Source: an optimization exercise on an open RTL-to-GDS flow (aim: small area, a short achievable clock period and few clock cycles per item). Production flows keep margins and buffers that such runs may drop.
At most, simulation tests tie the RTL to the original design; equivalence was not proved.
The series may have gaps, and a smaller design here may also do less where the tests do not look.
No functional check of the RTL was part of runs 6, 7 and 12 to 15.
Power and IR drop assume default switching activity.

--- flow/run.sh ---
#!/bin/bash
# synth_recipe.tcl (not shown) runs the flow's synth.tcl, then flattens the netlist and writes it again
# the make line also repeats each setting of config.mk as NAME=value (left out here)
make -C /OpenROAD-flow-scripts/flow DESIGN_CONFIG=/design/flow/config.mk WORK_HOME=/design/flow/orfs CLKGATE_MAP_FILE= SYNTH_SCRIPT=/design/flow/synth_recipe.tcl finish
--- flow/design.v ---
module top_fsm(
        input clk,
        input rst_n,
        input        ram_in_we,
        input [4 :0] ram_in_addr_wr,
        input [7 :0] ram_in_data_wr,
        input [3 :0] ram_out_addr_rd,
        output [15:0] ram_out_data_rd,
        input opmode_in,
        output reg done_out
);
    reg [7:0]  ram_in  [0:31];
    reg [15:0] ram_out [0:15];
    reg        busy;
    always @(posedge clk) begin
        if (ram_in_we)
            ram_in[ram_in_addr_wr] <= ram_in_data_wr;
    end
    integer k;
    always @(posedge clk) begin
        if (opmode_in)
            for (k = 0; k < 16; k = k + 1)
                ram_out[k] <= {ram_in[2*k], ram_in[2*k+1]};
    end
    assign ram_out_data_rd = ram_out[ram_out_addr_rd];
    always @(posedge clk or negedge rst_n) begin
        if (!rst_n)
            busy <= 1'b0;
        else
            busy <= opmode_in;
    end
    always @(posedge clk or negedge rst_n) begin
        if (!rst_n)
            done_out <= 1'b0;
        else if (opmode_in)
            done_out <= 1'b0;
        else if (busy)
            done_out <= 1'b1;
    end
endmodule
--- flow/config.mk ---
export PLATFORM = sky130hd
export DESIGN_NAME = top_fsm
export DESIGN_NICKNAME = top_fsm
export VERILOG_FILES = /design/flow/design.v
export SDC_FILE = /design/flow/constraint.sdc
export NUM_CORES = 4
export LEC_CHECK = 0
export CAP_MARGIN = 20
export CORE_MARGIN = 2
export CORE_UTILIZATION = 40
export SLEW_MARGIN = 20
--- flow/constraint.sdc ---
create_clock -name core_clock -period 4.5 [get_ports {clk}]
set_input_delay 0.9000 -clock core_clock [delete_from_list [all_inputs] [get_ports {clk}]]
set_output_delay 0.9000 -clock core_clock [all_outputs]
set_load 0.01 [all_outputs]
==> impl_metrics.json, run 1 <==
{
  "status": "complete, no violations",
  "root_buffer": "clkbuf_16",
  "worstPathCellList": "clkdlybuf4s50_1, buf_4, inv_2, and3_1, buf_12, a222oi_1, o21ai_1, o32a_1, clkdlybuf4s50_1",
  "clk_path_buf_depth": 3,
  "path_delay_family": "buffers and inverters",
  "yosys_warnings": 2,
  "yosysUniqueCellTypes": 38,
  "syn_to_final_growth_pct": 17.70,
  "r2r_slack_ns": 3.85,
  "cts.sinks": 514,
  "synth-main-ff-cell": "edfxtp_1",
  "final_area_mm2": 0.02070,
  "worstSetupPathType": "in2out",
  "rows": 76,
  "wl_met3_mm": 3.163,
  "critPathArrivalTime_ns": 3.54,
  "syn-num-nets": 892,
  "finalClockSkew_ns": 0.006913,
  "fmax_mhz": 225.2,
  "placed_cell_area_mm2": 0.01926,
  "ant_nets": 0,
  "grtUsageMet3_pct": 4.233,
  "grt_antenna_before_repair": 0,
  "wl_mm": 39.41,
  "r2r_cells": 2
}
Testbench counts for the RTL of run 1, summed over its fixed seeds: cycles 384, transfers 192.
[run 1: cell usage after synthesis (3+ instances only)]
library cell,instances
a31oi_1,6
a311oi_1,5
o32a_1,11
o21ai_1,11
nor2b_1,9
a221oi_1,16
edfxtp_1,512
inv_1,12
nor2_1,46
o21ai_0,6
a21oi_1,49
nand2_1,15
clkbuf_1,26
a32oi_1,5
nand3b_1,6
a22oi_1,45
a222oi_1,12
and3_1,9
o22ai_1,14
inv_2,3
nand3_1,7
buf_2,8
a22o_1,15
[run 1: area by class of cell]
class | instances | area [µm²] | share of cell area (%)
antenna | 1 | 2.502 | 0.01209
clock buffer | 59 | 1264 | 6.104
clock inverter | 27 | 118.9 | 0.5741
inverter | 15 | 56.30 | 0.2720
multi-input combinational | 305 | 1991 | 9.615
sequential | 514 | 15420 | 74.50
tap | 585 | 732.0 | 3.535
timing repair buffer | 123 | 1115 | 5.385
[run 1: through the flow]
stage	setup TNS, ns	cells	utilization (%)	hold WS [ns]
after floorplan	0	871	-	0.4003
after global placement	-0.1900	1542	44.52	0.4003
after detailed placement	-0.06486	1542	44.52	0.4045
after CTS	0	1628	47.72	0.4122
after global routing	-0.01759	1628	47.85	0.4210
final	0	1629	47.85	0.4147
[run 1: kinds of logic after synthesis]
kind of cell,Yosys count,share of synthesized area [%]
muxes,3,0.1778
buffers and inverters,52,1.273
AOI/OAI and AO/OA,199,8.030
DFF,514,87.69
and+or+nand+nor,103,2.831
[run 1: sequential cells by signal, indices dropped and copies added (netlist names)]
register	cells
ram_in	256
ram_out	256
busy	1
done_out	1
[run 1: power by group through the flow]
stage          registers [µW]  clock network [µW]  logic (µW)
2_1_floorplan            5490                   0         164
3_3_place_gp             5490                   0         474
3_5_place_dp             5500                   0         478
4_1_cts                  5400                3680         479
5_1_grt                  5400                3860         510
6_report                 5400                3590         477
[run 1: worst min-delay path by stage]
| stage | startpoint | to |
|---|---|---|
| 2_1_floorplan | ram_in[1][0] | ram_out[0][0] |
| 3_3_place_gp | ram_in[15][5] | ram_out[7][5] |
| 3_5_place_dp | ram_in[1][5] | ram_out[0][5] |
| 5_1_grt | ram_in[21][1] | ram_out[10][1] |
| 6_report | ram_in[13][7] | ram_out[6][7] |
| 4_1_cts | ram_in[15][0] | ram_out[7][0] |
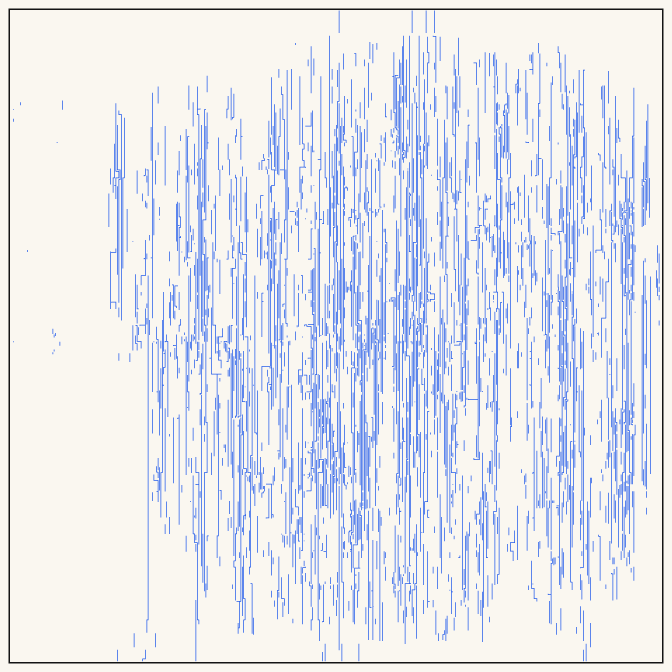
**Above:** run 1 (signal wires on met2).
share of all routed wire	47%
nets with wire on the layer	864
main direction	vertical

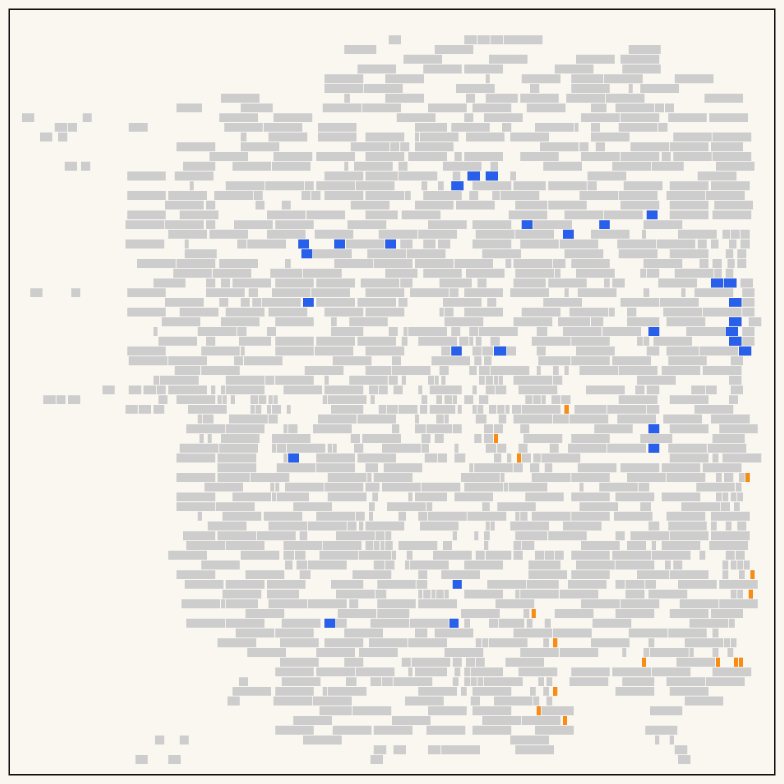
**Above:** run 1 (gate-type map).
family	color	cells	most used
inv cells	orange	15	inv_1
non-inverting ao/oa cells	blue	28	a22o_1

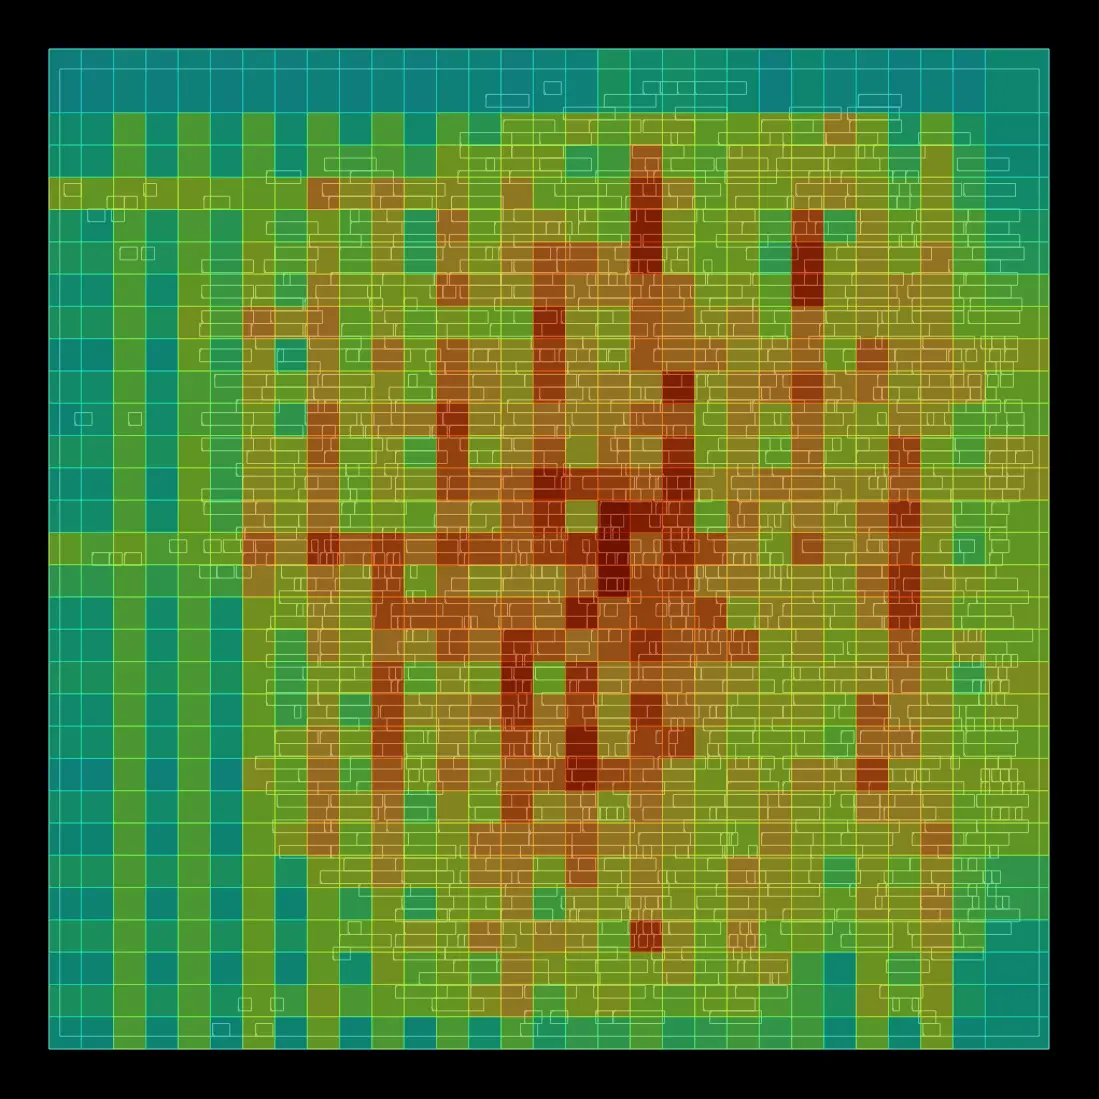
**Above:** run 1 (track usage over the die).
all-layer global routing usage: 17.49%
GR peak layer: met2
GR Util met2: 27.98%
Routed WL per cell: 24.19 µm

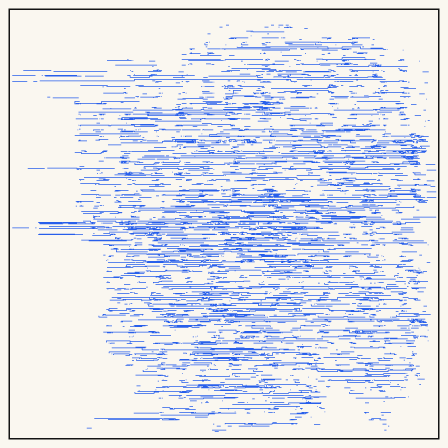
**Above:** run 1 (met1 routing).
longest straight run	78.0 µm
main direction	horizontal

--- run 2 (diff from run 1) ---
--- a/flow/config.mk
+++ b/flow/config.mk
@@ -10,2 +10,3 @@
 export CORE_UTILIZATION = 40
+export SETUP_SLACK_MARGIN = 1.5
 export SLEW_MARGIN = 20
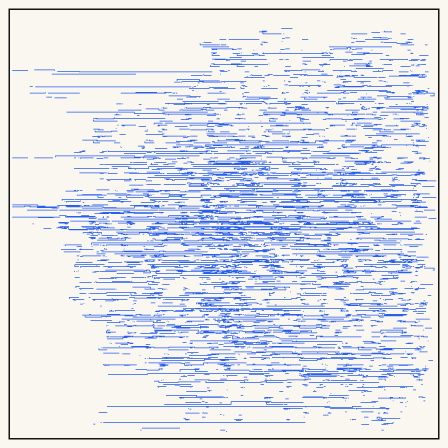
**Above:** run 2 (met1 routing).
main direction	horizontal
share of all routed wire	40%
wire length on this layer	16900 µm
nets with wire on the layer	987
longest straight run	111 µm

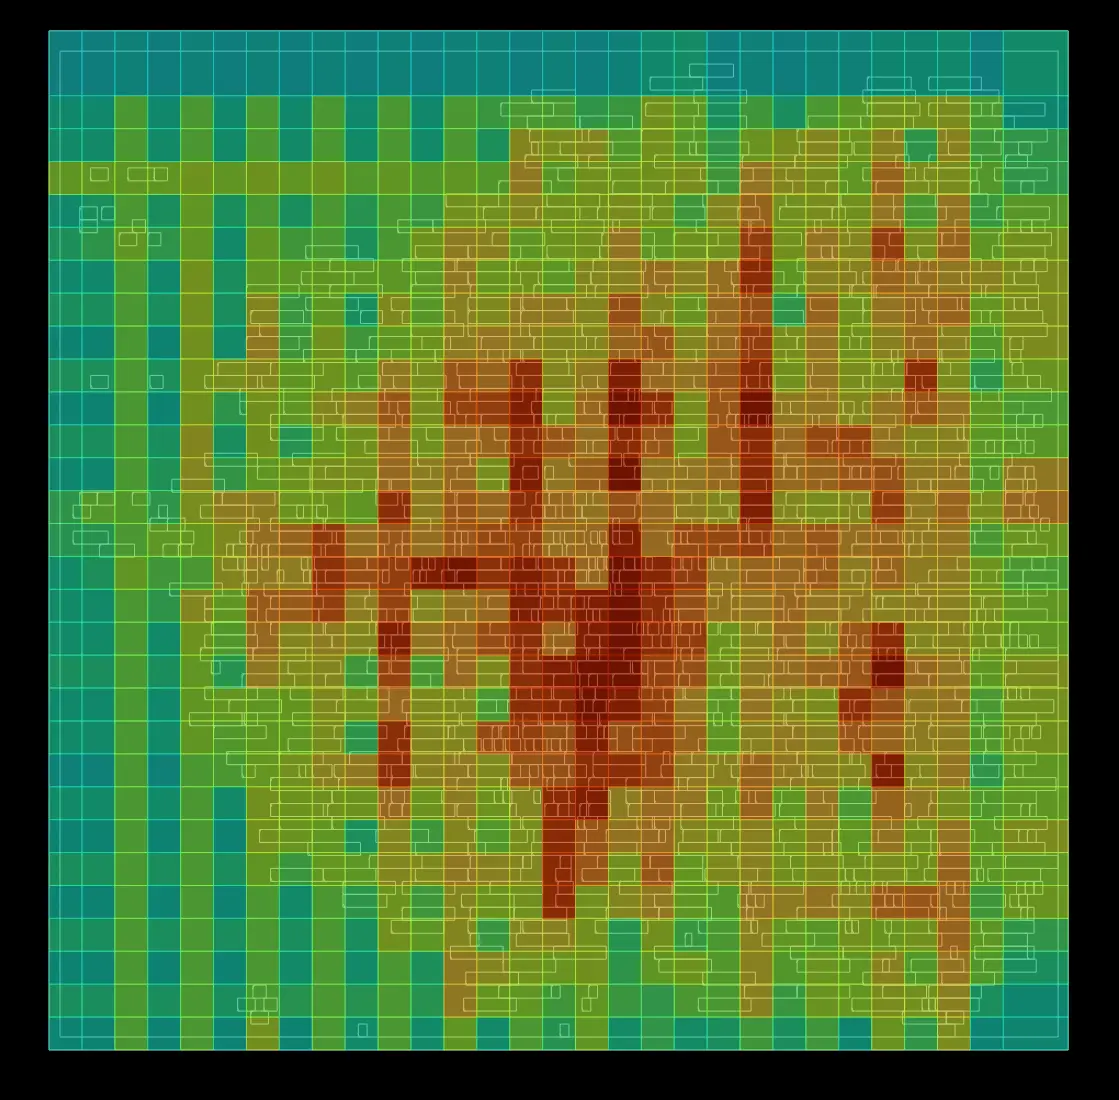
**Above:** run 2 (track usage over the die).
all-layer global routing usage: 18.54%
met1 Use GR: 24.93%
met3 Use GR: 4.731%

==> run 2 against run 1 <==
Compared with the run above: still clean on timing, DRC and antenna; combinational power increased by about 10%; synthesized cell count did not move; final cell count increased by 0.18%; non-clock buffer count unchanged; sequential share of layout area fell by 2.3 points.
==> impl_metrics.json, run 2 <==
{
  "status": "complete, no violations",
  "grt_max_degree": 103,
  "synth-main-ff-cell": "edfxtp_1",
  "min_from": "ram_in[17][4]",
  "p_clk_share_pct": 40.0,
  "syn-num-nets": 892,
  "yosysUniqueCellTypes": 38,
  "synth_area_mm2": 0.01759,
  "finalClockSkew_ns": 0.01001,
  "crit_path_frequent_cell": "buf_12",
  "ant_nets": 0,
  "yosys_warnings": 2,
  "synthTopCellsByCount": "512 x edfxtp_1, 49 x a21oi_1, 46 x nor2_1",
  "max-slew-margin-rel_pct": 20.88,
  "clk_path_buf_depth": 3,
  "crit_fanout": 7,
  "syn_to_final_growth_pct": 21.52,
  "io_pins": 38,
  "slowest_stage": "a222oi_1",
  "hp-class": "reg2reg",
  "chipHeight_um": 213.7,
  "grt_antenna_before_repair": 1,
  "critPathArrivalTime_ns": 2.84,
  "avgViaCountPerCell": 5.442,
  "worstSetupPathType": "in2out",
  "r2r_cells": 0,
  "period_share_pct": 83.02,
  "rsz0062_at_grt": "true",
  "cts_tree": "done",
  "placed_cell_area_mm2": 0.01902,
  "nFillCells": 3459,
  "yosysMostFrequentCell": "edfxtp_1",
  "wl_mm": 41.89,
  "final_common_cell": "edfxtp_1",
  "path_delay_family": "compound AO/OA/AOI/OAI gates",
  "synth-seq-cells": 514,
  "drt_iter0_markers": 1141,
  "rows": 76,
  "r2r_slack_ns": 3.84,
  "place.port_buffers": 37,
  "dieWidth_um": 213.7,
  "final_area_mm2": 0.02138,
  "min_path_cells": 0,
  "fmax_mhz": 267.7,
  "largest_registers": "ram_in (256), ram_out (256)",
  "grt_pass1_vias": 8793,
  "hold_path_end": "ram_out[8][4]",
  "root_buffer": "clkbuf_16",
  "internal_power_uw": 7856,
  "drc": 0,
  "worstPathCellList": "buf_12, buf_12, and2_4, a22o_1, a222oi_1, o21ai_1, o32a_1, buf_2",
  "cts.sinks": 514,
  "wl_per_cell_um": 25.67,
  "drive_above_1_share_pct": 23.61,
  "totalNegativeSetupSlack_ns": 0,
  "nets": 1030
}
run 2: cell counts after synthesis:
Identical to the previous run, type by type.
run 2: layer usage:
metal	track usage (%)	wire length [µm]	up-vias	share of wire (%)
met5	0	0	-	0
met4	5.364	1007	0	2.4
met3	4.731	4036	76	9.6
met2	30.04	19980	481	48
met1	24.93	16870	4478	40
li1	-	-	3847	-
run 2: cells by family (layout without fill, tap and decap cells):
family | after synthesis | in the layout | synth area share, %
AND/OR/NAND/NOR | 103 | 104 | 2.831
buffers and inverters | 52 | 226 | 1.273
multiplexers | 3 | 3 | 0.1778
AO/OA/AOI/OAI | 199 | 199 | 8.030
other | 0 | 1 | 0
flip-flops | 514 | 514 | 87.69
run 2: power by group through the flow:
stage / registers, µW / clock network, µW / logic (µW)
3_3_place_gp: 5500 / 0 / 441
4_1_cts: 5400 / 4020 / 503
2_1_floorplan: 5490 / 0 / 171
5_1_grt: 5410 / 4220 / 555
6_report: 5400 / 3960 / 525
3_5_place_dp: 5500 / 0 / 447
run 2: layout make-up:
cell class	instances	area [µm²]	share of cell area [%]
inverter	15	56.30	0.2634
multi-input combinational	306	2332	10.91
clock inverter	25	217.7	1.018
tap	585	732.0	3.424
timing repair buffer	123	1290	6.035
sequential	514	15420	72.16
antenna	1	2.502	0.01171
clock buffer	63	1321	6.181
run 2: metrics by stage:
stage	hold WS (ns)	power (µW)	util [%]	cells
after global placement	0.4005	5939	43.97	1502
after global routing	0.4186	10180	49.40	1631
after detailed placement	0.4045	5948	43.96	1502
after CTS	0.4062	9925	48.91	1623
final	0.4091	9889	49.41	1632
after floorplan	0.4003	5658	-	871
run 2: worst max-delay path by stage:
stage | startpoint | to | cells past startpoint
after floorplan | ram_out_addr_rd[1] | ram_out_data_rd[10] | 7
after global placement | ram_out_addr_rd[2] | ram_out_data_rd[10] | 8
after detailed placement | ram_out_addr_rd[2] | ram_out_data_rd[9] | 8
after CTS | ram_out_addr_rd[1] | ram_out_data_rd[9] | 9
after global routing | ram_out_addr_rd[1] | ram_out_data_rd[9] | 9
final | ram_out_addr_rd[1] | ram_out_data_rd[1] | 8
run 2: timing repair:
item                       in CTS  in global routing
hold buffers                    0                  0
setup buffers                  24                  8
pin swaps                      53                 38
resized for setup             162                 27
setup endpoints to repair      16                 16
cloned                          9                  0
--- run 3 (diff from run 2) ---
--- a/flow/config.mk
+++ b/flow/config.mk
@@ -10,3 +10,3 @@
 export CORE_UTILIZATION = 40
-export SETUP_SLACK_MARGIN = 1.5
+export SETUP_SLACK_MARGIN = 2.2
 export SLEW_MARGIN = 20
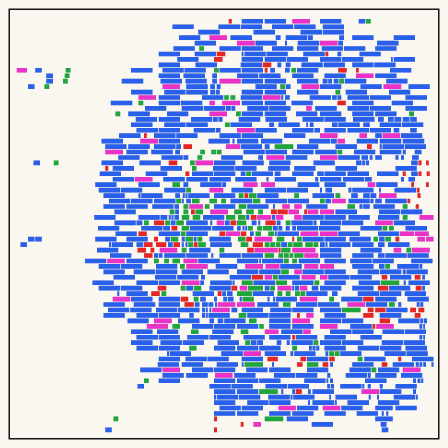
**Above:** run 3 (sizing map).
size	color	cells	most used
x1 and smaller	blue	756	edfxtp_1
x6 and larger	magenta	98	clkbuf_16
x2	red	86	buf_2
x3 and x4	green	146	buf_4

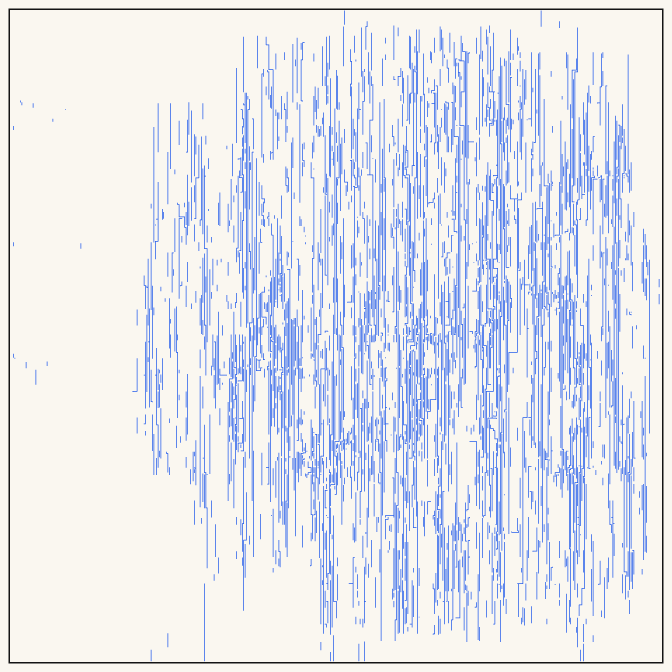
**Above:** run 3 (signal wires on met2).
longest straight run	89.8 µm
nets with wire on the layer	912
share of all routed wire	48%
main direction	vertical

==> run 3 against run 2 <==
Compared with the run above: design area increased by 2.8%; combinational power grew about 10%; largest cell class unchanged; synthesized cell count stayed put; still clean on timing, DRC and antenna; via count up 1.9%.
==> impl_metrics.json, run 3 <==
{
  "cts.sinks": 514,
  "nFillCells": 3360,
  "synth_area_mm2": 0.01759,
  "cts_hold_buffers": 0,
  "final_area_mm2": 0.02198,
  "synth-main-ff-cell": "edfxtp_1",
  "synth-seq-cells": 514,
  "hp-class": "reg2reg",
  "worstSetupPathType": "in2out",
  "grt_max_degree": 109,
  "min_path_cells": 0,
  "r2r_cells": 0,
  "grt_pass1_vias": 8980,
  "max-slew-margin-rel_pct": 38.32,
  "synthTopCellsByCount": "512 x edfxtp_1, 49 x a21oi_1, 46 x nor2_1",
  "avgViaCountPerCell": 5.412,
  "placed_cell_area_mm2": 0.01921,
  "nets": 1067,
  "yosysUniqueCellTypes": 38,
  "syn_to_final_growth_pct": 24.98,
  "min_from": "ram_in[15][0]",
  "syn-num-nets": 892,
  "r2r_slack_ns": 3.84,
  "yosysMostFrequentCell": "edfxtp_1",
  "final_common_cell": "edfxtp_1",
  "crit_fanout": 7,
  "root_buffer": "clkbuf_16",
  "io_pins": 38,
  "power_uw": 9811,
  "status": "complete, no violations",
  "fmax_mhz": 281.4,
  "wl_mm": 41.98,
  "totalNegativeSetupSlack_ns": 0
}
-- run 3: cell counts after synthesis --
Identical to the previous run, type by type.
-- run 3: logic make-up after synthesis --
family / after synthesis / share of synthesized area [%]
compound gates: 199 / 8.030
buf+inv: 52 / 1.273
flops: 514 / 87.69
mux: 3 / 0.1778
simple gates: 103 / 2.831
-- run 3: critical path, stage by stage --
cell and delay (ns):
buf_6 0.10, buf_12 0.13, and2_4 0.19, buf_6 0.12
a22o_1 0.21, a222oi_1 0.38, o21ai_1 0.13, o32a_1 0.33
buf_2 0.15
-- run 3: area by class of cell --
class,count,area [µm²],area share (%)
clock buffers,59,1264,5.748
multi-input cells,307,2684,12.21
diodes,2,5.005,0.02276
well taps,585,732.0,3.329
repair buffers,160,1582,7.194
flip-flops and latches,514,15420,70.16
inverters,15,58.81,0.2675
clock inverters,31,235.2,1.070
-- run 3: metrics by stage --
| stage | utilization (%) | worst slack (ns) | hold slack, ns |
|---|---|---|---|
| floorplan | - | 1.407 | 0.4003 |
| global placement | 44.38 | 0.02659 | 0.4001 |
| detailed placement | 44.39 | 0.07934 | 0.4045 |
| CTS | 50.04 | 0.9447 | 0.4117 |
| global route | 50.81 | 0.9171 | 0.4189 |
| finish | 50.81 | 0.9462 | 0.4049 |
-- run 3: where the power goes --
group,internal [µW],switching (µW)
Combinational,223,358
Clock,2170,1650
Sequential,5370,35.6
Total,7760,2050
-- run 3: per-layer routing --
metal  up-vias  share of wire [%]  GRT usage [%]
li1       3941                  -              -
met1      4592                 41          26.21
met2       452                 47          29.72
met3        65                8.8          3.984
met4         4                2.1          5.292
met5         -              0.057              0
-- run 3: how the worst max path moves through the flow --
stage / slack, ns / depth (start not counted) / to
floorplan: 1.41 / 7 / ram_out_data_rd[10]
global placement: 0.03 / 8 / ram_out_data_rd[4]
detailed placement: 0.08 / 8 / ram_out_data_rd[4]
CTS: 0.94 / 9 / ram_out_data_rd[1]
global route: 0.92 / 10 / ram_out_data_rd[14]
finish: 0.95 / 9 / ram_out_data_rd[1]
-- run 3: repair_timing --
| action | CTS | global route |
|---|---|---|
| setup endpoints to repair | 233 | 168 |
| cloned | 5 | 0 |
| hold endpoints to repair | 0 | 0 |
| resized for setup | 219 | 40 |
| setup buffers | 40 | 15 |
| pin swaps | 46 | 29 |
--- run 4 (diff from run 3) ---
--- a/flow/config.mk
+++ b/flow/config.mk
@@ -9,3 +9,3 @@
 export CORE_MARGIN = 2
-export CORE_UTILIZATION = 40
+export CORE_UTILIZATION = 65
 export SETUP_SLACK_MARGIN = 2.2
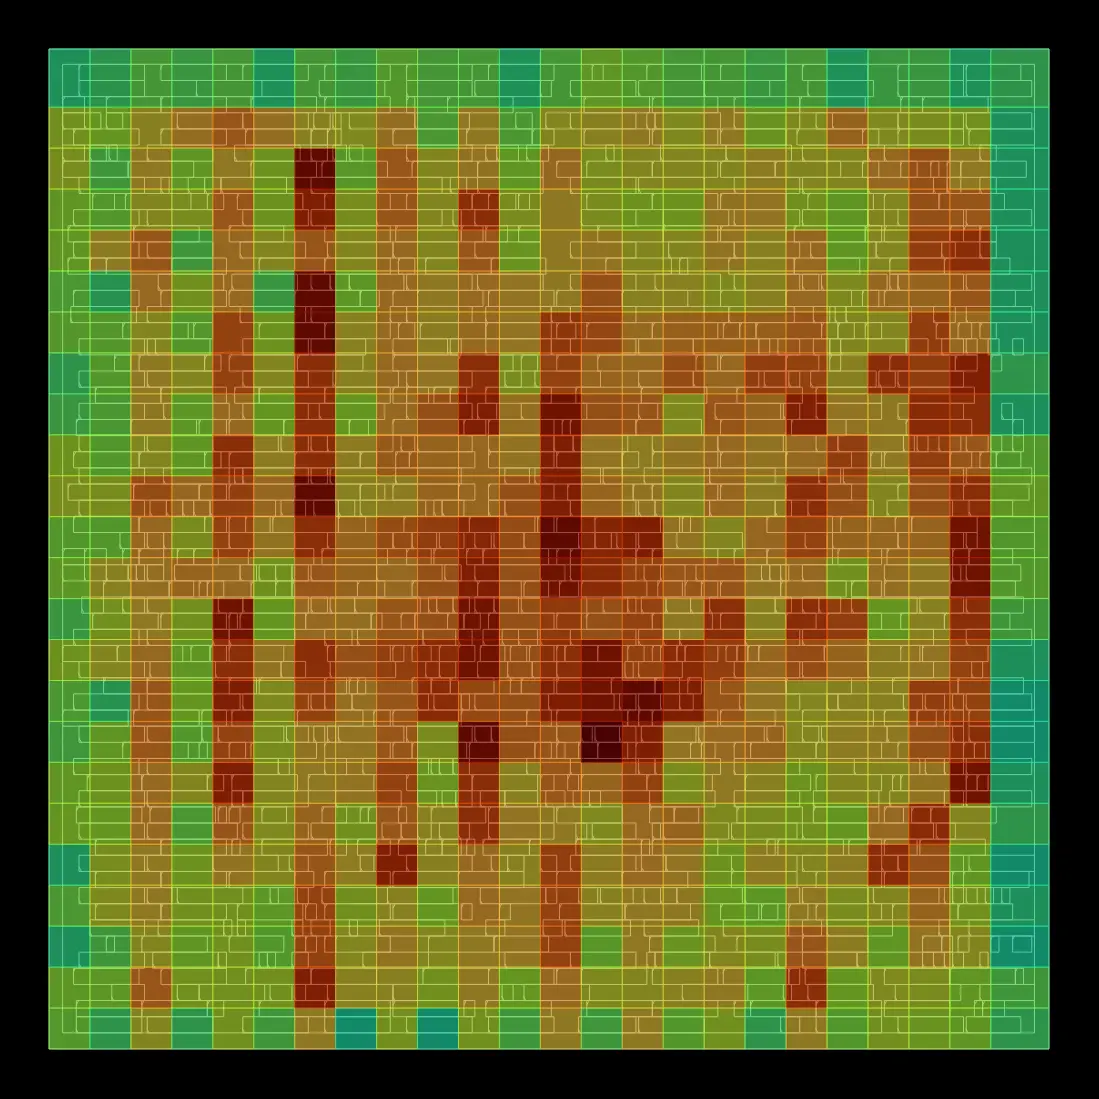
**Above:** run 4 (track usage over the die).
GR Util met2: 48.08%
Routed WL per cell: 29.32 µm
final core occ: 80.48%

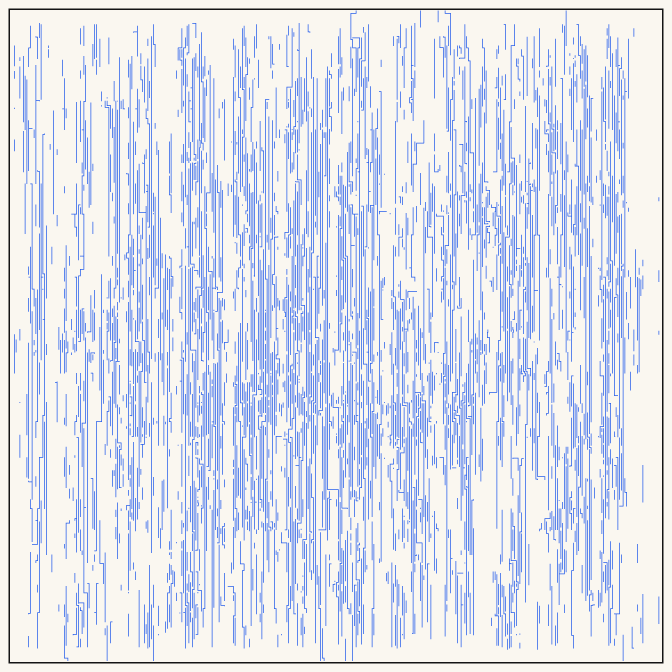
**Above:** run 4 (signal wires on met2).
nets with wire on the layer	938
wire length on this layer	20.3 mm
share of all routed wire	49%
main direction	vertical
longest straight run	109 µm

==> run 4 against run 3 <==
Compared with the run above: still clean on timing, DRC and antenna; clock power about the same; sequential power about the same; maximum frequency increased by 0.74%; sequential share of layout area increased by 1.6 points; non-clock buffer count decreased by 9; worst setup slack improved by 0.026 ns; routed wire length decreased by 1.1%; design area decreased by 2.2%; first-iteration DRC count increased by 20%; largest cell class unchanged; largest power group unchanged; highest routed layer is now met4.
==> impl_metrics.json, run 4 <==
{
  "critPathArrivalTime_ns": 2.63,
  "dp_cells": 1261,
  "gr-usage-all-layers_pct": 30.04,
  "cts_tree": "done",
  "chipHeight_um": 168.5,
  "ant_nets": 0,
  "dieWidth_um": 168.5,
  "crit_cells": 9,
  "grt_max_degree": 127,
  "period_share_pct": 78.40,
  "synthTopCellsByCount": "512 x edfxtp_1, 49 x a21oi_1, 46 x nor2_1",
  "yosys_warnings": 2,
  "hp-class": "reg2reg",
  "slowest_stage": "o32a_1",
  "post-place-ws_ns": -0.08664,
  "whs_ns": 0.4125,
  "drive_above_1_share_pct": 27.72,
  "fmax_mhz": 283.5,
  "rsz0062_at_grt": "true",
  "worstSetupPathType": "in2out",
  "max-slew-margin-rel_pct": 29.71,
  "rows": 60,
  "crit_path_frequent_cell": "buf_12",
  "grtUsageMet3_pct": 6.477,
  "path_delay_family": "compound AO/OA/AOI/OAI gates",
  "root_buffer": "clkbuf_16",
  "nFillCells": 1316,
  "synth-main-ff-cell": "edfxtp_1",
  "clk_path_buf_depth": 3,
  "busiest_layer": "met2",
  "ff_latch_area_mm2": 0.01542,
  "place.port_buffers": 37,
  "fin_ws_ns": 0.9722,
  "drt_iter0_markers": 1343,
  "hold_path_end": "ram_out[8][8]",
  "syn-num-nets": 892,
  "status": "complete, no violations",
  "crit_fanout": 9,
  "syn_to_final_growth_pct": 22.28,
  "r2r_cells": 0,
  "yosysUniqueCellTypes": 38,
  "cts_hold_buffers": 0,
  "final_common_cell": "edfxtp_1",
  "grt_pass1_vias": 9137,
  "n_antenna_cell": 0,
  "cp_num_buf_inv": 4,
  "worstPathCellList": "buf_12, buf_12, nor2_2, buf_6, a22o_1, a222oi_1, o21ai_1, o32a_1, buf_2",
  "min_path_cells": 0
}
==> run 4: cell counts after synthesis <==
Identical to the previous run, type by type.
==> run 4: per-layer routing <==
metal  vias up  wire length [µm]
met5         -                 0
met4         0              1251
met3        96              3879
met2       592             20330
met1      4642             16050
li1       3908                 -
==> run 4: area by class of cell <==
| type | count | share of cell area, % |
|---|---|---|
| clock inverter | 25 | 0.8493 |
| clock buffer | 62 | 6.125 |
| multi-input combinational | 308 | 11.86 |
| timing repair buffer | 151 | 7.190 |
| tap | 341 | 1.984 |
| inverter | 15 | 0.2850 |
| sequential | 514 | 71.71 |
==> run 4: worst max path at each step <==
| stage | start | to | slack, ns |
|---|---|---|---|
| 2_1_floorplan | ram_out_addr_rd[1] | ram_out_data_rd[10] | 1.41 |
| 3_3_place_gp | ram_out_addr_rd[2] | ram_out_data_rd[15] | -0.04 |
| 3_5_place_dp | ram_out_addr_rd[2] | ram_out_data_rd[15] | -0.09 |
| 4_1_cts | ram_out_addr_rd[2] | ram_out_data_rd[15] | 1.02 |
| 5_1_grt | ram_out_addr_rd[2] | ram_out_data_rd[15] | 0.90 |
| 6_report | ram_out_addr_rd[2] | ram_out_data_rd[15] | 0.97 |
==> run 4: per-stage QoR <==
| stage | total power (µW) | area (µm²) | TNS, ns |
|---|---|---|---|
| floorplan | 5666 | 17760 | 0 |
| global placement | 5940 | 18740 | -0.04114 |
| detailed placement | 5951 | 18740 | -0.08664 |
| CTS | 9812 | 21230 | 0 |
| global route | 10070 | 21510 | 0 |
| finish | 9812 | 21510 | 0 |
==> run 4: report_power, final <==
| part | total (µW) | switching [µW] | leakage (µW) | internal (µW) |
|---|---|---|---|---|
| Sequential | 5400 | 34.5 | 0.00484 | 5370 |
| Combinational | 568 | 352 | 0.00160 | 216 |
| Clock | 3840 | 1610 | 0.000731 | 2230 |
==> run 4: cell families after synthesis <==
| logic type | after synthesis | synth area share, % |
|---|---|---|
| flops | 514 | 87.69 |
| simple gates | 103 | 2.831 |
| buf+inv | 52 | 1.273 |
| mux | 3 | 0.1778 |
| compound gates | 199 | 8.030 |
==> run 4: repair_timing <==
action,CTS,global route
setup endpoints to repair,249,184
pin swaps,58,27
gates resized for setup,226,23
buffers inserted,35,23
cloned,10,0
--- run 5 (diff from run 4) ---
--- a/flow/config.mk
+++ b/flow/config.mk
@@ -9,3 +9,4 @@
 export CORE_MARGIN = 2
-export CORE_UTILIZATION = 65
+export CORE_UTILIZATION = 40
+export CTS_BUF_LIST = sky130_fd_sc_hd__clkbuf_4 sky130_fd_sc_hd__clkbuf_8
 export SETUP_SLACK_MARGIN = 2.2
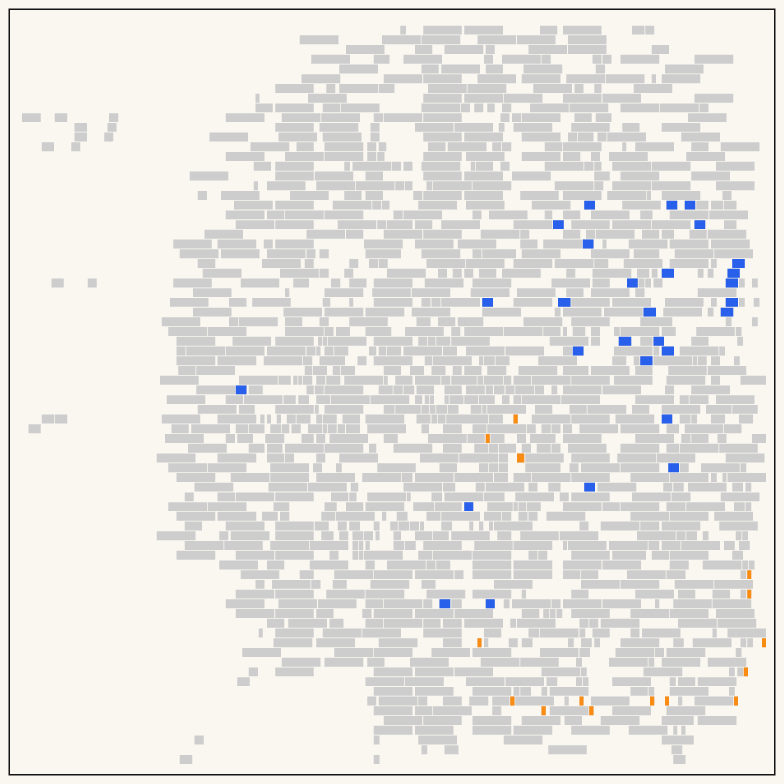
**Above:** run 5 (gate-type map).
family	color	cells	most used
non-inverting ao/oa cells	blue	28	a22o_1
inv cells	orange	15	inv_1

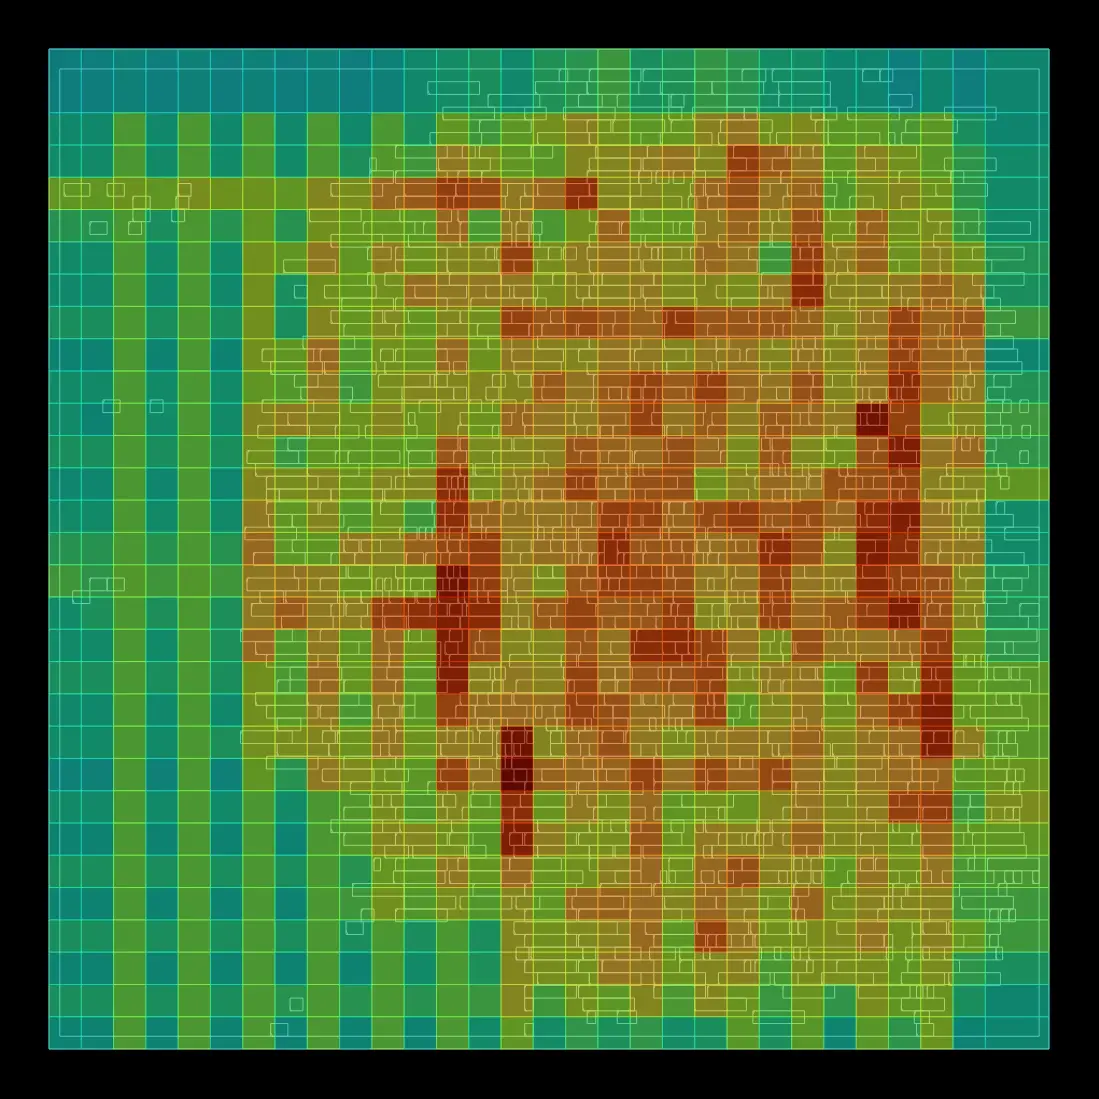
**Above:** run 5 (track usage over the die).
Routed WL per cell: 24.68 µm
met1 Use GR: 25.51%
final core occ: 50.08%
GR Util met2: 29.70%
met3 Use GR: 5.082%

==> run 5 against run 4 <==
Compared with the run above: die area increased by 61%; highest routed layer is now met5; clock power down 9.9%; critical path type unchanged; via count is 1.4% lower; synthesized area did not move; first-iteration DRC count is 24% lower; largest cell class unchanged; non-clock buffer count increased by 1; worst hold slack lost 0.025 ns; still clean; critical endpoint unchanged.
==> impl_metrics.json, run 5 <==
{
  "cts_hold_buffers": 0,
  "io_pins": 38,
  "period_share_pct": 80.04,
  "root_buffer": "clkbuf_8",
  "synth-main-ff-cell": "edfxtp_1",
  "dieWidth_um": 213.7,
  "top_layer_used": "met5",
  "syn_to_final_growth_pct": 23.18,
  "syn-instance-count": 871,
  "largest_registers": "ram_in (256), ram_out (256)",
  "synth-seq-cells": 514,
  "critPathArrivalTime_ns": 2.70,
  "rsz0062_at_grt": "true",
  "placed_cell_area_mm2": 0.01921,
  "synthTopCellsByCount": "512 x edfxtp_1, 49 x a21oi_1, 46 x nor2_1",
  "powerDensity_mw_per_mm2": 435.1,
  "wl_mm": 42.08,
  "clk_path_buf_depth": 3,
  "rows": 76,
  "nFillCells": 3444,
  "gr-usage-all-layers_pct": 18.71,
  "avgViaCountPerCell": 5.340,
  "yosysUniqueCellTypes": 38,
  "nets": 1088,
  "crit_fanout": 7,
  "status": "complete, no violations",
  "hp-class": "reg2reg",
  "dp_cells": 1521,
  "final_common_cell": "edfxtp_1",
  "max-slew-margin-rel_pct": 39.24,
  "grt_pass1_vias": 9205,
  "synth_area_mm2": 0.01759,
  "drc": 0,
  "worstSetupPathType": "in2out",
  "syn_avg_cell_area_um2": 20.20,
  "wl_met3_mm": 3.879,
  "grt_antenna_before_repair": 3,
  "drive_above_1_share_pct": 31.90,
  "layout.cells.non_filler": 1705,
  "syn-num-nets": 892,
  "ant_nets": 0,
  "place.port_buffers": 37,
  "whs_ns": 0.3875,
  "ctsHtreeMaxLevel": 3,
  "fmax_mhz": 277.6,
  "wl_met2_mm": 20.06,
  "finalClockSkew_ns": 0.02824,
  "wl_met1_mm": 17.30,
  "totalNegativeSetupSlack_ns": 0,
  "drt_iter0_markers": 1026,
  "final_area_mm2": 0.02167,
  "grt_max_degree": 109,
  "cts_tree": "done"
}
==> run 5: final timing paths <==
kind	from	endpoint	slack [ns]	depth (start not counted)
setup / recovery	ram_out_addr_rd[2]	ram_out_data_rd[15]	0.90	9
hold reg to reg	ram_in[0][4]	ram_out[0][12]	0.39	0
max in group asynchronous	rst_n	busy	3.91	1
min in group asynchronous	rst_n	done_out	0.47	1
hold / removal	ram_in[0][4]	ram_out[0][12]	0.39	0
setup reg to reg	done_out	done_out	3.85	2
==> run 5: kinds of logic after synthesis <==
family | synth area share (%)
AND/OR/NAND/NOR | 2.831
flip-flops | 87.69
buffers and inverters | 1.273
AO/OA/AOI/OAI | 8.030
multiplexers | 0.1778
==> run 5: worst max-delay path, stage by stage <==
cell and delay [ns]:
buf_6 0.10, buf_12 0.13, and2_4 0.20, buf_4 0.15, a22o_1 0.22, a222oi_1 0.40, o21ai_1 0.12, o32a_1 0.33
buf_2 0.15
==> run 5: per-stage QoR <==
| step | setup slack (ns) | utilization (%) |
|---|---|---|
| 2_1_floorplan | 1.407 | - |
| 3_3_place_gp | 0.02659 | 44.38 |
| 3_5_place_dp | 0.07934 | 44.39 |
| 4_1_cts | 0.9348 | 49.57 |
| 5_1_grt | 0.9144 | 50.08 |
| 6_report | 0.8982 | 50.08 |
==> run 5: report_power, final <==
group          internal [µW]  switching [µW]  leakage [µW]
sequential              5370            34.4       0.00484
combinational            213             349       0.00160
clock                   1820            1640      0.000733
==> run 5: area by class of cell <==
type	instances	area [µm²]	area share (%)
Antenna cell	1	2.502	0.01155
Clock buffer	104	1275	5.884
Clock inverter	27	110.1	0.5081
Inverter	15	58.81	0.2714
Multi-Input combinational cell	307	2579	11.90
Sequential cell	514	15420	71.19
Tap cell	585	732.0	3.378
Timing Repair Buffer	152	1486	6.860
==> run 5: routing by layer <==
| layer | vias up | track usage [%] |
|---|---|---|
| li1 | 3977 | - |
| met1 | 4640 | 25.51 |
| met2 | 416 | 29.70 |
| met3 | 68 | 5.082 |
| met4 | 4 | 5.364 |
| met5 | - | 0 |
==> run 5: what timing repair did <==
item                                    4_1_cts  5_1_grt
pin swaps                                    45       25
setup buffers                                39        6
gates resized for setup                     208       35
cloned                                        6        1
endpoints found under the setup margin      226      183
--- run 6 (diff from run 5) ---
--- a/flow/design.v
+++ b/flow/design.v
@@ -24,3 +24,19 @@
     end
-    assign ram_out_data_rd = ram_out[ram_out_addr_rd];
+    wire [15:0] rd_sel;
+    rd_decode u_rd_dec (.a(ram_out_addr_rd), .s(rd_sel));
+    genvar b, g;
+    generate
+        for (b = 0; b < 16; b = b + 1) begin : rd_bit
+            wire [7:0] pair_n;
+            wire [1:0] half;
+            for (g = 0; g < 8; g = g + 1) begin : pair
+                rd_ao22n u_ao (.a(rd_sel[2*g]),   .b(ram_out[2*g][b]),
+                               .c(rd_sel[2*g+1]), .d(ram_out[2*g+1][b]),
+                               .y(pair_n[g]));
+            end
+            rd_nand4 u_n0 (.a(pair_n[0]), .b(pair_n[1]), .c(pair_n[2]), .d(pair_n[3]), .y(half[0]));
+            rd_nand4 u_n1 (.a(pair_n[4]), .b(pair_n[5]), .c(pair_n[6]), .d(pair_n[7]), .y(half[1]));
+            rd_or2   u_or (.a(half[0]), .b(half[1]), .y(ram_out_data_rd[b]));
+        end
+    endgenerate
     always @(posedge clk or negedge rst_n) begin
@@ -40 +56,13 @@
 endmodule
+module rd_decode(input [3:0] a, output [15:0] s);
+    assign s = 16'b1 << a;
+endmodule
+module rd_ao22n(input a, input b, input c, input d, output y);
+    assign y = ~((a & b) | (c & d));
+endmodule
+module rd_nand4(input a, input b, input c, input d, output y);
+    assign y = ~(a & b & c & d);
+endmodule
+module rd_or2(input a, input b, output y);
+    assign y = a | b;
+endmodule
--- a/flow/config.mk
+++ b/flow/config.mk
@@ -9,5 +9,6 @@
 export CORE_MARGIN = 2
-export CORE_UTILIZATION = 40
-export CTS_BUF_LIST = sky130_fd_sc_hd__clkbuf_4 sky130_fd_sc_hd__clkbuf_8
+export CORE_UTILIZATION = 65
 export SETUP_SLACK_MARGIN = 2.2
 export SLEW_MARGIN = 20
+export SYNTH_HIERARCHICAL = 1
+export SYNTH_MINIMUM_KEEP_SIZE = 0
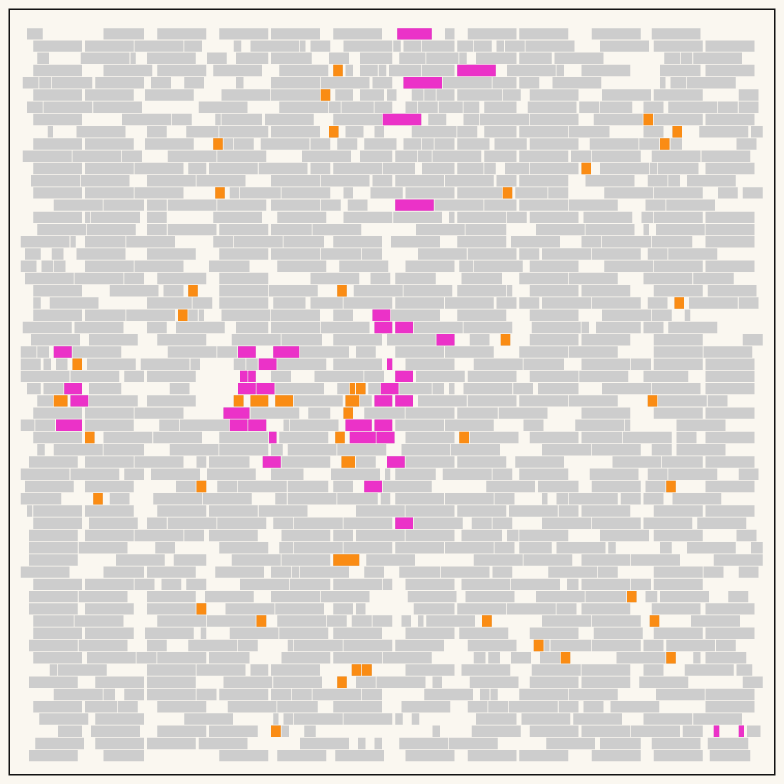
**Above:** run 6 (gate-type map).
family	color	cells	most used	where
nor cells	magenta	39	nor2_4	center
nand cells	orange	45	nand4_1	all over the die

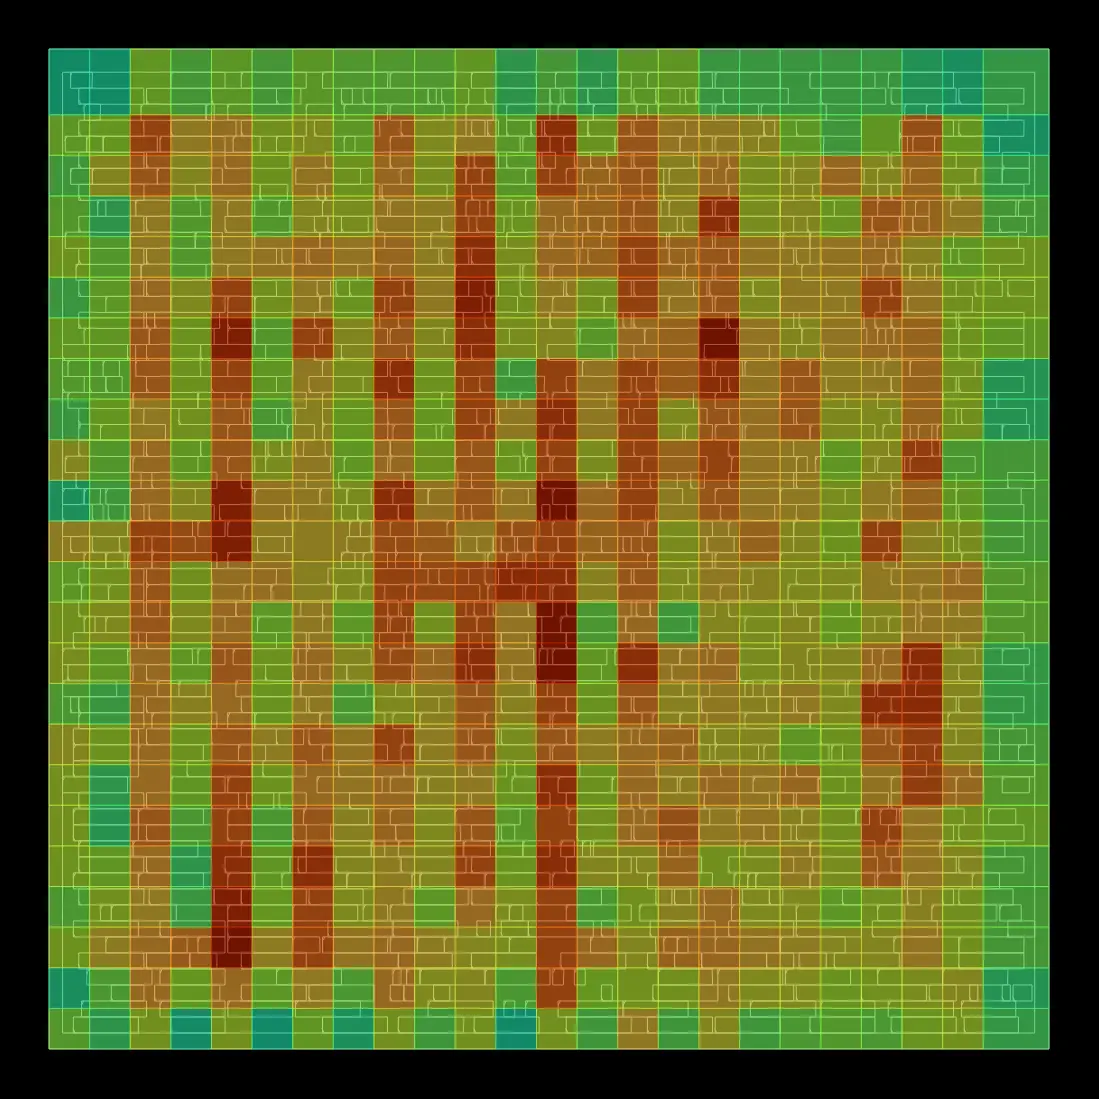
**Above:** run 6 (track usage over the die).
all-layer global routing usage: 25.79%
met3 Use GR: 3.442%
GR Util met2: 43.82%
final core occ: 80.01%

==> run 6 against run 5 <==
Compared with the run above: combinational power is 28% lower; sequential cell count stayed put; count of clock-buffer cells in the layout is 43 lower; via count is 10% lower; power is 3.7% higher; register-to-register slack hardly changed; highest routed layer is now met4.
==> impl_metrics.json, run 6 <==
{
  "status": "complete, no violations",
  "dieWidth_um": 169.9,
  "wl_per_cell_um": 27.60,
  "ff_latch_area_mm2": 0.01542,
  "cts_hold_buffers": 0,
  "slowest_stage": "or2_1",
  "synth_compound_area_share_pct": 8.956,
  "rsz0062_at_grt": "true",
  "syn_avg_cell_area_um2": 23.47,
  "synth-seq-cells": 514,
  "max-slew-margin-rel_pct": 49.99,
  "multi_input_area_mm2": 0.002640,
  "nets": 947,
  "muxShareOfSynthArea_pct": 0,
  "period_share_pct": 73.96,
  "min_path_cells": 0,
  "chipHeight_um": 169.9,
  "synth_area_mm2": 0.01788,
  "root_buffer": "clkbuf_16",
  "cpPeakStageDelay_ns": 0.25,
  "syn-num-nets": 783,
  "worstPathCellList": "buf_8, buf_6, buf_6, nor4b_4, buf_12, buf_8, buf_12, a22oi_2, nand4_1, or2_1, buf_2",
  "place.port_buffers": 37,
  "final_common_cell": "edfxtp_1",
  "grt_pass1_vias": 8310,
  "ctsHtreeMaxLevel": 2,
  "nFillCells": 1288,
  "rows": 60,
  "crit_fanout": 8,
  "hp-class": "reg2reg",
  "yosys_warnings": 9,
  "io_pins": 38,
  "syn-instance-count": 762
}
-- run 6: cell types whose count changed after synthesis, sizes merged, moves of 14 or more --
cell	change
clkbuf	-24
o21ai	-17
inv	-15
a21oi	-49
a221oi	-16
or2	+14
nor2	-20
a22o	-15
nand4	+32
a22oi	+83
o22ai	-14
-- run 6: modules after synthesis (local to each module, per instance) --
module	cells inside	flip-flops and latches	copies in the design	cell area, µm²
rd_ao22n	1	0	128	12.51
rd_decode	20	0	1	276.5
rd_or2	1	0	16	6.256
top_fsm	566	514	1	15700
rd_nand4	1	0	32	6.256
-- run 6: worst paths after layout --
path / start / slack, ns / end
max: ram_out_addr_rd[1] / 1.17 / ram_out_data_rd[4]
min: ram_in[6][5] / 0.41 / ram_out[3][13]
min reg2reg: ram_in[6][5] / 0.41 / ram_out[3][13]
max in group asynchronous: rst_n / 3.86 / busy
max reg2reg: ram_in[4][2] / 3.85 / ram_out[2][10]
min in group asynchronous: rst_n / 0.52 / done_out
-- run 6: area by class of cell --
type                    count  area share (%)
repair buffers            122           7.021
clock buffers              61           5.895
clock inverters            28           1.329
multi-input cells         240           12.24
flip-flops and latches    514           71.53
well taps                 341           1.979
-- run 6: metrics by stage --
stage | utilization, % | total power (µW) | area, µm² | worst slack, ns | std cells
5_1_grt | 80.01 | 10050 | 21560 | 1.121 | 1306
6_report | 80.01 | 9779 | 21560 | 1.172 | 1306
3_3_place_gp | 70.54 | 5857 | 19010 | 0.1816 | 1165
4_1_cts | 79.33 | 9822 | 21380 | 1.218 | 1299
2_1_floorplan | - | 5633 | 17920 | 1.309 | 762
3_5_place_dp | 70.54 | 5870 | 19010 | 0.1475 | 1165
-- run 6: report_power, final --
part	switching, µW	internal [µW]
sequential	40.6	5370
combinational	255	152
clock	1620	2340
-- run 6: logic make-up (layout without fill, tap and decap cells) --
family,Yosys count,count (layout)
AOI/OAI and AO/OA,128,128
buffers and inverters,8,211
DFF,514,514
and+or+nand+nor,112,112
-- run 6: layer usage --
metal  vias up  GRT usage, %  routed length, µm
li1       3573             -                  -
met4         0         7.246                743
met1      4208         36.00              14600
met5         -             0                  0
met3        58         3.442               2206
met2       318         43.82              18500
-- run 6: repair_timing --
action | in CTS | in global routing
buffers inserted | 39 | 7
gates resized for setup | 186 | 18
pin swaps | 73 | 28
setup endpoints to repair | 233 | 248
cloned | 6 | 0
--- run 7 (diff from run 6) ---
--- a/flow/design.v
+++ b/flow/design.v
@@ -24,4 +24,9 @@
     end
-    wire [15:0] rd_sel;
-    rd_decode u_rd_dec (.a(ram_out_addr_rd), .s(rd_sel));
+    wire [15:0] rd_sel_q [0:3];
+    genvar q;
+    generate
+        for (q = 0; q < 4; q = q + 1) begin : rd_dec
+            rd_decode u_rd_dec (.a(ram_out_addr_rd), .s(rd_sel_q[q]));
+        end
+    endgenerate
     genvar b, g;
@@ -29,12 +34,12 @@
         for (b = 0; b < 16; b = b + 1) begin : rd_bit
-            wire [7:0] pair_n;
             wire [1:0] half;
-            for (g = 0; g < 8; g = g + 1) begin : pair
-                rd_ao22n u_ao (.a(rd_sel[2*g]),   .b(ram_out[2*g][b]),
-                               .c(rd_sel[2*g+1]), .d(ram_out[2*g+1][b]),
-                               .y(pair_n[g]));
+            for (g = 0; g < 2; g = g + 1) begin : oct
+                rd_oct u_oct (.s(rd_sel_q[b/4][8*g+7:8*g]),
+                              .d({ram_out[8*g+7][b], ram_out[8*g+6][b], ram_out[8*g+5][b], ram_out[8*g+4][b],
+                                  ram_out[8*g+3][b], ram_out[8*g+2][b], ram_out[8*g+1][b], ram_out[8*g][b]}),
+                              .y(half[g]));
             end
-            rd_nand4 u_n0 (.a(pair_n[0]), .b(pair_n[1]), .c(pair_n[2]), .d(pair_n[3]), .y(half[0]));
-            rd_nand4 u_n1 (.a(pair_n[4]), .b(pair_n[5]), .c(pair_n[6]), .d(pair_n[7]), .y(half[1]));
-            rd_or2   u_or (.a(half[0]), .b(half[1]), .y(ram_out_data_rd[b]));
+            wire out_n;
+            rd_nor2  u_or (.a(half[0]), .b(half[1]), .y(out_n));
+            rd_inv   u_iv (.a(out_n), .y(ram_out_data_rd[b]));
         end
@@ -65,4 +70,10 @@
 endmodule
-module rd_or2(input a, input b, output y);
-    assign y = a | b;
+module rd_nor2(input a, input b, output y);
+    assign y = ~(a | b);
 endmodule
+module rd_inv(input a, output y);
+    assign y = ~a;
+endmodule
+module rd_oct(input [7:0] s, input [7:0] d, output y);
+    assign y = |(s & d);
+endmodule
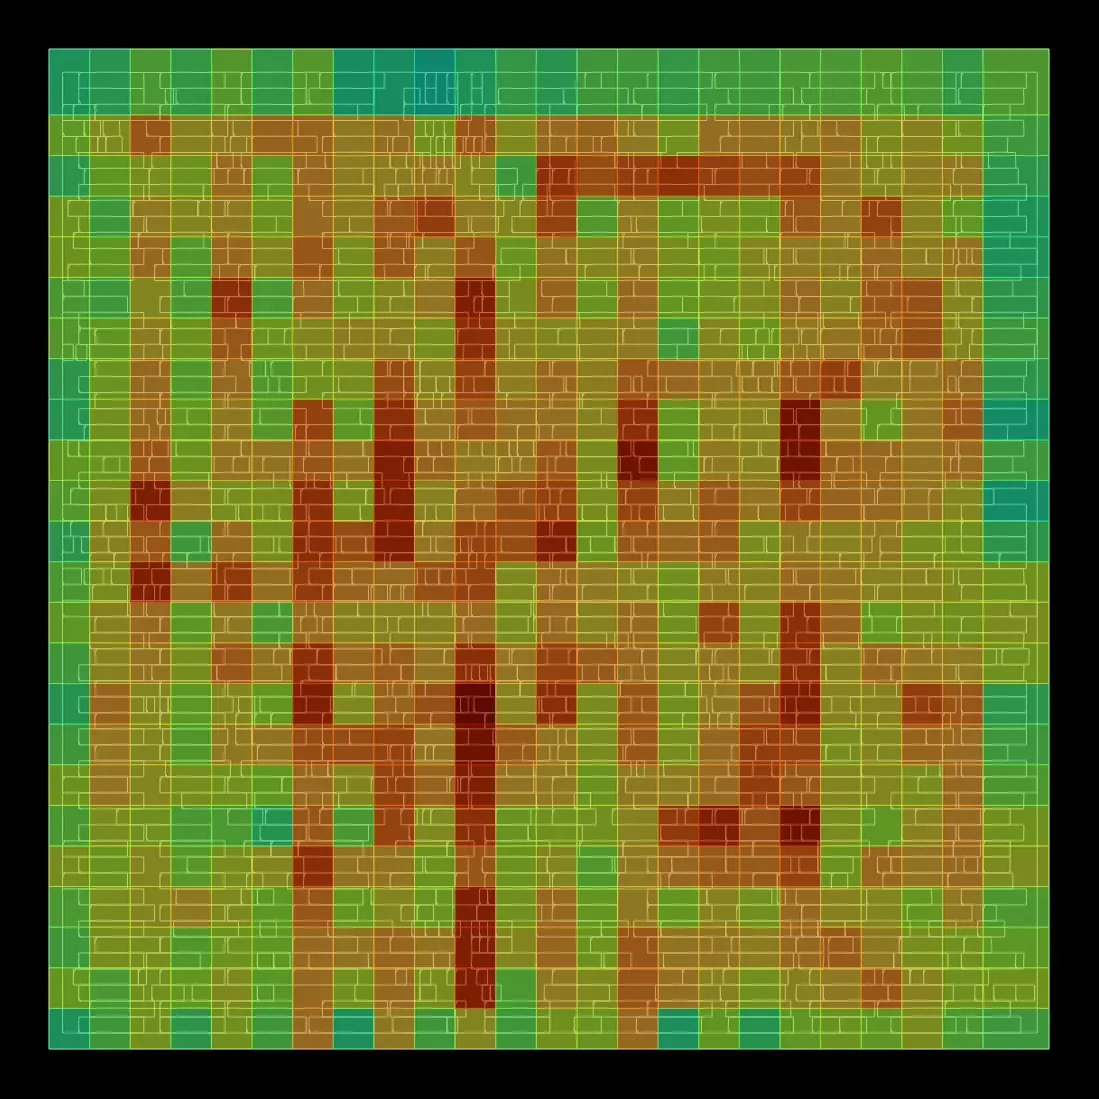
**Above:** run 7 (track usage over the die).
final core occ: 81.56%
all-layer global routing usage: 27.11%
GR Util met2: 42.57%

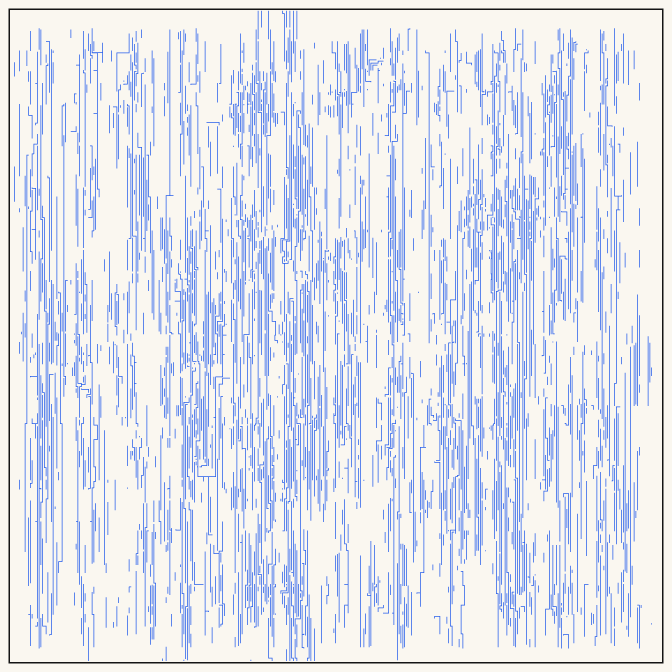
**Above:** run 7 (signal wires on met2).
main direction	vertical
nets with wire on the layer	904

==> run 7 against run 6 <==
Compared with the run above: core utilization is 1.6 points higher; via count grew 9.3%; critical endpoint is now ram_out_data_rd[7]; worst hold slack worse by 0.0014 ns.
==> impl_metrics.json, run 7 <==
{
  "seqAreaFraction_pct": 69.97,
  "combPwrFrac_pct": 5.1,
  "grt_pass1_vias": 8922,
  "top_layer_used": "met4",
  "internal_power_uw": 7900,
  "buffer_area_share_pct": 6.380,
  "synth_xor_area_share_pct": 0,
  "synthTopCellsByCount": "512 x edfxtp_1, 128 x a22oi_1, 42 x nor2_1",
  "design.seq.count": 514,
  "clk_path_buf_depth": 3,
  "ant_nets": 0,
  "min_path_cells": 0,
  "ff_latch_area_mm2": 0.01542,
  "nFillCells": 1240,
  "yosys_warnings": 9,
  "finalClockSkew_ns": 0.009255,
  "seq-power_uw": 5410,
  "status": "complete, no violations",
  "p_sw_uw": 1998,
  "r2r_slack_ns": 3.84,
  "syn-num-nets": 859,
  "chipHeight_um": 169.9,
  "cts_tree": "done",
  "worstSetupPathType": "in2out",
  "inverters_excl_clock": 16,
  "wl_met2_mm": 18.27,
  "synth_top_family_by_area": "simple AND/OR/NAND/NOR gates",
  "drt_iter0_markers": 1037,
  "clock_buffers": 63,
  "drc": 0,
  "yosysMostFrequentCell": "edfxtp_1",
  "max-slew-margin-rel_pct": 44.24,
  "root_buffer": "clkbuf_16",
  "totalNegativeSetupSlack_ns": 0,
  "grt_max_degree": 110,
  "timing.rr.end": "ram_out[2][14]",
  "final_common_cell": "edfxtp_1",
  "multi_input_area_share_pct": 14.32,
  "pwr-share-seq_pct": 54.6
}
-- run 7: changes by cell type after synthesis, moves of 4 or more --
cell	before	now
buf_6	5	1
nor2_1	26	42
a22oi_2	128	0
and4bb_1	5	0
buf_4	0	16
and4bb_2	1	24
nor4b_4	4	0
a22oi_1	0	128
or2_1	16	0
and4b_1	4	16
nor4b_2	0	16
inv_1	0	16
-- run 7: layer usage --
metal | vias up | global-route usage (%)
met4 | 0 | 8.584
li1 | 3830 | -
met5 | - | 0
met2 | 416 | 42.57
met1 | 4575 | 39.39
met3 | 92 | 5.465
-- run 7: cells by family (layout without fill, tap and decap cells) --
family                 count (synthesis)  after routing
DFF                                  514            514
buffers and inverters                 36            216
AOI/OAI and AO/OA                    128            128
and+or+nand+nor                      160            160
-- run 7: worst max-delay path, cell delays in order --
cell and delay, ns:
buf_16 0.13, buf_16 0.15, buf_8 0.13, and4bb_4 0.22, a22oi_2 0.20, nand4_1 0.25
nor2_2 0.26, inv_1 0.07, buf_2 0.14
-- run 7: worst max path at each step --
stage               cells past startpoint               start             endpoint  slack (ns)
global route                           10  ram_out_addr_rd[1]   ram_out_data_rd[1]        1.12
global placement                        8  ram_out_addr_rd[1]   ram_out_data_rd[4]        0.60
CTS                                     9  ram_out_addr_rd[1]   ram_out_data_rd[4]        1.25
floorplan                               6  ram_out_addr_rd[1]   ram_out_data_rd[0]        1.90
detailed placement                      8  ram_out_addr_rd[2]  ram_out_data_rd[14]        0.56
finish                                  9  ram_out_addr_rd[1]   ram_out_data_rd[7]        1.14
-- run 7: through the flow --
step / instance area, µm² / total power, µW / setup WS, ns / util, %
final: 22040 / 9898 / 1.141 / 81.56
after global routing: 22040 / 10160 / 1.125 / 81.56
after CTS: 21760 / 9908 / 1.254 / 80.50
after detailed placement: 18970 / 5893 / 0.5565 / 70.19
after global placement: 18970 / 5880 / 0.5979 / 70.19
after floorplan: 18190 / 5656 / 1.905 / -
-- run 7: Yosys stat by module (local to each module, per instance) --
module	copies in the design	cells	flip-flops and latches	area [µm²]
top_fsm	1	566	514	15700
rd_decode	4	20	0	226.5
rd_oct	32	5	0	36.28
rd_inv	16	1	0	3.754
rd_nor2	16	1	0	3.754
-- run 7: repair_timing --
action | 4_1_cts | 5_1_grt
cloned | 12 | 0
endpoints found under the setup margin | 249 | 178
buffers inserted | 31 | 11
pin swaps | 97 | 64
resized for setup | 234 | 47
--- run 8 (diff from run 7) ---
--- a/flow/design.v
+++ b/flow/design.v
@@ -24,9 +24,4 @@
     end
-    wire [15:0] rd_sel_q [0:3];
-    genvar q;
-    generate
-        for (q = 0; q < 4; q = q + 1) begin : rd_dec
-            rd_decode u_rd_dec (.a(ram_out_addr_rd), .s(rd_sel_q[q]));
-        end
-    endgenerate
+    wire [15:0] rd_sel;
+    rd_decode u_rd_dec (.a(ram_out_addr_rd), .s(rd_sel));
     genvar b, g;
@@ -36,3 +31,3 @@
             for (g = 0; g < 2; g = g + 1) begin : oct
-                rd_oct u_oct (.s(rd_sel_q[b/4][8*g+7:8*g]),
+                rd_oct u_oct (.s(rd_sel[8*g+7:8*g]),
                               .d({ram_out[8*g+7][b], ram_out[8*g+6][b], ram_out[8*g+5][b], ram_out[8*g+4][b],
--- a/flow/config.mk
+++ b/flow/config.mk
@@ -10,2 +10,4 @@
 export CORE_UTILIZATION = 65
+export CTS_CLUSTER_DIAMETER = 100
+export CTS_CLUSTER_SIZE = 30
 export SETUP_SLACK_MARGIN = 2.2
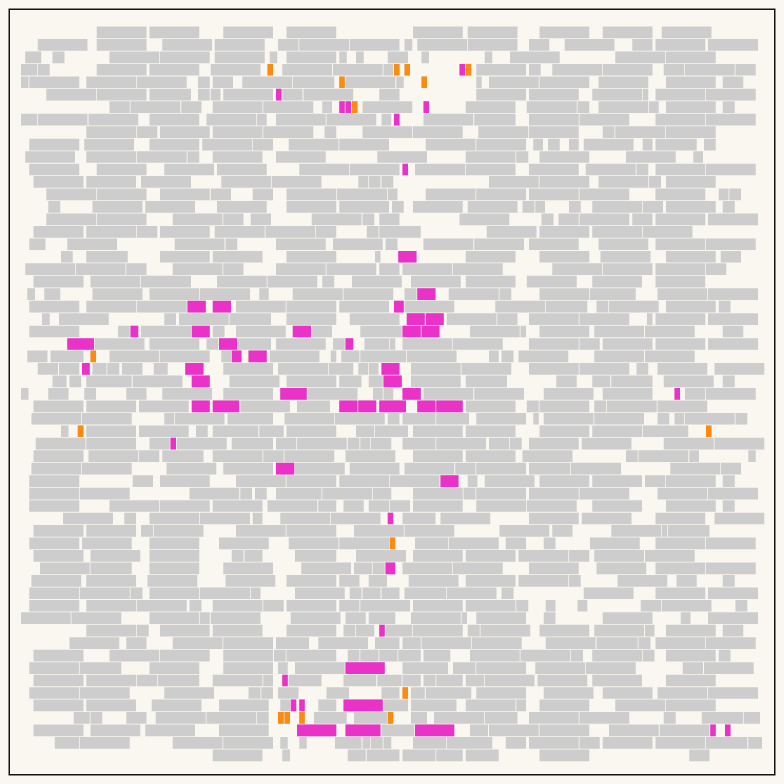
**Above:** run 8 (gate-type map).
family	color	cells	most used
nor cells	magenta	55	nor2_4
inv cells	orange	16	inv_1

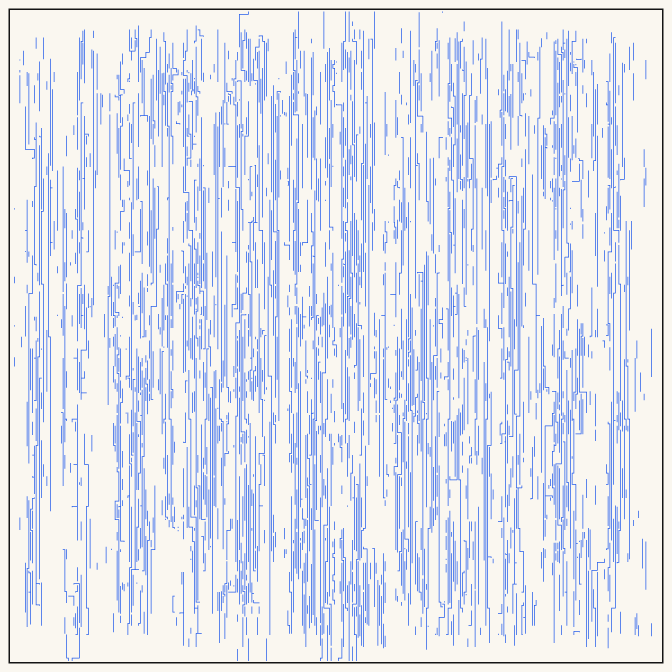
**Above:** run 8 (signal wires on met2).
wire length on this layer	17700 µm
main direction	vertical
nets with wire on the layer	803
longest straight run	74.9 µm

==> run 8 against run 7 <==
Compared with the run above: worst hold slack better by 0.013 ns; core utilization down 3.8 points; global-route usage is 1.4 points lower; power shrank 19%; synthesized cell count is 7.2% lower; synthesized area fell by 3.8%; final cell count shrank 8.0%; still clean on timing, DRC and antenna; maximum frequency up 2.6%; via count down 10%.
==> impl_metrics.json, run 8 <==
{
  "status": "complete, no violations",
  "io_pins": 38,
  "cpPeakStageDelay_ns": 0.33,
  "wl_per_cell_um": 28.02,
  "clk_path_buf_depth": 3,
  "crit_fanout": 6,
  "root_buffer": "clkbuf_16",
  "gr-usage-all-layers_pct": 25.71,
  "powerDensity_mw_per_mm2": 393.9,
  "grt_pass1_vias": 7975,
  "placed_cell_area_mm2": 0.01835,
  "rsz0062_at_grt": "true",
  "chipHeight_um": 166.7,
  "final_area_mm2": 0.02026,
  "critPathLaunch": "ram_out_addr_rd[0]",
  "path_delay_family": "buffers and inverters",
  "synth_area_mm2": 0.01721,
  "synth_xor_area_share_pct": 0,
  "critPathArrivalTime_ns": 2.37,
  "crit_path_frequent_cell": "buf_6",
  "ctsHtreeMaxLevel": 1,
  "grt_max_degree": 115,
  "synthSimpleGateAreaFrac_pct": 4.136,
  "synthTopCellsByCount": "512 x edfxtp_1, 128 x a22oi_1, 42 x nor2_1",
  "rows": 59,
  "synth_top_family_by_area": "compound AO/OA/AOI/OAI gates",
  "n_antenna_cell": 0,
  "synth_fa_ha_area_share_pct": 0,
  "cp_num_buf_inv": 7
}
Testbench counts for the RTL of run 8, summed over its fixed seeds: cycles 384, transfers 192.
[run 8: cells by family after synthesis]
logic type             count (synthesis)
flip-flops                           514
AND/OR/NAND/NOR                      112
AO/OA/AOI/OAI                        128
buffers and inverters                 24
[run 8: layout make-up]
type	instances	area, µm²
well taps	335	419.2
clock inverters	1	30.03
repair buffers	115	1413
fillers	1324	5802
inverters	16	60.06
flip-flops and latches	514	15420
multi-input cells	240	2355
clock buffers	29	555.5
[run 8: final timing paths]
path	to	slack (ns)	cells after the start
max	ram_out_data_rd[9]	1.23	11
max in group asynchronous	busy	3.87	1
min reg2reg	ram_out[15][2]	0.42	0
min in group asynchronous	done_out	0.51	1
min	ram_out[15][2]	0.42	0
max reg2reg	ram_out[4][10]	3.82	0
[run 8: where the power goes]
| part | switching [µW] | total, µW | internal (µW) | leakage (µW) |
|---|---|---|---|---|
| Clock | 1300 | 2180 | 886 | 0.000280 |
| Sequential | 35.7 | 5390 | 5360 | 0.00484 |
| Combinational | 257 | 401 | 144 | 0.00135 |
| Total | 1590 | 7980 | 6390 | 0.00646 |
[run 8: what timing repair did]
item / CTS / global route
cloned: 10 / 0
gates resized for setup: 276 / 15
setup endpoints to repair: 249 / 245
pin swaps: 93 / 11
setup buffers: 31 / 3
[run 8: per-module statistics from Yosys (local to each module, per instance)]
module,times used,flops+latches,cell area (µm²)
rd_decode,1,0,226.5
rd_inv,16,0,3.754
rd_nor2,16,0,3.754
rd_oct,32,0,36.28
top_fsm,1,514,15700
[run 8: routing by layer]
metal | vias up | GRT usage [%] | wire (µm)
li1 | 3488 | - | -
met1 | 4065 | 36.59 | 13590
met4 | 0 | 6.447 | 850
met3 | 62 | 4.254 | 2925
met5 | - | 0 | 0
met2 | 373 | 42.89 | 17660
[run 8: stage by stage]
stage	setup WS (ns)	power [µW]	hold WS, ns
detailed placement	0.1690	5835	0.4045
finish	1.226	7978	0.4229
floorplan	1.600	5601	0.4003
global route	1.195	8184	0.4267
global placement	0.2347	5821	0.4003
CTS	1.326	7980	0.4236
--- run 9 (diff from run 8) ---
--- a/flow/config.mk
+++ b/flow/config.mk
@@ -9,3 +9,3 @@
 export CORE_MARGIN = 2
-export CORE_UTILIZATION = 65
+export CORE_UTILIZATION = 80
 export CTS_CLUSTER_DIAMETER = 100
==> run 9 against run 8 <==
Compared with the run above: the run now fails in 4_1_cts; synthesized cell count unchanged; synthesized area unchanged.
==> impl_metrics.json, run 9 <==
{
  "globalplace.congestion": 0.8377,
  "cts-buffers-inserted": 21,
  "yosys_warnings": 8,
  "cts.repair.resized": 263,
  "dp_hpwl_mm": 21.32,
  "rows": 53,
  "root_buffer": "clkbuf_16",
  "dieWidth_um": 150.7,
  "yosysMostFrequentCell": "edfxtp_1",
  "ys_seq_area_share_pct": 89.62,
  "synth-async-reset-ratio_pct": 0.3891,
  "initial_utilization_pct": 81.62,
  "synth-main-ff-cell": "edfxtp_1",
  "io_pins": 38,
  "synth_edf_count": 512,
  "post_cts_buffers": 36,
  "synth.top_cell.area_share_pct": 89.33,
  "synth_area_leader_cell": "edfxtp_1",
  "synth_area_mm2": 0.01721,
  "synth-seq-cells": 514,
  "lastStage": "4_1_cts",
  "chipHeight_um": 150.7,
  "synth_top_cells_by_area": "edfxtp_1 89%, a22oi_1 5.6%, nand4_1 1.2%, nor2_1 0.92%, and4bb_2 0.44%",
  "ctsHtreeMaxLevel": 1,
  "syn-num-nets": 799,
  "yosysUniqueCellTypes": 22,
  "syn-instance-count": 778,
  "synthTopCellsByCount": "512 x edfxtp_1, 128 x a22oi_1, 42 x nor2_1",
  "clk_path_buf_depth": 3,
  "cts.sinks": 514,
  "error": "[ERROR DPL-0033] detailed placement checks failed during check placement.",
  "status": "aborted with a tool error",
  "cts_hold_buffers": 0,
  "place.port_buffers": 37,
  "syn_avg_cell_area_um2": 22.12,
  "placed_cell_area_mm2": 0.01821
}
## run 9: power by group through the flow
stage          sequential [µW]  clock [µW]  combinational [µW]
2_1_floorplan             5490           0                 114
3_3_place_gp              5490           0                 317
3_5_place_dp              5500           0                 339
## run 9: kinds of logic after synthesis
family | share of synthesized area, %
compound gates | 5.583
buf+inv | 0.6615
flops | 89.62
simple gates | 4.136
## run 9: metrics by stage
| step | worst slack, ns | cells | TNS [ns] | power (µW) | hold WS [ns] |
|---|---|---|---|---|---|
| floorplan | 1.600 | 778 | 0 | 5601 | 0.4003 |
| detailed placement | -0.1061 | 1114 | -0.3751 | 5840 | 0.4045 |
| global placement | 0.1867 | 1114 | 0 | 5807 | 0.4004 |
## run 9: worst max path at each step
stage / slack (ns) / to
2_1_floorplan: 1.60 / ram_out_data_rd[0]
3_5_place_dp: -0.11 / ram_out_data_rd[10]
3_3_place_gp: 0.19 / ram_out_data_rd[8]
## run 9: Yosys stat by module, one instance, submodules excluded
module | cells | times used | area (µm²) | flip-flops and latches
rd_oct | 5 | 32 | 36.28 | 0
rd_inv | 1 | 16 | 3.754 | 0
top_fsm | 566 | 1 | 15700 | 514
rd_decode | 20 | 1 | 226.5 | 0
rd_nor2 | 1 | 16 | 3.754 | 0
--- run 10 (diff from run 9) ---
--- a/flow/config.mk
+++ b/flow/config.mk
@@ -9,3 +9,3 @@
 export CORE_MARGIN = 2
-export CORE_UTILIZATION = 80
+export CORE_UTILIZATION = 72
 export CTS_CLUSTER_DIAMETER = 100
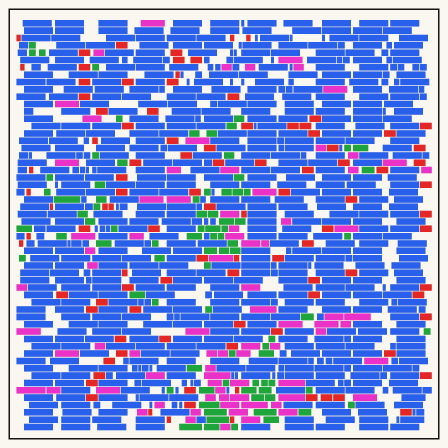
**Above:** run 10 (sizing map).
size	color	cells	most used
x2	red	99	a22oi_2
x1 and smaller	blue	661	edfxtp_1
x6 and larger	magenta	79	buf_6
x3 and x4	green	83	buf_4

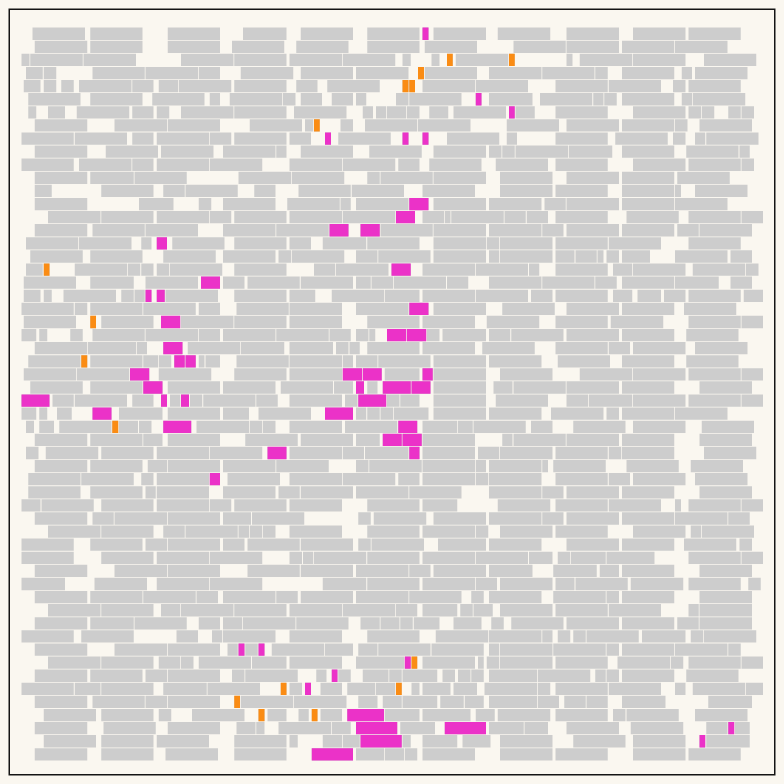
**Above:** run 10 (gate-type map).
family	color	cells	most used
nor cells	magenta	55	nor2_4
inv cells	orange	16	inv_1

==> run 10 against run 9 <==
Compared with the run above: now clean on timing, DRC and antenna; synthesized area is the same; synthesized cell count did not move.
==> impl_metrics.json, run 10 <==
{
  "nets": 936,
  "powerDensity_mw_per_mm2": 396.5,
  "rows": 56,
  "drc": 0,
  "io_pins": 38,
  "chipHeight_um": 158.6,
  "grt_max_degree": 107,
  "root_buffer": "clkbuf_16",
  "worstSetupPathType": "in2out",
  "period_share_pct": 72.57,
  "crit_fanout": 7,
  "cpPeakStageDelay_ns": 0.27,
  "critPathArrivalTime_ns": 2.37,
  "rsz0062_at_grt": "true",
  "post-route-util_pct": 86.33,
  "path_delay_family": "simple AND/OR/NAND/NOR gates",
  "ant_nets": 0,
  "synth.top_cell.area_share_pct": 89.33,
  "status": "complete, no violations",
  "n_antenna_cell": 0,
  "syn_to_final_growth_pct": 17.73,
  "grtUsageMet2_pct": 50.51,
  "wl_mm": 37.23,
  "cts_hold_buffers": 0,
  "syn-num-nets": 799,
  "fmax_mhz": 306.2
}
[run 10: cell counts after synthesis]
Identical to the previous run, type by type.
[run 10: cells by family (layout without fill, tap and decap cells)]
kind of cell,after synthesis,count (layout),synth area share [%]
buffers and inverters,24,164,0.6615
flip-flops,514,514,89.62
AND/OR/NAND/NOR,112,116,4.136
AO/OA/AOI/OAI,128,128,5.583
[run 10: cell type report]
type | instances | area (µm²) | area share (%)
well taps | 319 | 399.1 | 1.970
clock buffers | 28 | 551.8 | 2.723
flip-flops and latches | 514 | 15420 | 76.12
inverters | 16 | 60.06 | 0.2964
clock inverters | 2 | 38.79 | 0.1914
multi-input cells | 244 | 2449 | 12.08
repair buffers | 118 | 1340 | 6.613
[run 10: through the flow]
step | instance area, µm² | total power (µW) | instances
finish | 20260 | 8035 | 1241
global route | 20260 | 8199 | 1241
CTS | 20070 | 8002 | 1234
detailed placement | 18180 | 5827 | 1149
global placement | 18180 | 5811 | 1149
floorplan | 17300 | 5601 | 778
[run 10: path summary, 6_finish.rpt]
path / start / endpoint / slack (ns) / cells past startpoint
max: ram_out_addr_rd[0] / ram_out_data_rd[15] / 1.23 / 9
min: ram_in[6][6] / ram_out[3][14] / 0.39 / 0
max reg2reg: ram_in[16][5] / ram_out[8][13] / 3.80 / 0
min reg2reg: ram_in[6][6] / ram_out[3][14] / 0.39 / 0
max in group asynchronous: rst_n / busy / 3.87 / 1
min in group asynchronous: rst_n / done_out / 0.51 / 1
[run 10: repair_timing]
item                       CTS  global route
pin swaps                   86            47
resized for setup          289            31
setup endpoints to repair  249           185
setup buffers               43             7
cloned                      12             0
[run 10: power breakdown]
group | total, µW | switching (µW) | internal, µW
Sequential | 5400 | 39.9 | 5360
Clock | 2210 | 1330 | 887
Combinational | 423 | 271 | 152
Total | 8040 | 1640 | 6400
[run 10: Yosys stat by module, one instance, submodules excluded]
module	cell area, µm²	flops+latches	copies in the design	cells inside
rd_decode	226.5	0	1	20
rd_inv	3.754	0	16	1
rd_nor2	3.754	0	16	1
rd_oct	36.28	0	32	5
top_fsm	15700	514	1	566
[run 10: per-layer routing]
metal | wire [µm] | share of wire [%]
met1 | 14120 | 38
met2 | 18810 | 51
met4 | 1080 | 2.9
met5 | 0 | 0
met3 | 3206 | 8.6
--- run 11 (diff from run 10) ---
--- a/flow/config.mk
+++ b/flow/config.mk
@@ -9,5 +9,3 @@
 export CORE_MARGIN = 2
-export CORE_UTILIZATION = 72
-export CTS_CLUSTER_DIAMETER = 100
-export CTS_CLUSTER_SIZE = 30
+export CORE_UTILIZATION = 65
 export SETUP_SLACK_MARGIN = 2.2
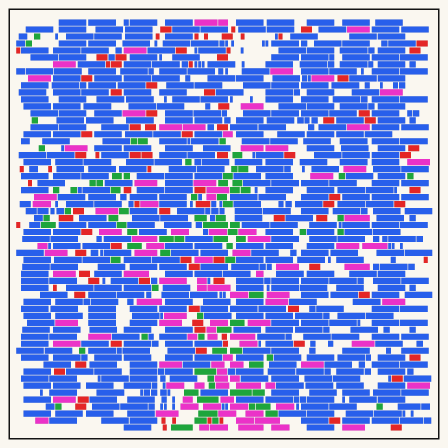
**Above:** run 11 (sizing map).
size	color	cells	most used
x2	red	98	a22oi_2
x6 and larger	magenta	103	clkbuf_16
x3 and x4	green	80	buf_4
x1 and smaller	blue	690	edfxtp_1

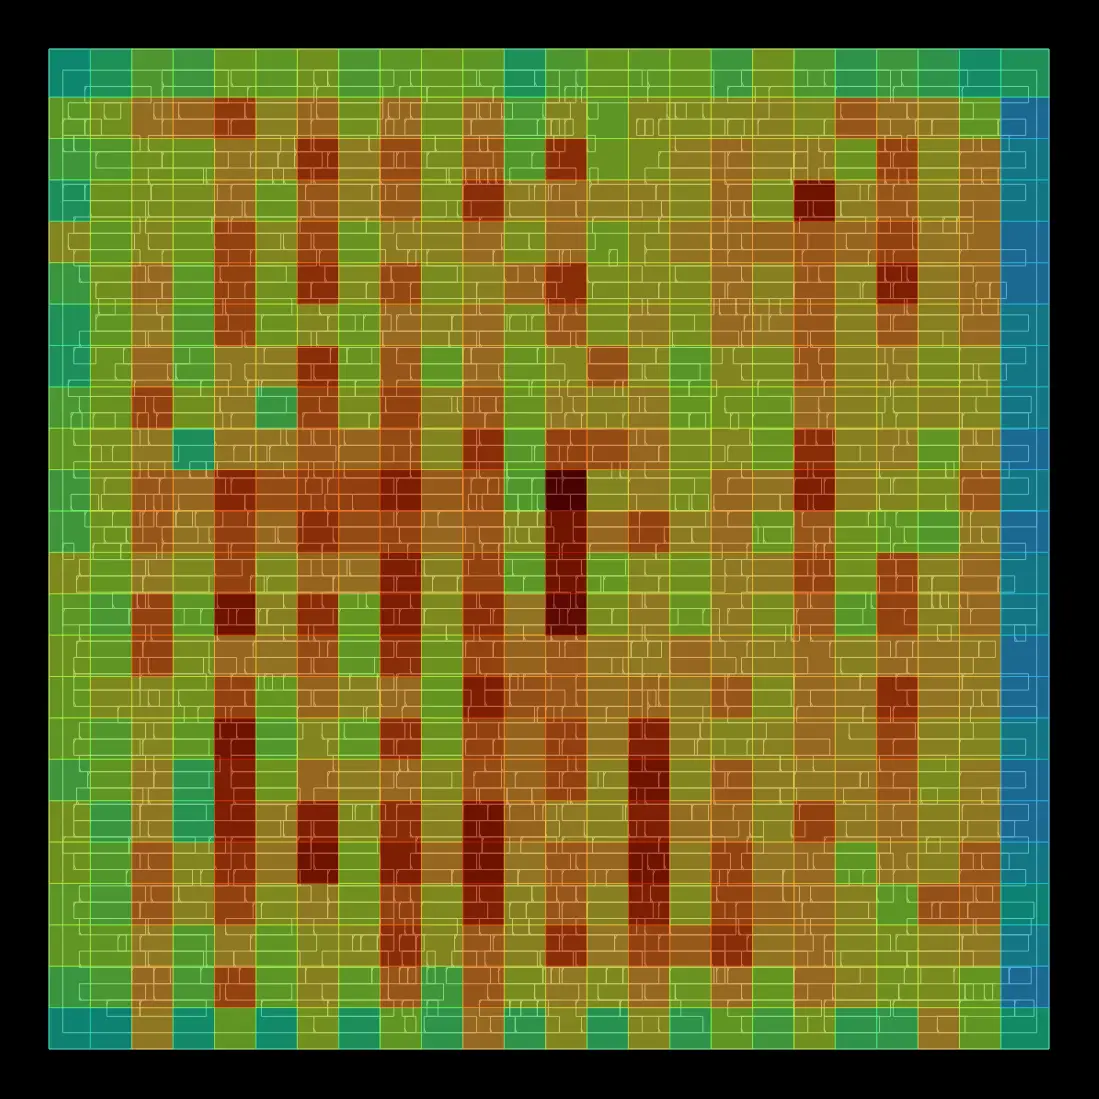
**Above:** run 11 (track usage over the die).
all-layer global routing usage: 26.94%
final core occ: 80.96%
met3 Use GR: 4.040%
met1 Use GR: 38.52%
Routed WL per cell: 28.03 µm

==> run 11 against run 10 <==
Compared with the run above: still clean; sequential power barely moved; die area grew 10%; maximum frequency up 1.4%; register-to-register slack improved by 0.02 ns; worst hold slack improved by 0.019 ns; synthesized cell count did not move; via count down 1.4%; count of clock-buffer cells in the layout up 31; clock power increased by 63%; design area increased by 4.1%; core utilization fell by 5.4 points; critical endpoint is now ram_out_data_rd[9].
==> impl_metrics.json, run 11 <==
{
  "synth_edf_count": 512,
  "whs_ns": 0.4141,
  "critPathArrivalTime_ns": 2.32,
  "dp_cells": 1176,
  "cts.sinks": 514,
  "worstSetupPathType": "in2out",
  "ys_seq_area_share_pct": 89.62,
  "syn_to_final_growth_pct": 22.57,
  "drive_above_1_share_pct": 28.94,
  "yosys_warnings": 8,
  "drt_iter0_markers": 1131,
  "ant_nets": 0,
  "rows": 59,
  "initial_utilization_pct": 66.05,
  "syn-num-nets": 799,
  "busiest_layer": "met2",
  "status": "complete, no violations",
  "period_share_pct": 71.54,
  "rsz0062_at_grt": "true",
  "crit_path_frequent_cell": "buf_12",
  "max-slew-margin-rel_pct": 40.72,
  "n_antenna_cell": 0,
  "dp_hpwl_mm": 19.48,
  "grt_antenna_before_repair": 0,
  "drc": 0,
  "syn_avg_cell_area_um2": 22.12,
  "synth-main-ff-cell": "edfxtp_1",
  "synth_top_cells_by_area": "edfxtp_1 89%, a22oi_1 5.6%, nand4_1 1.2%, nor2_1 0.92%, and4bb_2 0.44%",
  "nFillCells": 1221,
  "grt_pass1_vias": 8303,
  "layout.cells.non_filler": 1306,
  "globalplace.congestion": 0.7424,
  "place.port_buffers": 37,
  "wl_mm": 36.61,
  "finalClockSkew_ns": 0.009147,
  "synth_area_leader_cell": "edfxtp_1",
  "clk_path_buf_depth": 3,
  "yosysMostFrequentCell": "edfxtp_1",
  "cpPeakStageDelay_ns": 0.25,
  "avgViaCountPerCell": 6.352,
  "cts-buffers-inserted": 46
}
[run 11: cell families (layout without fill, tap and decap cells)]
family | after synthesis | after routing | synth area share [%]
buf+inv | 24 | 217 | 0.6615
simple gates | 112 | 112 | 4.136
flops | 514 | 514 | 89.62
compound gates | 128 | 128 | 5.583
[run 11: power breakdown]
part / switching (µW) / internal [µW]
logic: 264 / 147
registers: 36.0 / 5370
clock network: 1580 / 2020
total: 1880 / 7540
[run 11: repair_timing]
item | in CTS | in global routing
resized for setup | 268 | 29
setup endpoints to repair | 249 | 264
buffers inserted | 31 | 4
hold buffers | 0 | 0
gates cloned | 11 | 0
pin swaps | 82 | 25
[run 11: area by class of cell]
class	count	area, µm²	area share [%]
clock buffers	59	1221	5.788
well taps	335	419.2	1.987
multi-input cells	240	2367	11.22
repair buffers	117	1445	6.850
flip-flops and latches	514	15420	73.12
clock inverters	25	158.9	0.7532
inverters	16	60.06	0.2847
[run 11: Yosys stat by module (local to each module, per instance)]
module / times used / flops+latches / cell area (µm²) / cells
top_fsm: 1 / 514 / 15700 / 566
rd_decode: 1 / 0 / 226.5 / 20
rd_oct: 32 / 0 / 36.28 / 5
rd_nor2: 16 / 0 / 3.754 / 1
rd_inv: 16 / 0 / 3.754 / 1
[run 11: metrics by stage]
stage	cell area (µm²)	util [%]
after global placement	18350	70.41
after floorplan	17300	-
after detailed placement	18350	70.41
after global routing	21100	80.96
after CTS	20940	80.37
final	21100	80.96
[run 11: final timing paths]
kind                                       to                from  depth (start not counted)  slack [ns]
max                        ram_out_data_rd[9]  ram_out_addr_rd[2]                          9        1.28
min                             ram_out[4][6]        ram_in[9][6]                          0        0.41
max reg2reg                    ram_out[4][11]        ram_in[8][3]                          0        3.82
min reg2reg                     ram_out[4][6]        ram_in[9][6]                          0        0.41
max in group asynchronous                busy               rst_n                          1        3.86
min in group asynchronous            done_out               rst_n                          1        0.52
[run 11: metal layers]
metal | wire [µm] | up-vias
li1 | - | 3578
met1 | 14510 | 4262
met2 | 18370 | 380
met3 | 2643 | 76
met4 | 1088 | 0
met5 | 0 | -
--- run 12 (diff from run 11) ---
--- a/flow/design.v
+++ b/flow/design.v
@@ -24,4 +24,14 @@
     end
-    wire [15:0] rd_sel;
-    rd_decode u_rd_dec (.a(ram_out_addr_rd), .s(rd_sel));
+    wire [3:0] rd_lo, rd_hi;
+    rd_pre u_rd_lo (.a(ram_out_addr_rd[1:0]), .p(rd_lo));
+    rd_pre u_rd_hi (.a(ram_out_addr_rd[3:2]), .p(rd_hi));
+    wire [15:0] rd_sel_c [0:1];
+    genvar c, w;
+    generate
+        for (c = 0; c < 2; c = c + 1) begin : rd_copy
+            for (w = 0; w < 16; w = w + 1) begin : line
+                rd_and2 u_and (.a(rd_lo[w%4]), .b(rd_hi[w/4]), .y(rd_sel_c[c][w]));
+            end
+        end
+    endgenerate
     genvar b, g;
@@ -31,3 +41,3 @@
             for (g = 0; g < 2; g = g + 1) begin : oct
-                rd_oct u_oct (.s(rd_sel[8*g+7:8*g]),
+                rd_oct u_oct (.s(rd_sel_c[b/8][8*g+7:8*g]),
                               .d({ram_out[8*g+7][b], ram_out[8*g+6][b], ram_out[8*g+5][b], ram_out[8*g+4][b],
@@ -56,4 +66,7 @@
 endmodule
-module rd_decode(input [3:0] a, output [15:0] s);
-    assign s = 16'b1 << a;
+module rd_pre(input [1:0] a, output [3:0] p);
+    assign p = 4'b1 << a;
+endmodule
+module rd_and2(input a, input b, output y);
+    assign y = a & b;
 endmodule
--- a/flow/config.mk
+++ b/flow/config.mk
@@ -10,2 +10,4 @@
 export CORE_UTILIZATION = 65
+export CTS_CLUSTER_DIAMETER = 100
+export CTS_CLUSTER_SIZE = 30
 export SETUP_SLACK_MARGIN = 2.2
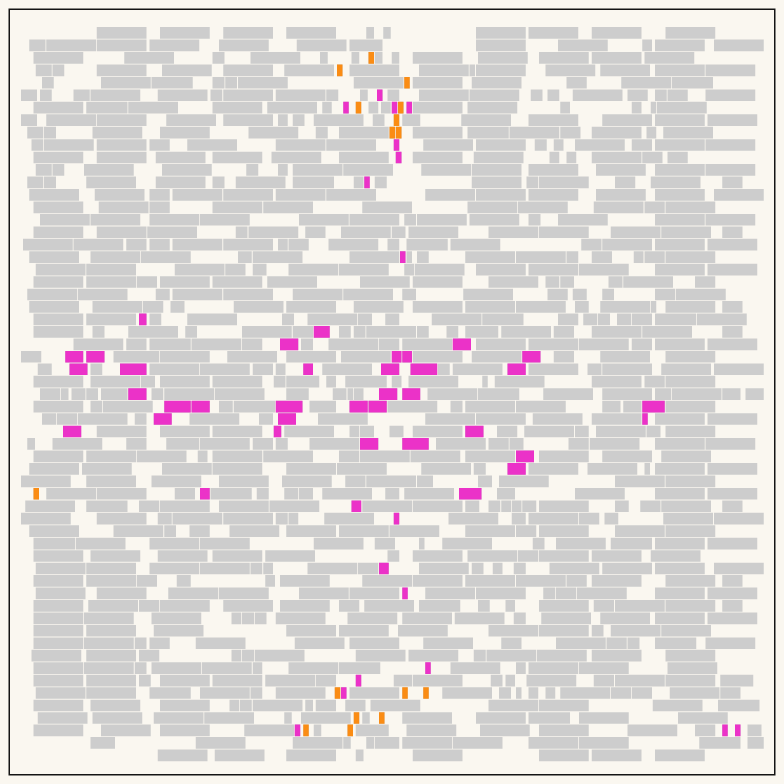
**Above:** run 12 (gate-type map).
family	color	cells	most used
nor cells	magenta	54	nor2_4
inv cells	orange	16	inv_1

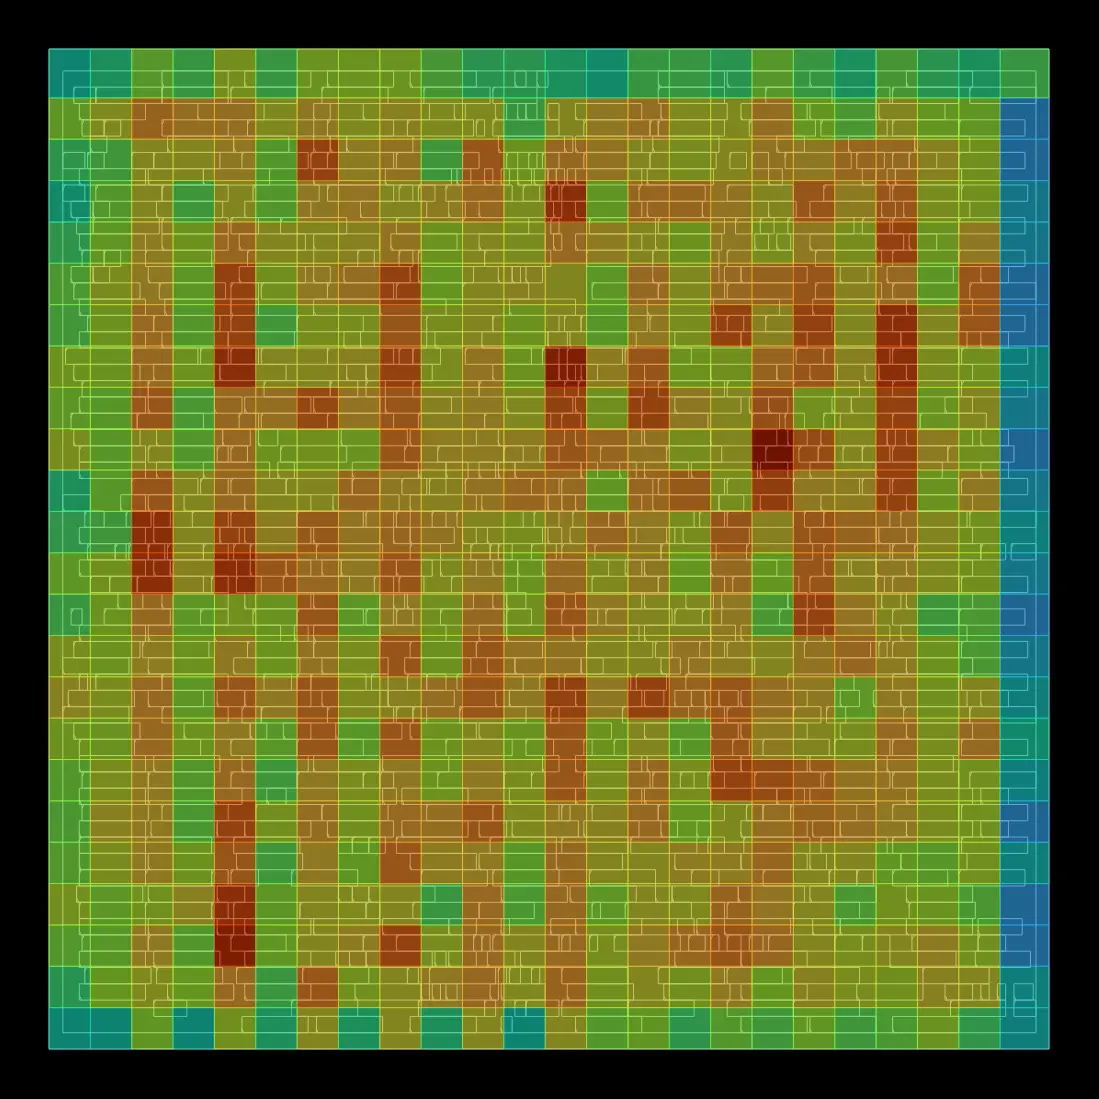
**Above:** run 12 (track usage over the die).
final core occ: 75.24%
met1 Use GR: 35.82%
all-layer global routing usage: 23.55%
Routed WL per cell: 26.65 µm

==> run 12 against run 11 <==
Compared with the run above: non-clock buffer count down 47; clock power down 39%; via count down 6.4%; synthesized area up 0.15%; clock skew up 0.013 ns; sequential share of layout area up 5.6 points; largest cell class unchanged; highest routed layer unchanged.
==> impl_metrics.json, run 12 <==
{
  "worstSetupPathType": "in2out",
  "synth-main-ff-cell": "edfxtp_1",
  "syn-num-nets": 819,
  "dp_hpwl_mm": 20.02,
  "fmax_mhz": 312.3,
  "syn_to_final_growth_pct": 13.74,
  "power_uw": 7940,
  "status": "complete, no violations",
  "cts.sinks": 514,
  "syn_avg_cell_area_um2": 21.60,
  "avgViaCountPerCell": 6.319,
  "drc": 0,
  "synth_fa_ha_area_share_pct": 0,
  "whs_ns": 0.3947,
  "final_common_cell": "edfxtp_1",
  "powerDensity_mw_per_mm2": 405.0,
  "rsz0062_at_grt": "true",
  "critPathArrivalTime_ns": 2.30,
  "synthSimpleGateAreaFrac_pct": 4.457,
  "synth_xor_area_share_pct": 0,
  "max-slew-margin-rel_pct": 48.30,
  "largest_registers": "ram_in (256), ram_out (256)",
  "crit_fanout": 8,
  "ctsHtreeMaxLevel": 1,
  "initial_utilization_pct": 66.15,
  "synth_area_mm2": 0.01724,
  "grt_antenna_before_repair": 0,
  "muxShareOfSynthArea_pct": 0,
  "synth.top_cell.area_share_pct": 89.19,
  "dieWidth_um": 166.9,
  "finalClockSkew_ns": 0.02240,
  "yosysMostFrequentCell": "edfxtp_1",
  "synthTopCellsByCount": "512 x edfxtp_1, 128 x a22oi_1, 44 x nor2_1",
  "n_antenna_cell": 0,
  "r2r_cells": 0,
  "yosysUniqueCellTypes": 20,
  "chipHeight_um": 166.9,
  "final_area_mm2": 0.01961,
  "yosys_warnings": 9,
  "root_buffer": "clkbuf_16",
  "cts-buffers-inserted": 21,
  "grt_pass1_vias": 7812,
  "synth_compound_area_share_pct": 5.575,
  "synth_edf_count": 512,
  "place.port_buffers": 37,
  "grt_max_degree": 99
}
## run 12: cell types whose count changed after synthesis, sizes merged
cell,previous run,this run
nor4b,4,0
and4b,4,0
nor2b,0,2
nor4,1,0
and4,1,0
buf,6,2
and4bb,6,0
and2b,0,2
and2,0,34
nor2,42,44
## run 12: report_power, final
part / leakage [µW] / switching [µW] / internal (µW) / total (µW)
registers: 0.00484 / 37.5 / 5360 / 5400
logic: 0.00107 / 249 / 112 / 361
clock network: 0.000280 / 1300 / 884 / 2180
## run 12: area by class of cell
cell class / instances / area [µm²]
fillers: 1455 / 6452
multi-input cells: 264 / 2474
well taps: 335 / 419.2
flip-flops and latches: 514 / 15420
inverters: 16 / 60.06
clock inverters: 1 / 30.03
clock buffers: 29 / 555.5
repair buffers: 70 / 643.1
## run 12: worst max-delay path, stage by stage
cell	delay, ns
buf_8	0.11
nor2b_4	0.12
buf_6	0.13
and2_4	0.20
a22oi_2	0.21
nand4_1	0.24
nor2_2	0.19
inv_1	0.06
buf_2	0.13
## run 12: cell families after synthesis
family	count (synthesis)
AO/OA/AOI/OAI	128
flip-flops	514
AND/OR/NAND/NOR	136
buffers and inverters	20
## run 12: through the flow
stage / setup WS, ns / instances
2_1_floorplan: 1.856 / 798
3_3_place_gp: 0.1350 / 1182
3_5_place_dp: 0.1301 / 1182
4_1_cts: 1.308 / 1223
5_1_grt: 1.252 / 1229
6_report: 1.298 / 1229
## run 12: what timing repair did
action                     CTS  global route
hold buffers                 0             0
gates resized for setup    250            22
buffers inserted            11             6
hold endpoints to repair     0             0
pin swaps                   91            22
setup endpoints to repair  255           245
## run 12: layer usage
metal	part of all wire (%)	GRT usage [%]
met4	1.6	3.898
met1	44	35.82
met3	5.9	3.636
met2	48	37.99
met5	0	0
## run 12: Yosys stat by module (local to each module, per instance)
| module | cell area (µm²) | cells |
|---|---|---|
| top_fsm | 15700 | 566 |
| rd_oct | 36.28 | 5 |
| rd_pre | 26.28 | 4 |
| rd_and2 | 6.256 | 1 |
| rd_inv | 3.754 | 1 |
| rd_nor2 | 3.754 | 1 |
--- run 13 (diff from run 12) ---
--- a/flow/config.mk
+++ b/flow/config.mk
@@ -12,2 +12,3 @@
 export CTS_CLUSTER_SIZE = 30
+export GPL_ROUTABILITY_DRIVEN = 0
 export SETUP_SLACK_MARGIN = 2.2
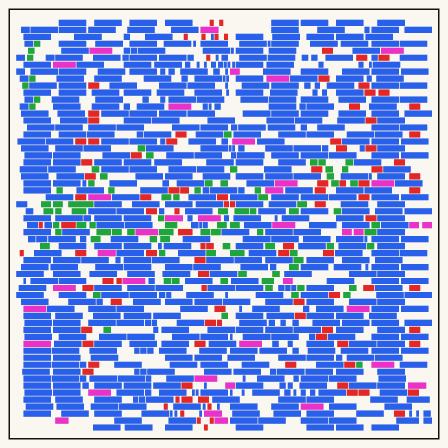
**Above:** run 13 (sizing map).
size	color	cells	most used
x3 and x4	green	89	and2_4
x2	red	105	a22oi_2
x1 and smaller	blue	663	edfxtp_1
x6 and larger	magenta	37	clkbuf_16

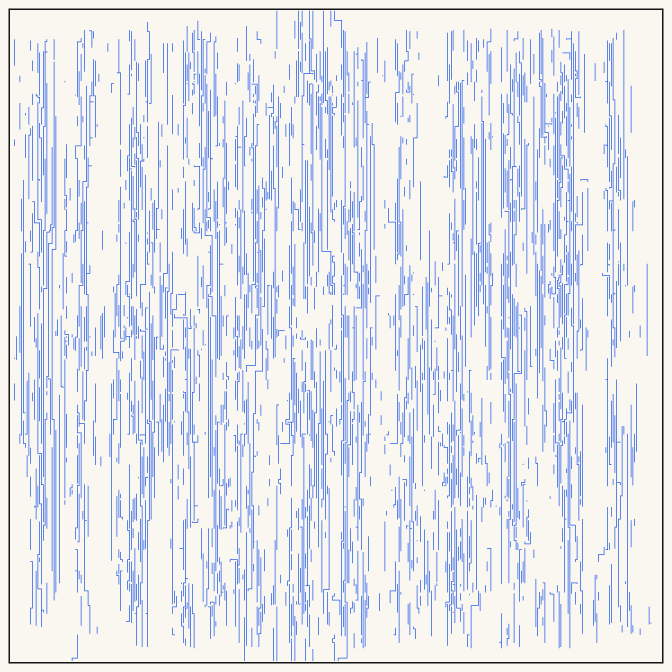
**Above:** run 13 (signal wires on met2).
main direction	vertical
nets with wire on the layer	779
longest straight run	71.7 µm
wire length on this layer	15800 µm

==> run 13 against run 12 <==
Compared with the run above: largest power group unchanged; design area unchanged; still clean on timing, DRC and antenna; critical path depth unchanged; register-to-register slack about the same; count of clock-buffer cells in the layout unchanged; highest routed layer unchanged.
==> impl_metrics.json, run 13 <==
{
  "status": "complete, no violations",
  "dieWidth_um": 166.9,
  "place.port_buffers": 37,
  "drc": 0,
  "top_layer_used": "met4",
  "wl_per_cell_um": 26.65,
  "chipHeight_um": 166.9,
  "hp-class": "reg2reg",
  "ff_latch_area_mm2": 0.01542,
  "wl_met2_mm": 15.78,
  "cts_hold_buffers": 0,
  "syn-num-nets": 819,
  "largest_registers": "ram_in (256), ram_out (256)",
  "synth-seq-cells": 514,
  "wl_met1_mm": 14.51,
  "final_common_cell": "edfxtp_1",
  "multi_input_area_mm2": 0.002474,
  "syn_avg_cell_area_um2": 21.60,
  "synth-main-ff-cell": "edfxtp_1",
  "yosysUniqueCellTypes": 20,
  "timing.rr.start": "ram_in[9][6]",
  "grt_util_met1_pct": 35.82,
  "drive_above_1_share_pct": 25.84,
  "root_buffer": "clkbuf_16",
  "nets": 908,
  "synth.top_cell.area_share_pct": 89.19,
  "wl_mm": 32.75,
  "grtUsageMet3_pct": 3.636,
  "ctsHtreeMaxLevel": 1,
  "totalNegativeSetupSlack_ns": 0
}
[run 13: final cells by class]
type,count,share of cell area (%)
Sequential cell,514,78.67
Multi-Input combinational cell,264,12.62
Timing Repair Buffer,70,3.280
Clock buffer,29,2.833
Tap cell,335,2.138
Inverter,16,0.3063
Clock inverter,1,0.1532
[run 13: how the worst max path moves through the flow]
stage	start	to	slack [ns]	depth (start not counted)
after floorplan	ram_out_addr_rd[1]	ram_out_data_rd[0]	1.86	6
after global placement	ram_out_addr_rd[1]	ram_out_data_rd[12]	0.14	8
after detailed placement	ram_out_addr_rd[1]	ram_out_data_rd[12]	0.13	8
after CTS	ram_out_addr_rd[3]	ram_out_data_rd[8]	1.31	9
after global routing	ram_out_addr_rd[3]	ram_out_data_rd[8]	1.25	9
final	ram_out_addr_rd[3]	ram_out_data_rd[8]	1.30	9
[run 13: per-stage QoR]
| step | util, % | hold slack (ns) | area [µm²] | total power (µW) | worst slack, ns |
|---|---|---|---|---|---|
| floorplan | - | 0.4003 | 17310 | 5598 | 1.856 |
| global placement | 69.94 | 0.4005 | 18230 | 5823 | 0.1350 |
| detailed placement | 69.94 | 0.4045 | 18230 | 5832 | 0.1301 |
| CTS | 74.67 | 0.3961 | 19460 | 7965 | 1.308 |
| global route | 75.24 | 0.3993 | 19610 | 8156 | 1.252 |
| finish | 75.24 | 0.3947 | 19610 | 7940 | 1.298 |
[run 13: power groups by stage]
stage	Sequential (µW)	Clock, µW	Combinational [µW]
after floorplan	5490	0	111
after global placement	5490	0	329
after detailed placement	5500	0	334
after CTS	5400	2210	354
after global routing	5410	2360	385
final	5400	2180	361
[run 13: critical path, stage by stage]
cell,delay (ns)
buf_8,0.11
nor2b_4,0.12
buf_6,0.13
and2_4,0.20
a22oi_2,0.21
nand4_1,0.24
nor2_2,0.19
inv_1,0.06
buf_2,0.13
[run 13: modules after synthesis, one instance, submodules excluded]
module / flip-flops and latches / area [µm²] / cells inside
top_fsm: 514 / 15700 / 566
rd_oct: 0 / 36.28 / 5
rd_pre: 0 / 26.28 / 4
rd_and2: 0 / 6.256 / 1
rd_inv: 0 / 3.754 / 1
rd_nor2: 0 / 3.754 / 1
[run 13: what timing repair did]
item,in CTS,in global routing
gates resized for setup,250,22
pin swaps,91,22
buffers inserted,11,6
setup endpoints to repair,255,245
[run 13: logic make-up after synthesis]
kind of cell,synth area share (%)
buf+inv,0.4863
compound gates,5.574
simple gates,4.457
flops,89.48
--- run 14 (diff from run 13) ---
--- a/flow/config.mk
+++ b/flow/config.mk
@@ -10,5 +10,5 @@
 export CORE_UTILIZATION = 65
+export CTS_BUF_LIST = sky130_fd_sc_hd__clkbuf_8 sky130_fd_sc_hd__clkbuf_16
 export CTS_CLUSTER_DIAMETER = 100
 export CTS_CLUSTER_SIZE = 30
-export GPL_ROUTABILITY_DRIVEN = 0
 export SETUP_SLACK_MARGIN = 2.2
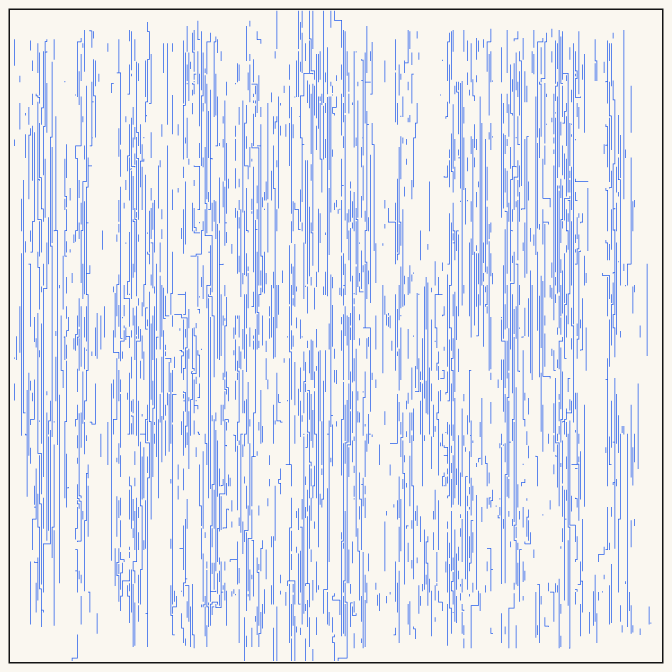
**Above:** run 14 (signal wires on met2).
share of all routed wire	48%
nets with wire on the layer	779
main direction	vertical
wire length on this layer	15800 µm

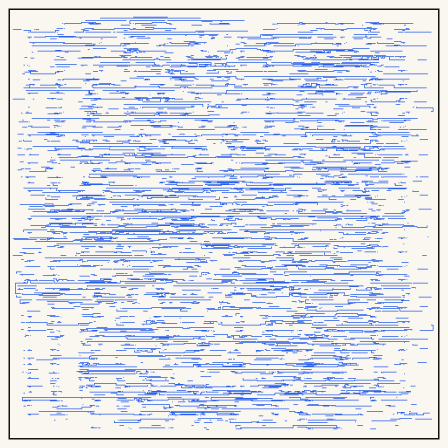
**Above:** run 14 (met1 routing).
share of all routed wire	44%
main direction	horizontal
wire length on this layer	14500 µm
longest straight run	92.9 µm

==> run 14 against run 13 <==
Compared with the run above: still clean on timing, DRC and antenna; combinational power is essentially flat; core utilization did not move; design area is the same; final cell count did not move; non-clock buffer count unchanged; worst setup slack got worse by 0.022 ns; largest power group unchanged; highest routed layer unchanged.
==> impl_metrics.json, run 14 <==
{
  "avgViaCountPerCell": 6.321,
  "synth-main-ff-cell": "edfxtp_1",
  "place.port_buffers": 37,
  "rsz0062_at_grt": "true",
  "globalplace.congestion": 0.7840,
  "drc": 0,
  "ys_seq_area_share_pct": 89.48,
  "synth_edf_count": 512,
  "syn-instance-count": 798,
  "wl_per_cell_um": 26.62,
  "status": "complete, no violations",
  "powerDensity_mw_per_mm2": 404.0,
  "fmax_mhz": 310.2,
  "nets": 908,
  "dp_hpwl_mm": 20.02,
  "largest_registers": "ram_in (256), ram_out (256)",
  "clk_path_buf_depth": 3,
  "max-slew-margin-rel_pct": 47.67,
  "busiest_layer": "met2",
  "cts.sinks": 514,
  "cts_hold_buffers": 0,
  "dieWidth_um": 166.9,
  "syn_avg_cell_area_um2": 21.60,
  "synth-async-reset-ratio_pct": 0.3891,
  "crit_fanout": 8,
  "grt_util_met1_pct": 35.82,
  "drt_iter0_markers": 895,
  "yosysMostFrequentCell": "edfxtp_1",
  "final_common_cell": "edfxtp_1",
  "syn_to_final_growth_pct": 13.74,
  "yosys_warnings": 9,
  "slowest_stage": "nand4_1",
  "gr-usage-all-layers_pct": 23.55,
  "grtUsageMet2_pct": 37.99
}
[run 14: per-module statistics from Yosys (local to each module, per instance)]
module	flip-flops and latches	cells
rd_and2	0	1
rd_inv	0	1
rd_nor2	0	1
rd_oct	0	5
rd_pre	0	4
top_fsm	514	566
[run 14: repair_timing]
action                     4_1_cts  5_1_grt
cloned                           0        0
resized for setup              250       22
setup endpoints to repair      255      245
pin swaps                       91       22
setup buffers                   11        6
[run 14: layout make-up]
type | count | area, µm² | share of cell area (%)
Clock buffer | 21 | 525.5 | 2.680
Clock inverter | 9 | 60.06 | 0.3063
Inverter | 16 | 60.06 | 0.3063
Multi-Input combinational cell | 264 | 2474 | 12.62
Tap cell | 335 | 419.2 | 2.138
Sequential cell | 514 | 15420 | 78.67
Timing Repair Buffer | 70 | 643.1 | 3.280
[run 14: layer usage]
layer	vias up	part of all wire (%)
met5	-	0
met4	0	1.5
met3	35	6.1
met2	259	48
met1	4033	44
li1	3441	-
[run 14: path summary, 6_finish.rpt]
path	from	endpoint	slack (ns)	cells past startpoint
min	ram_in[14][4]	ram_out[7][12]	0.39	0
max	ram_out_addr_rd[3]	ram_out_data_rd[8]	1.28	9
max reg2reg	ram_in[9][6]	ram_out[4][6]	3.84	0
min reg2reg	ram_in[14][4]	ram_out[7][12]	0.39	0
max in group asynchronous	rst_n	done_out	3.87	1
min in group asynchronous	rst_n	busy	0.51	1
[run 14: stage by stage]
stage,area (µm²),hold WS (ns),instances,setup WS [ns],utilization (%)
after floorplan,17310,0.4003,798,1.856,-
after global placement,18230,0.4005,1182,0.1350,69.94
after detailed placement,18230,0.4045,1182,0.1301,69.94
after CTS,19460,0.3961,1223,1.308,74.67
after global routing,19610,0.3993,1229,1.252,75.24
final,19610,0.3941,1229,1.276,75.24
[run 14: kinds of logic after synthesis]
family                 Yosys count  share of synthesized area, %
DFF                            514                         89.48
and+or+nand+nor                136                         4.457
AOI/OAI and AO/OA              128                         5.574
buffers and inverters           20                        0.4863
[run 14: where the power goes]
part           internal [µW]  total [µW]  switching, µW
Sequential              5360        5400           37.4
Combinational            112         361            249
Clock                    866        2160           1300
--- run 15 (diff from run 14) ---
--- a/flow/design.v
+++ b/flow/design.v
@@ -27,6 +27,6 @@
     rd_pre u_rd_hi (.a(ram_out_addr_rd[3:2]), .p(rd_hi));
-    wire [15:0] rd_sel_c [0:1];
+    wire [15:0] rd_sel_c [0:3];
     genvar c, w;
     generate
-        for (c = 0; c < 2; c = c + 1) begin : rd_copy
+        for (c = 0; c < 4; c = c + 1) begin : rd_copy
             for (w = 0; w < 16; w = w + 1) begin : line
@@ -41,3 +41,3 @@
             for (g = 0; g < 2; g = g + 1) begin : oct
-                rd_oct u_oct (.s(rd_sel_c[b/8][8*g+7:8*g]),
+                rd_oct u_oct (.s(rd_sel_c[b/4][8*g+7:8*g]),
                               .d({ram_out[8*g+7][b], ram_out[8*g+6][b], ram_out[8*g+5][b], ram_out[8*g+4][b],
--- a/flow/config.mk
+++ b/flow/config.mk
@@ -10,3 +10,2 @@
 export CORE_UTILIZATION = 65
-export CTS_BUF_LIST = sky130_fd_sc_hd__clkbuf_8 sky130_fd_sc_hd__clkbuf_16
 export CTS_CLUSTER_DIAMETER = 100
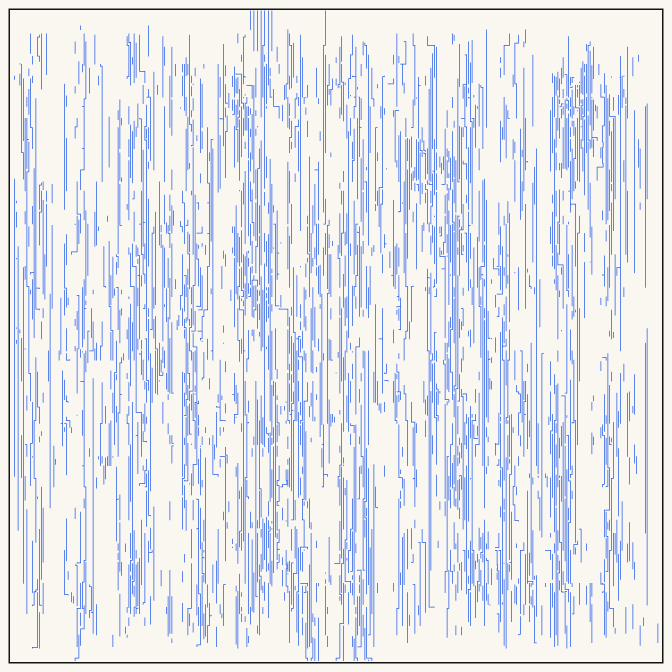
**Above:** run 15 (signal wires on met2).
main direction	vertical
longest straight run	81.6 µm

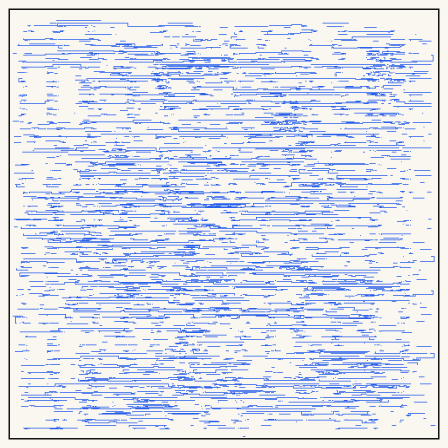
**Above:** run 15 (met1 routing).
nets with wire on the layer	910
wire length on this layer	14200 µm
longest straight run	73.1 µm
share of all routed wire	42%
main direction	horizontal

==> run 15 against run 14 <==
Compared with the run above: non-clock buffer count shrank 6; sequential power is essentially flat; via count grew 3.7%; combinational power grew 8.0%; die area grew 1.1%; clock skew grew 0.0024 ns; register-to-register slack is essentially flat; routed wire length grew 3.3%; clock power is essentially flat; core utilization grew 0.52 points; final cell count grew 2.4%; sequential share of layout area shrank 0.98 points; critical path type unchanged; largest cell class unchanged; largest power group unchanged.
==> impl_metrics.json, run 15 <==
{
  "synthTopCellsByCount": "512 x edfxtp_1, 128 x a22oi_1, 64 x and2_1",
  "cts-buffers-inserted": 21,
  "r2r_cells": 0,
  "grt_max_degree": 120,
  "cts_tree": "done",
  "p_clk_share_pct": 27.3,
  "rows": 59,
  "min_path_cells": 0,
  "layout.cells.non_filler": 1258,
  "timing.rr.end": "ram_out[5][14]",
  "syn-num-nets": 851,
  "final_common_cell": "edfxtp_1",
  "placed_cell_area_mm2": 0.01835,
  "drc": 0,
  "largest_registers": "ram_in (256), ram_out (256)",
  "globalplace.congestion": 0.8307,
  "powerDensity_mw_per_mm2": 401.3,
  "r2r_slack_ns": 3.84,
  "syn_avg_cell_area_um2": 21.01,
  "dieWidth_um": 167.8,
  "crit_fanout": 5,
  "synth.top_cell.area_share_pct": 88.17,
  "avgViaCountPerCell": 6.403,
  "status": "complete, no violations",
  "period_share_pct": 72.19,
  "slowest_stage": "a22oi_2",
  "pwr-share-seq_pct": 67.8,
  "p_sw_uw": 1596,
  "yosys_warnings": 9
}
run 15: changes by cell type in the layout (fill, tap and decap cells not counted), sizes merged:
| cell | change |
|---|---|
| inv | -8 |
| and2 | +33 |
| clkdlybuf4s50 | -5 |
| and2b | +2 |
| clkbuf | +7 |
| dlymetal6s2s | +1 |
| buf | -1 |
run 15: worst max-delay path: cells and delay by family:
family,cells,cell delay (ns)
AO/OA/AOI/OAI,1,0.25
buffers and inverters,4,0.46
AND/OR/NAND/NOR,4,0.73
run 15: per-layer routing:
metal  GRT usage, %  wire length [µm]  share of wire [%]  vias up
li1               -                 -                  -     3538
met1          35.69             14200                 42     4177
met2          40.87             16660                 49      290
met3          3.409              2132                6.3       50
met4          5.747               800                2.4        0
met5              0                 0                  0        -
run 15: final cells by class:
type	instances	area, µm²	area share (%)
clock buffers	29	555.5	2.798
clock inverters	1	30.03	0.1512
inverters	16	60.06	0.3025
multi-input cells	299	2734	13.77
flip-flops and latches	514	15420	77.69
well taps	335	419.2	2.111
repair buffers	64	630.6	3.176
run 15: how the worst max path moves through the flow:
| stage | slack (ns) | to | cells after the start | startpoint |
|---|---|---|---|---|
| floorplan | 1.87 | ram_out_data_rd[0] | 6 | ram_out_addr_rd[3] |
| global placement | 0.22 | ram_out_data_rd[5] | 8 | ram_out_addr_rd[3] |
| detailed placement | 0.17 | ram_out_data_rd[0] | 8 | ram_out_addr_rd[3] |
| CTS | 1.29 | ram_out_data_rd[5] | 9 | ram_out_addr_rd[1] |
| global route | 1.22 | ram_out_data_rd[5] | 9 | ram_out_addr_rd[1] |
| finish | 1.25 | ram_out_data_rd[5] | 9 | ram_out_addr_rd[1] |
run 15: what timing repair did:
action / CTS / global route
gates resized for setup: 257 / 29
gates cloned: 3 / 0
pin swaps: 91 / 46
endpoints found under the setup margin: 249 / 220
setup buffers: 17 / 1
run 15: cells by family (layout without fill, tap and decap cells):
group,Yosys count,count (layout),synth area share [%]
compound gates,128,128,5.511
flops,514,514,88.46
buf+inv,20,110,0.4807
simple gates,168,171,5.554
run 15: Yosys stat by module, one instance, submodules excluded:
module	times used	cells
rd_and2	64	1
rd_inv	16	1
rd_nor2	16	1
rd_oct	32	5
rd_pre	2	4
top_fsm	1	566

==> what the ideal ports hide <==
The results above use ideal ports. As a check the final layouts listed here were re-extracted and re-timed, cells and wires unchanged.
Step 1, drivers: a clkbuf_16 drives clk and a buf_2 each remaining input, both assumed.
Step 2 moves the port delays by t, midway between the first and last clock arrival at a register: inputs arrive t later, outputs are due t later. That takes back most of the time a late clock gives input paths.
a / b / c = ideal / step 1 / step 2; a / b = the first two.
run	t, ns	setup slack, ns	hold slack, ns	worst register clock-pin slew, ns	worst slew at a driven data input, ns
run 1	0.599	0.059 / 0.031 / 0.031	0.415 / 0.415 / 0.415	0.06 / 0.06	0.08
run 2	0.611	0.764 / 0.718 / 0.718	0.409 / 0.409 / 0.409	0.06 / 0.06	0.09
run 3	0.611	0.946 / 0.915 / 0.915	0.405 / 0.405 / 0.405	0.06 / 0.06	0.09
run 4	0.599	0.972 / 0.909 / 0.909	0.413 / 0.413 / 0.413	0.06 / 0.06	0.10
run 5	0.634	0.898 / 0.866 / 0.866	0.387 / 0.387 / 0.387	0.07 / 0.07	0.09
run 6	0.591	1.172 / 1.028 / 1.028	0.412 / 0.412 / 0.412	0.06 / 0.06	0.14
run 7	0.589	1.141 / 1.017 / 1.017	0.410 / 0.410 / 0.410	0.06 / 0.06	0.24
run 8	0.575	1.226 / 1.135 / 1.135	0.423 / 0.423 / 0.423	0.11 / 0.11	0.14
run 10	0.587	1.234 / 1.099 / 1.099	0.395 / 0.395 / 0.395	0.12 / 0.12	0.16
run 11	0.587	1.281 / 1.155 / 1.155	0.414 / 0.414 / 0.414	0.07 / 0.07	0.15
run 12	0.580	1.298 / 1.258 / 1.258	0.395 / 0.395 / 0.395	0.11 / 0.11	0.05
run 13	0.580	1.298 / 1.258 / 1.258	0.395 / 0.395 / 0.395	0.11 / 0.11	0.05
run 14	0.580	1.276 / 1.236 / 1.236	0.394 / 0.394 / 0.394	0.11 / 0.11	0.05
run 15	0.584	1.251 / 1.177 / 1.177	0.420 / 0.420 / 0.420	0.11 / 0.11	0.12
After both steps every run listed still meets setup and hold. The setup slack of run 6, which loses most, moves by -0.144 ns with the drivers and by -0.144 ns with both steps.
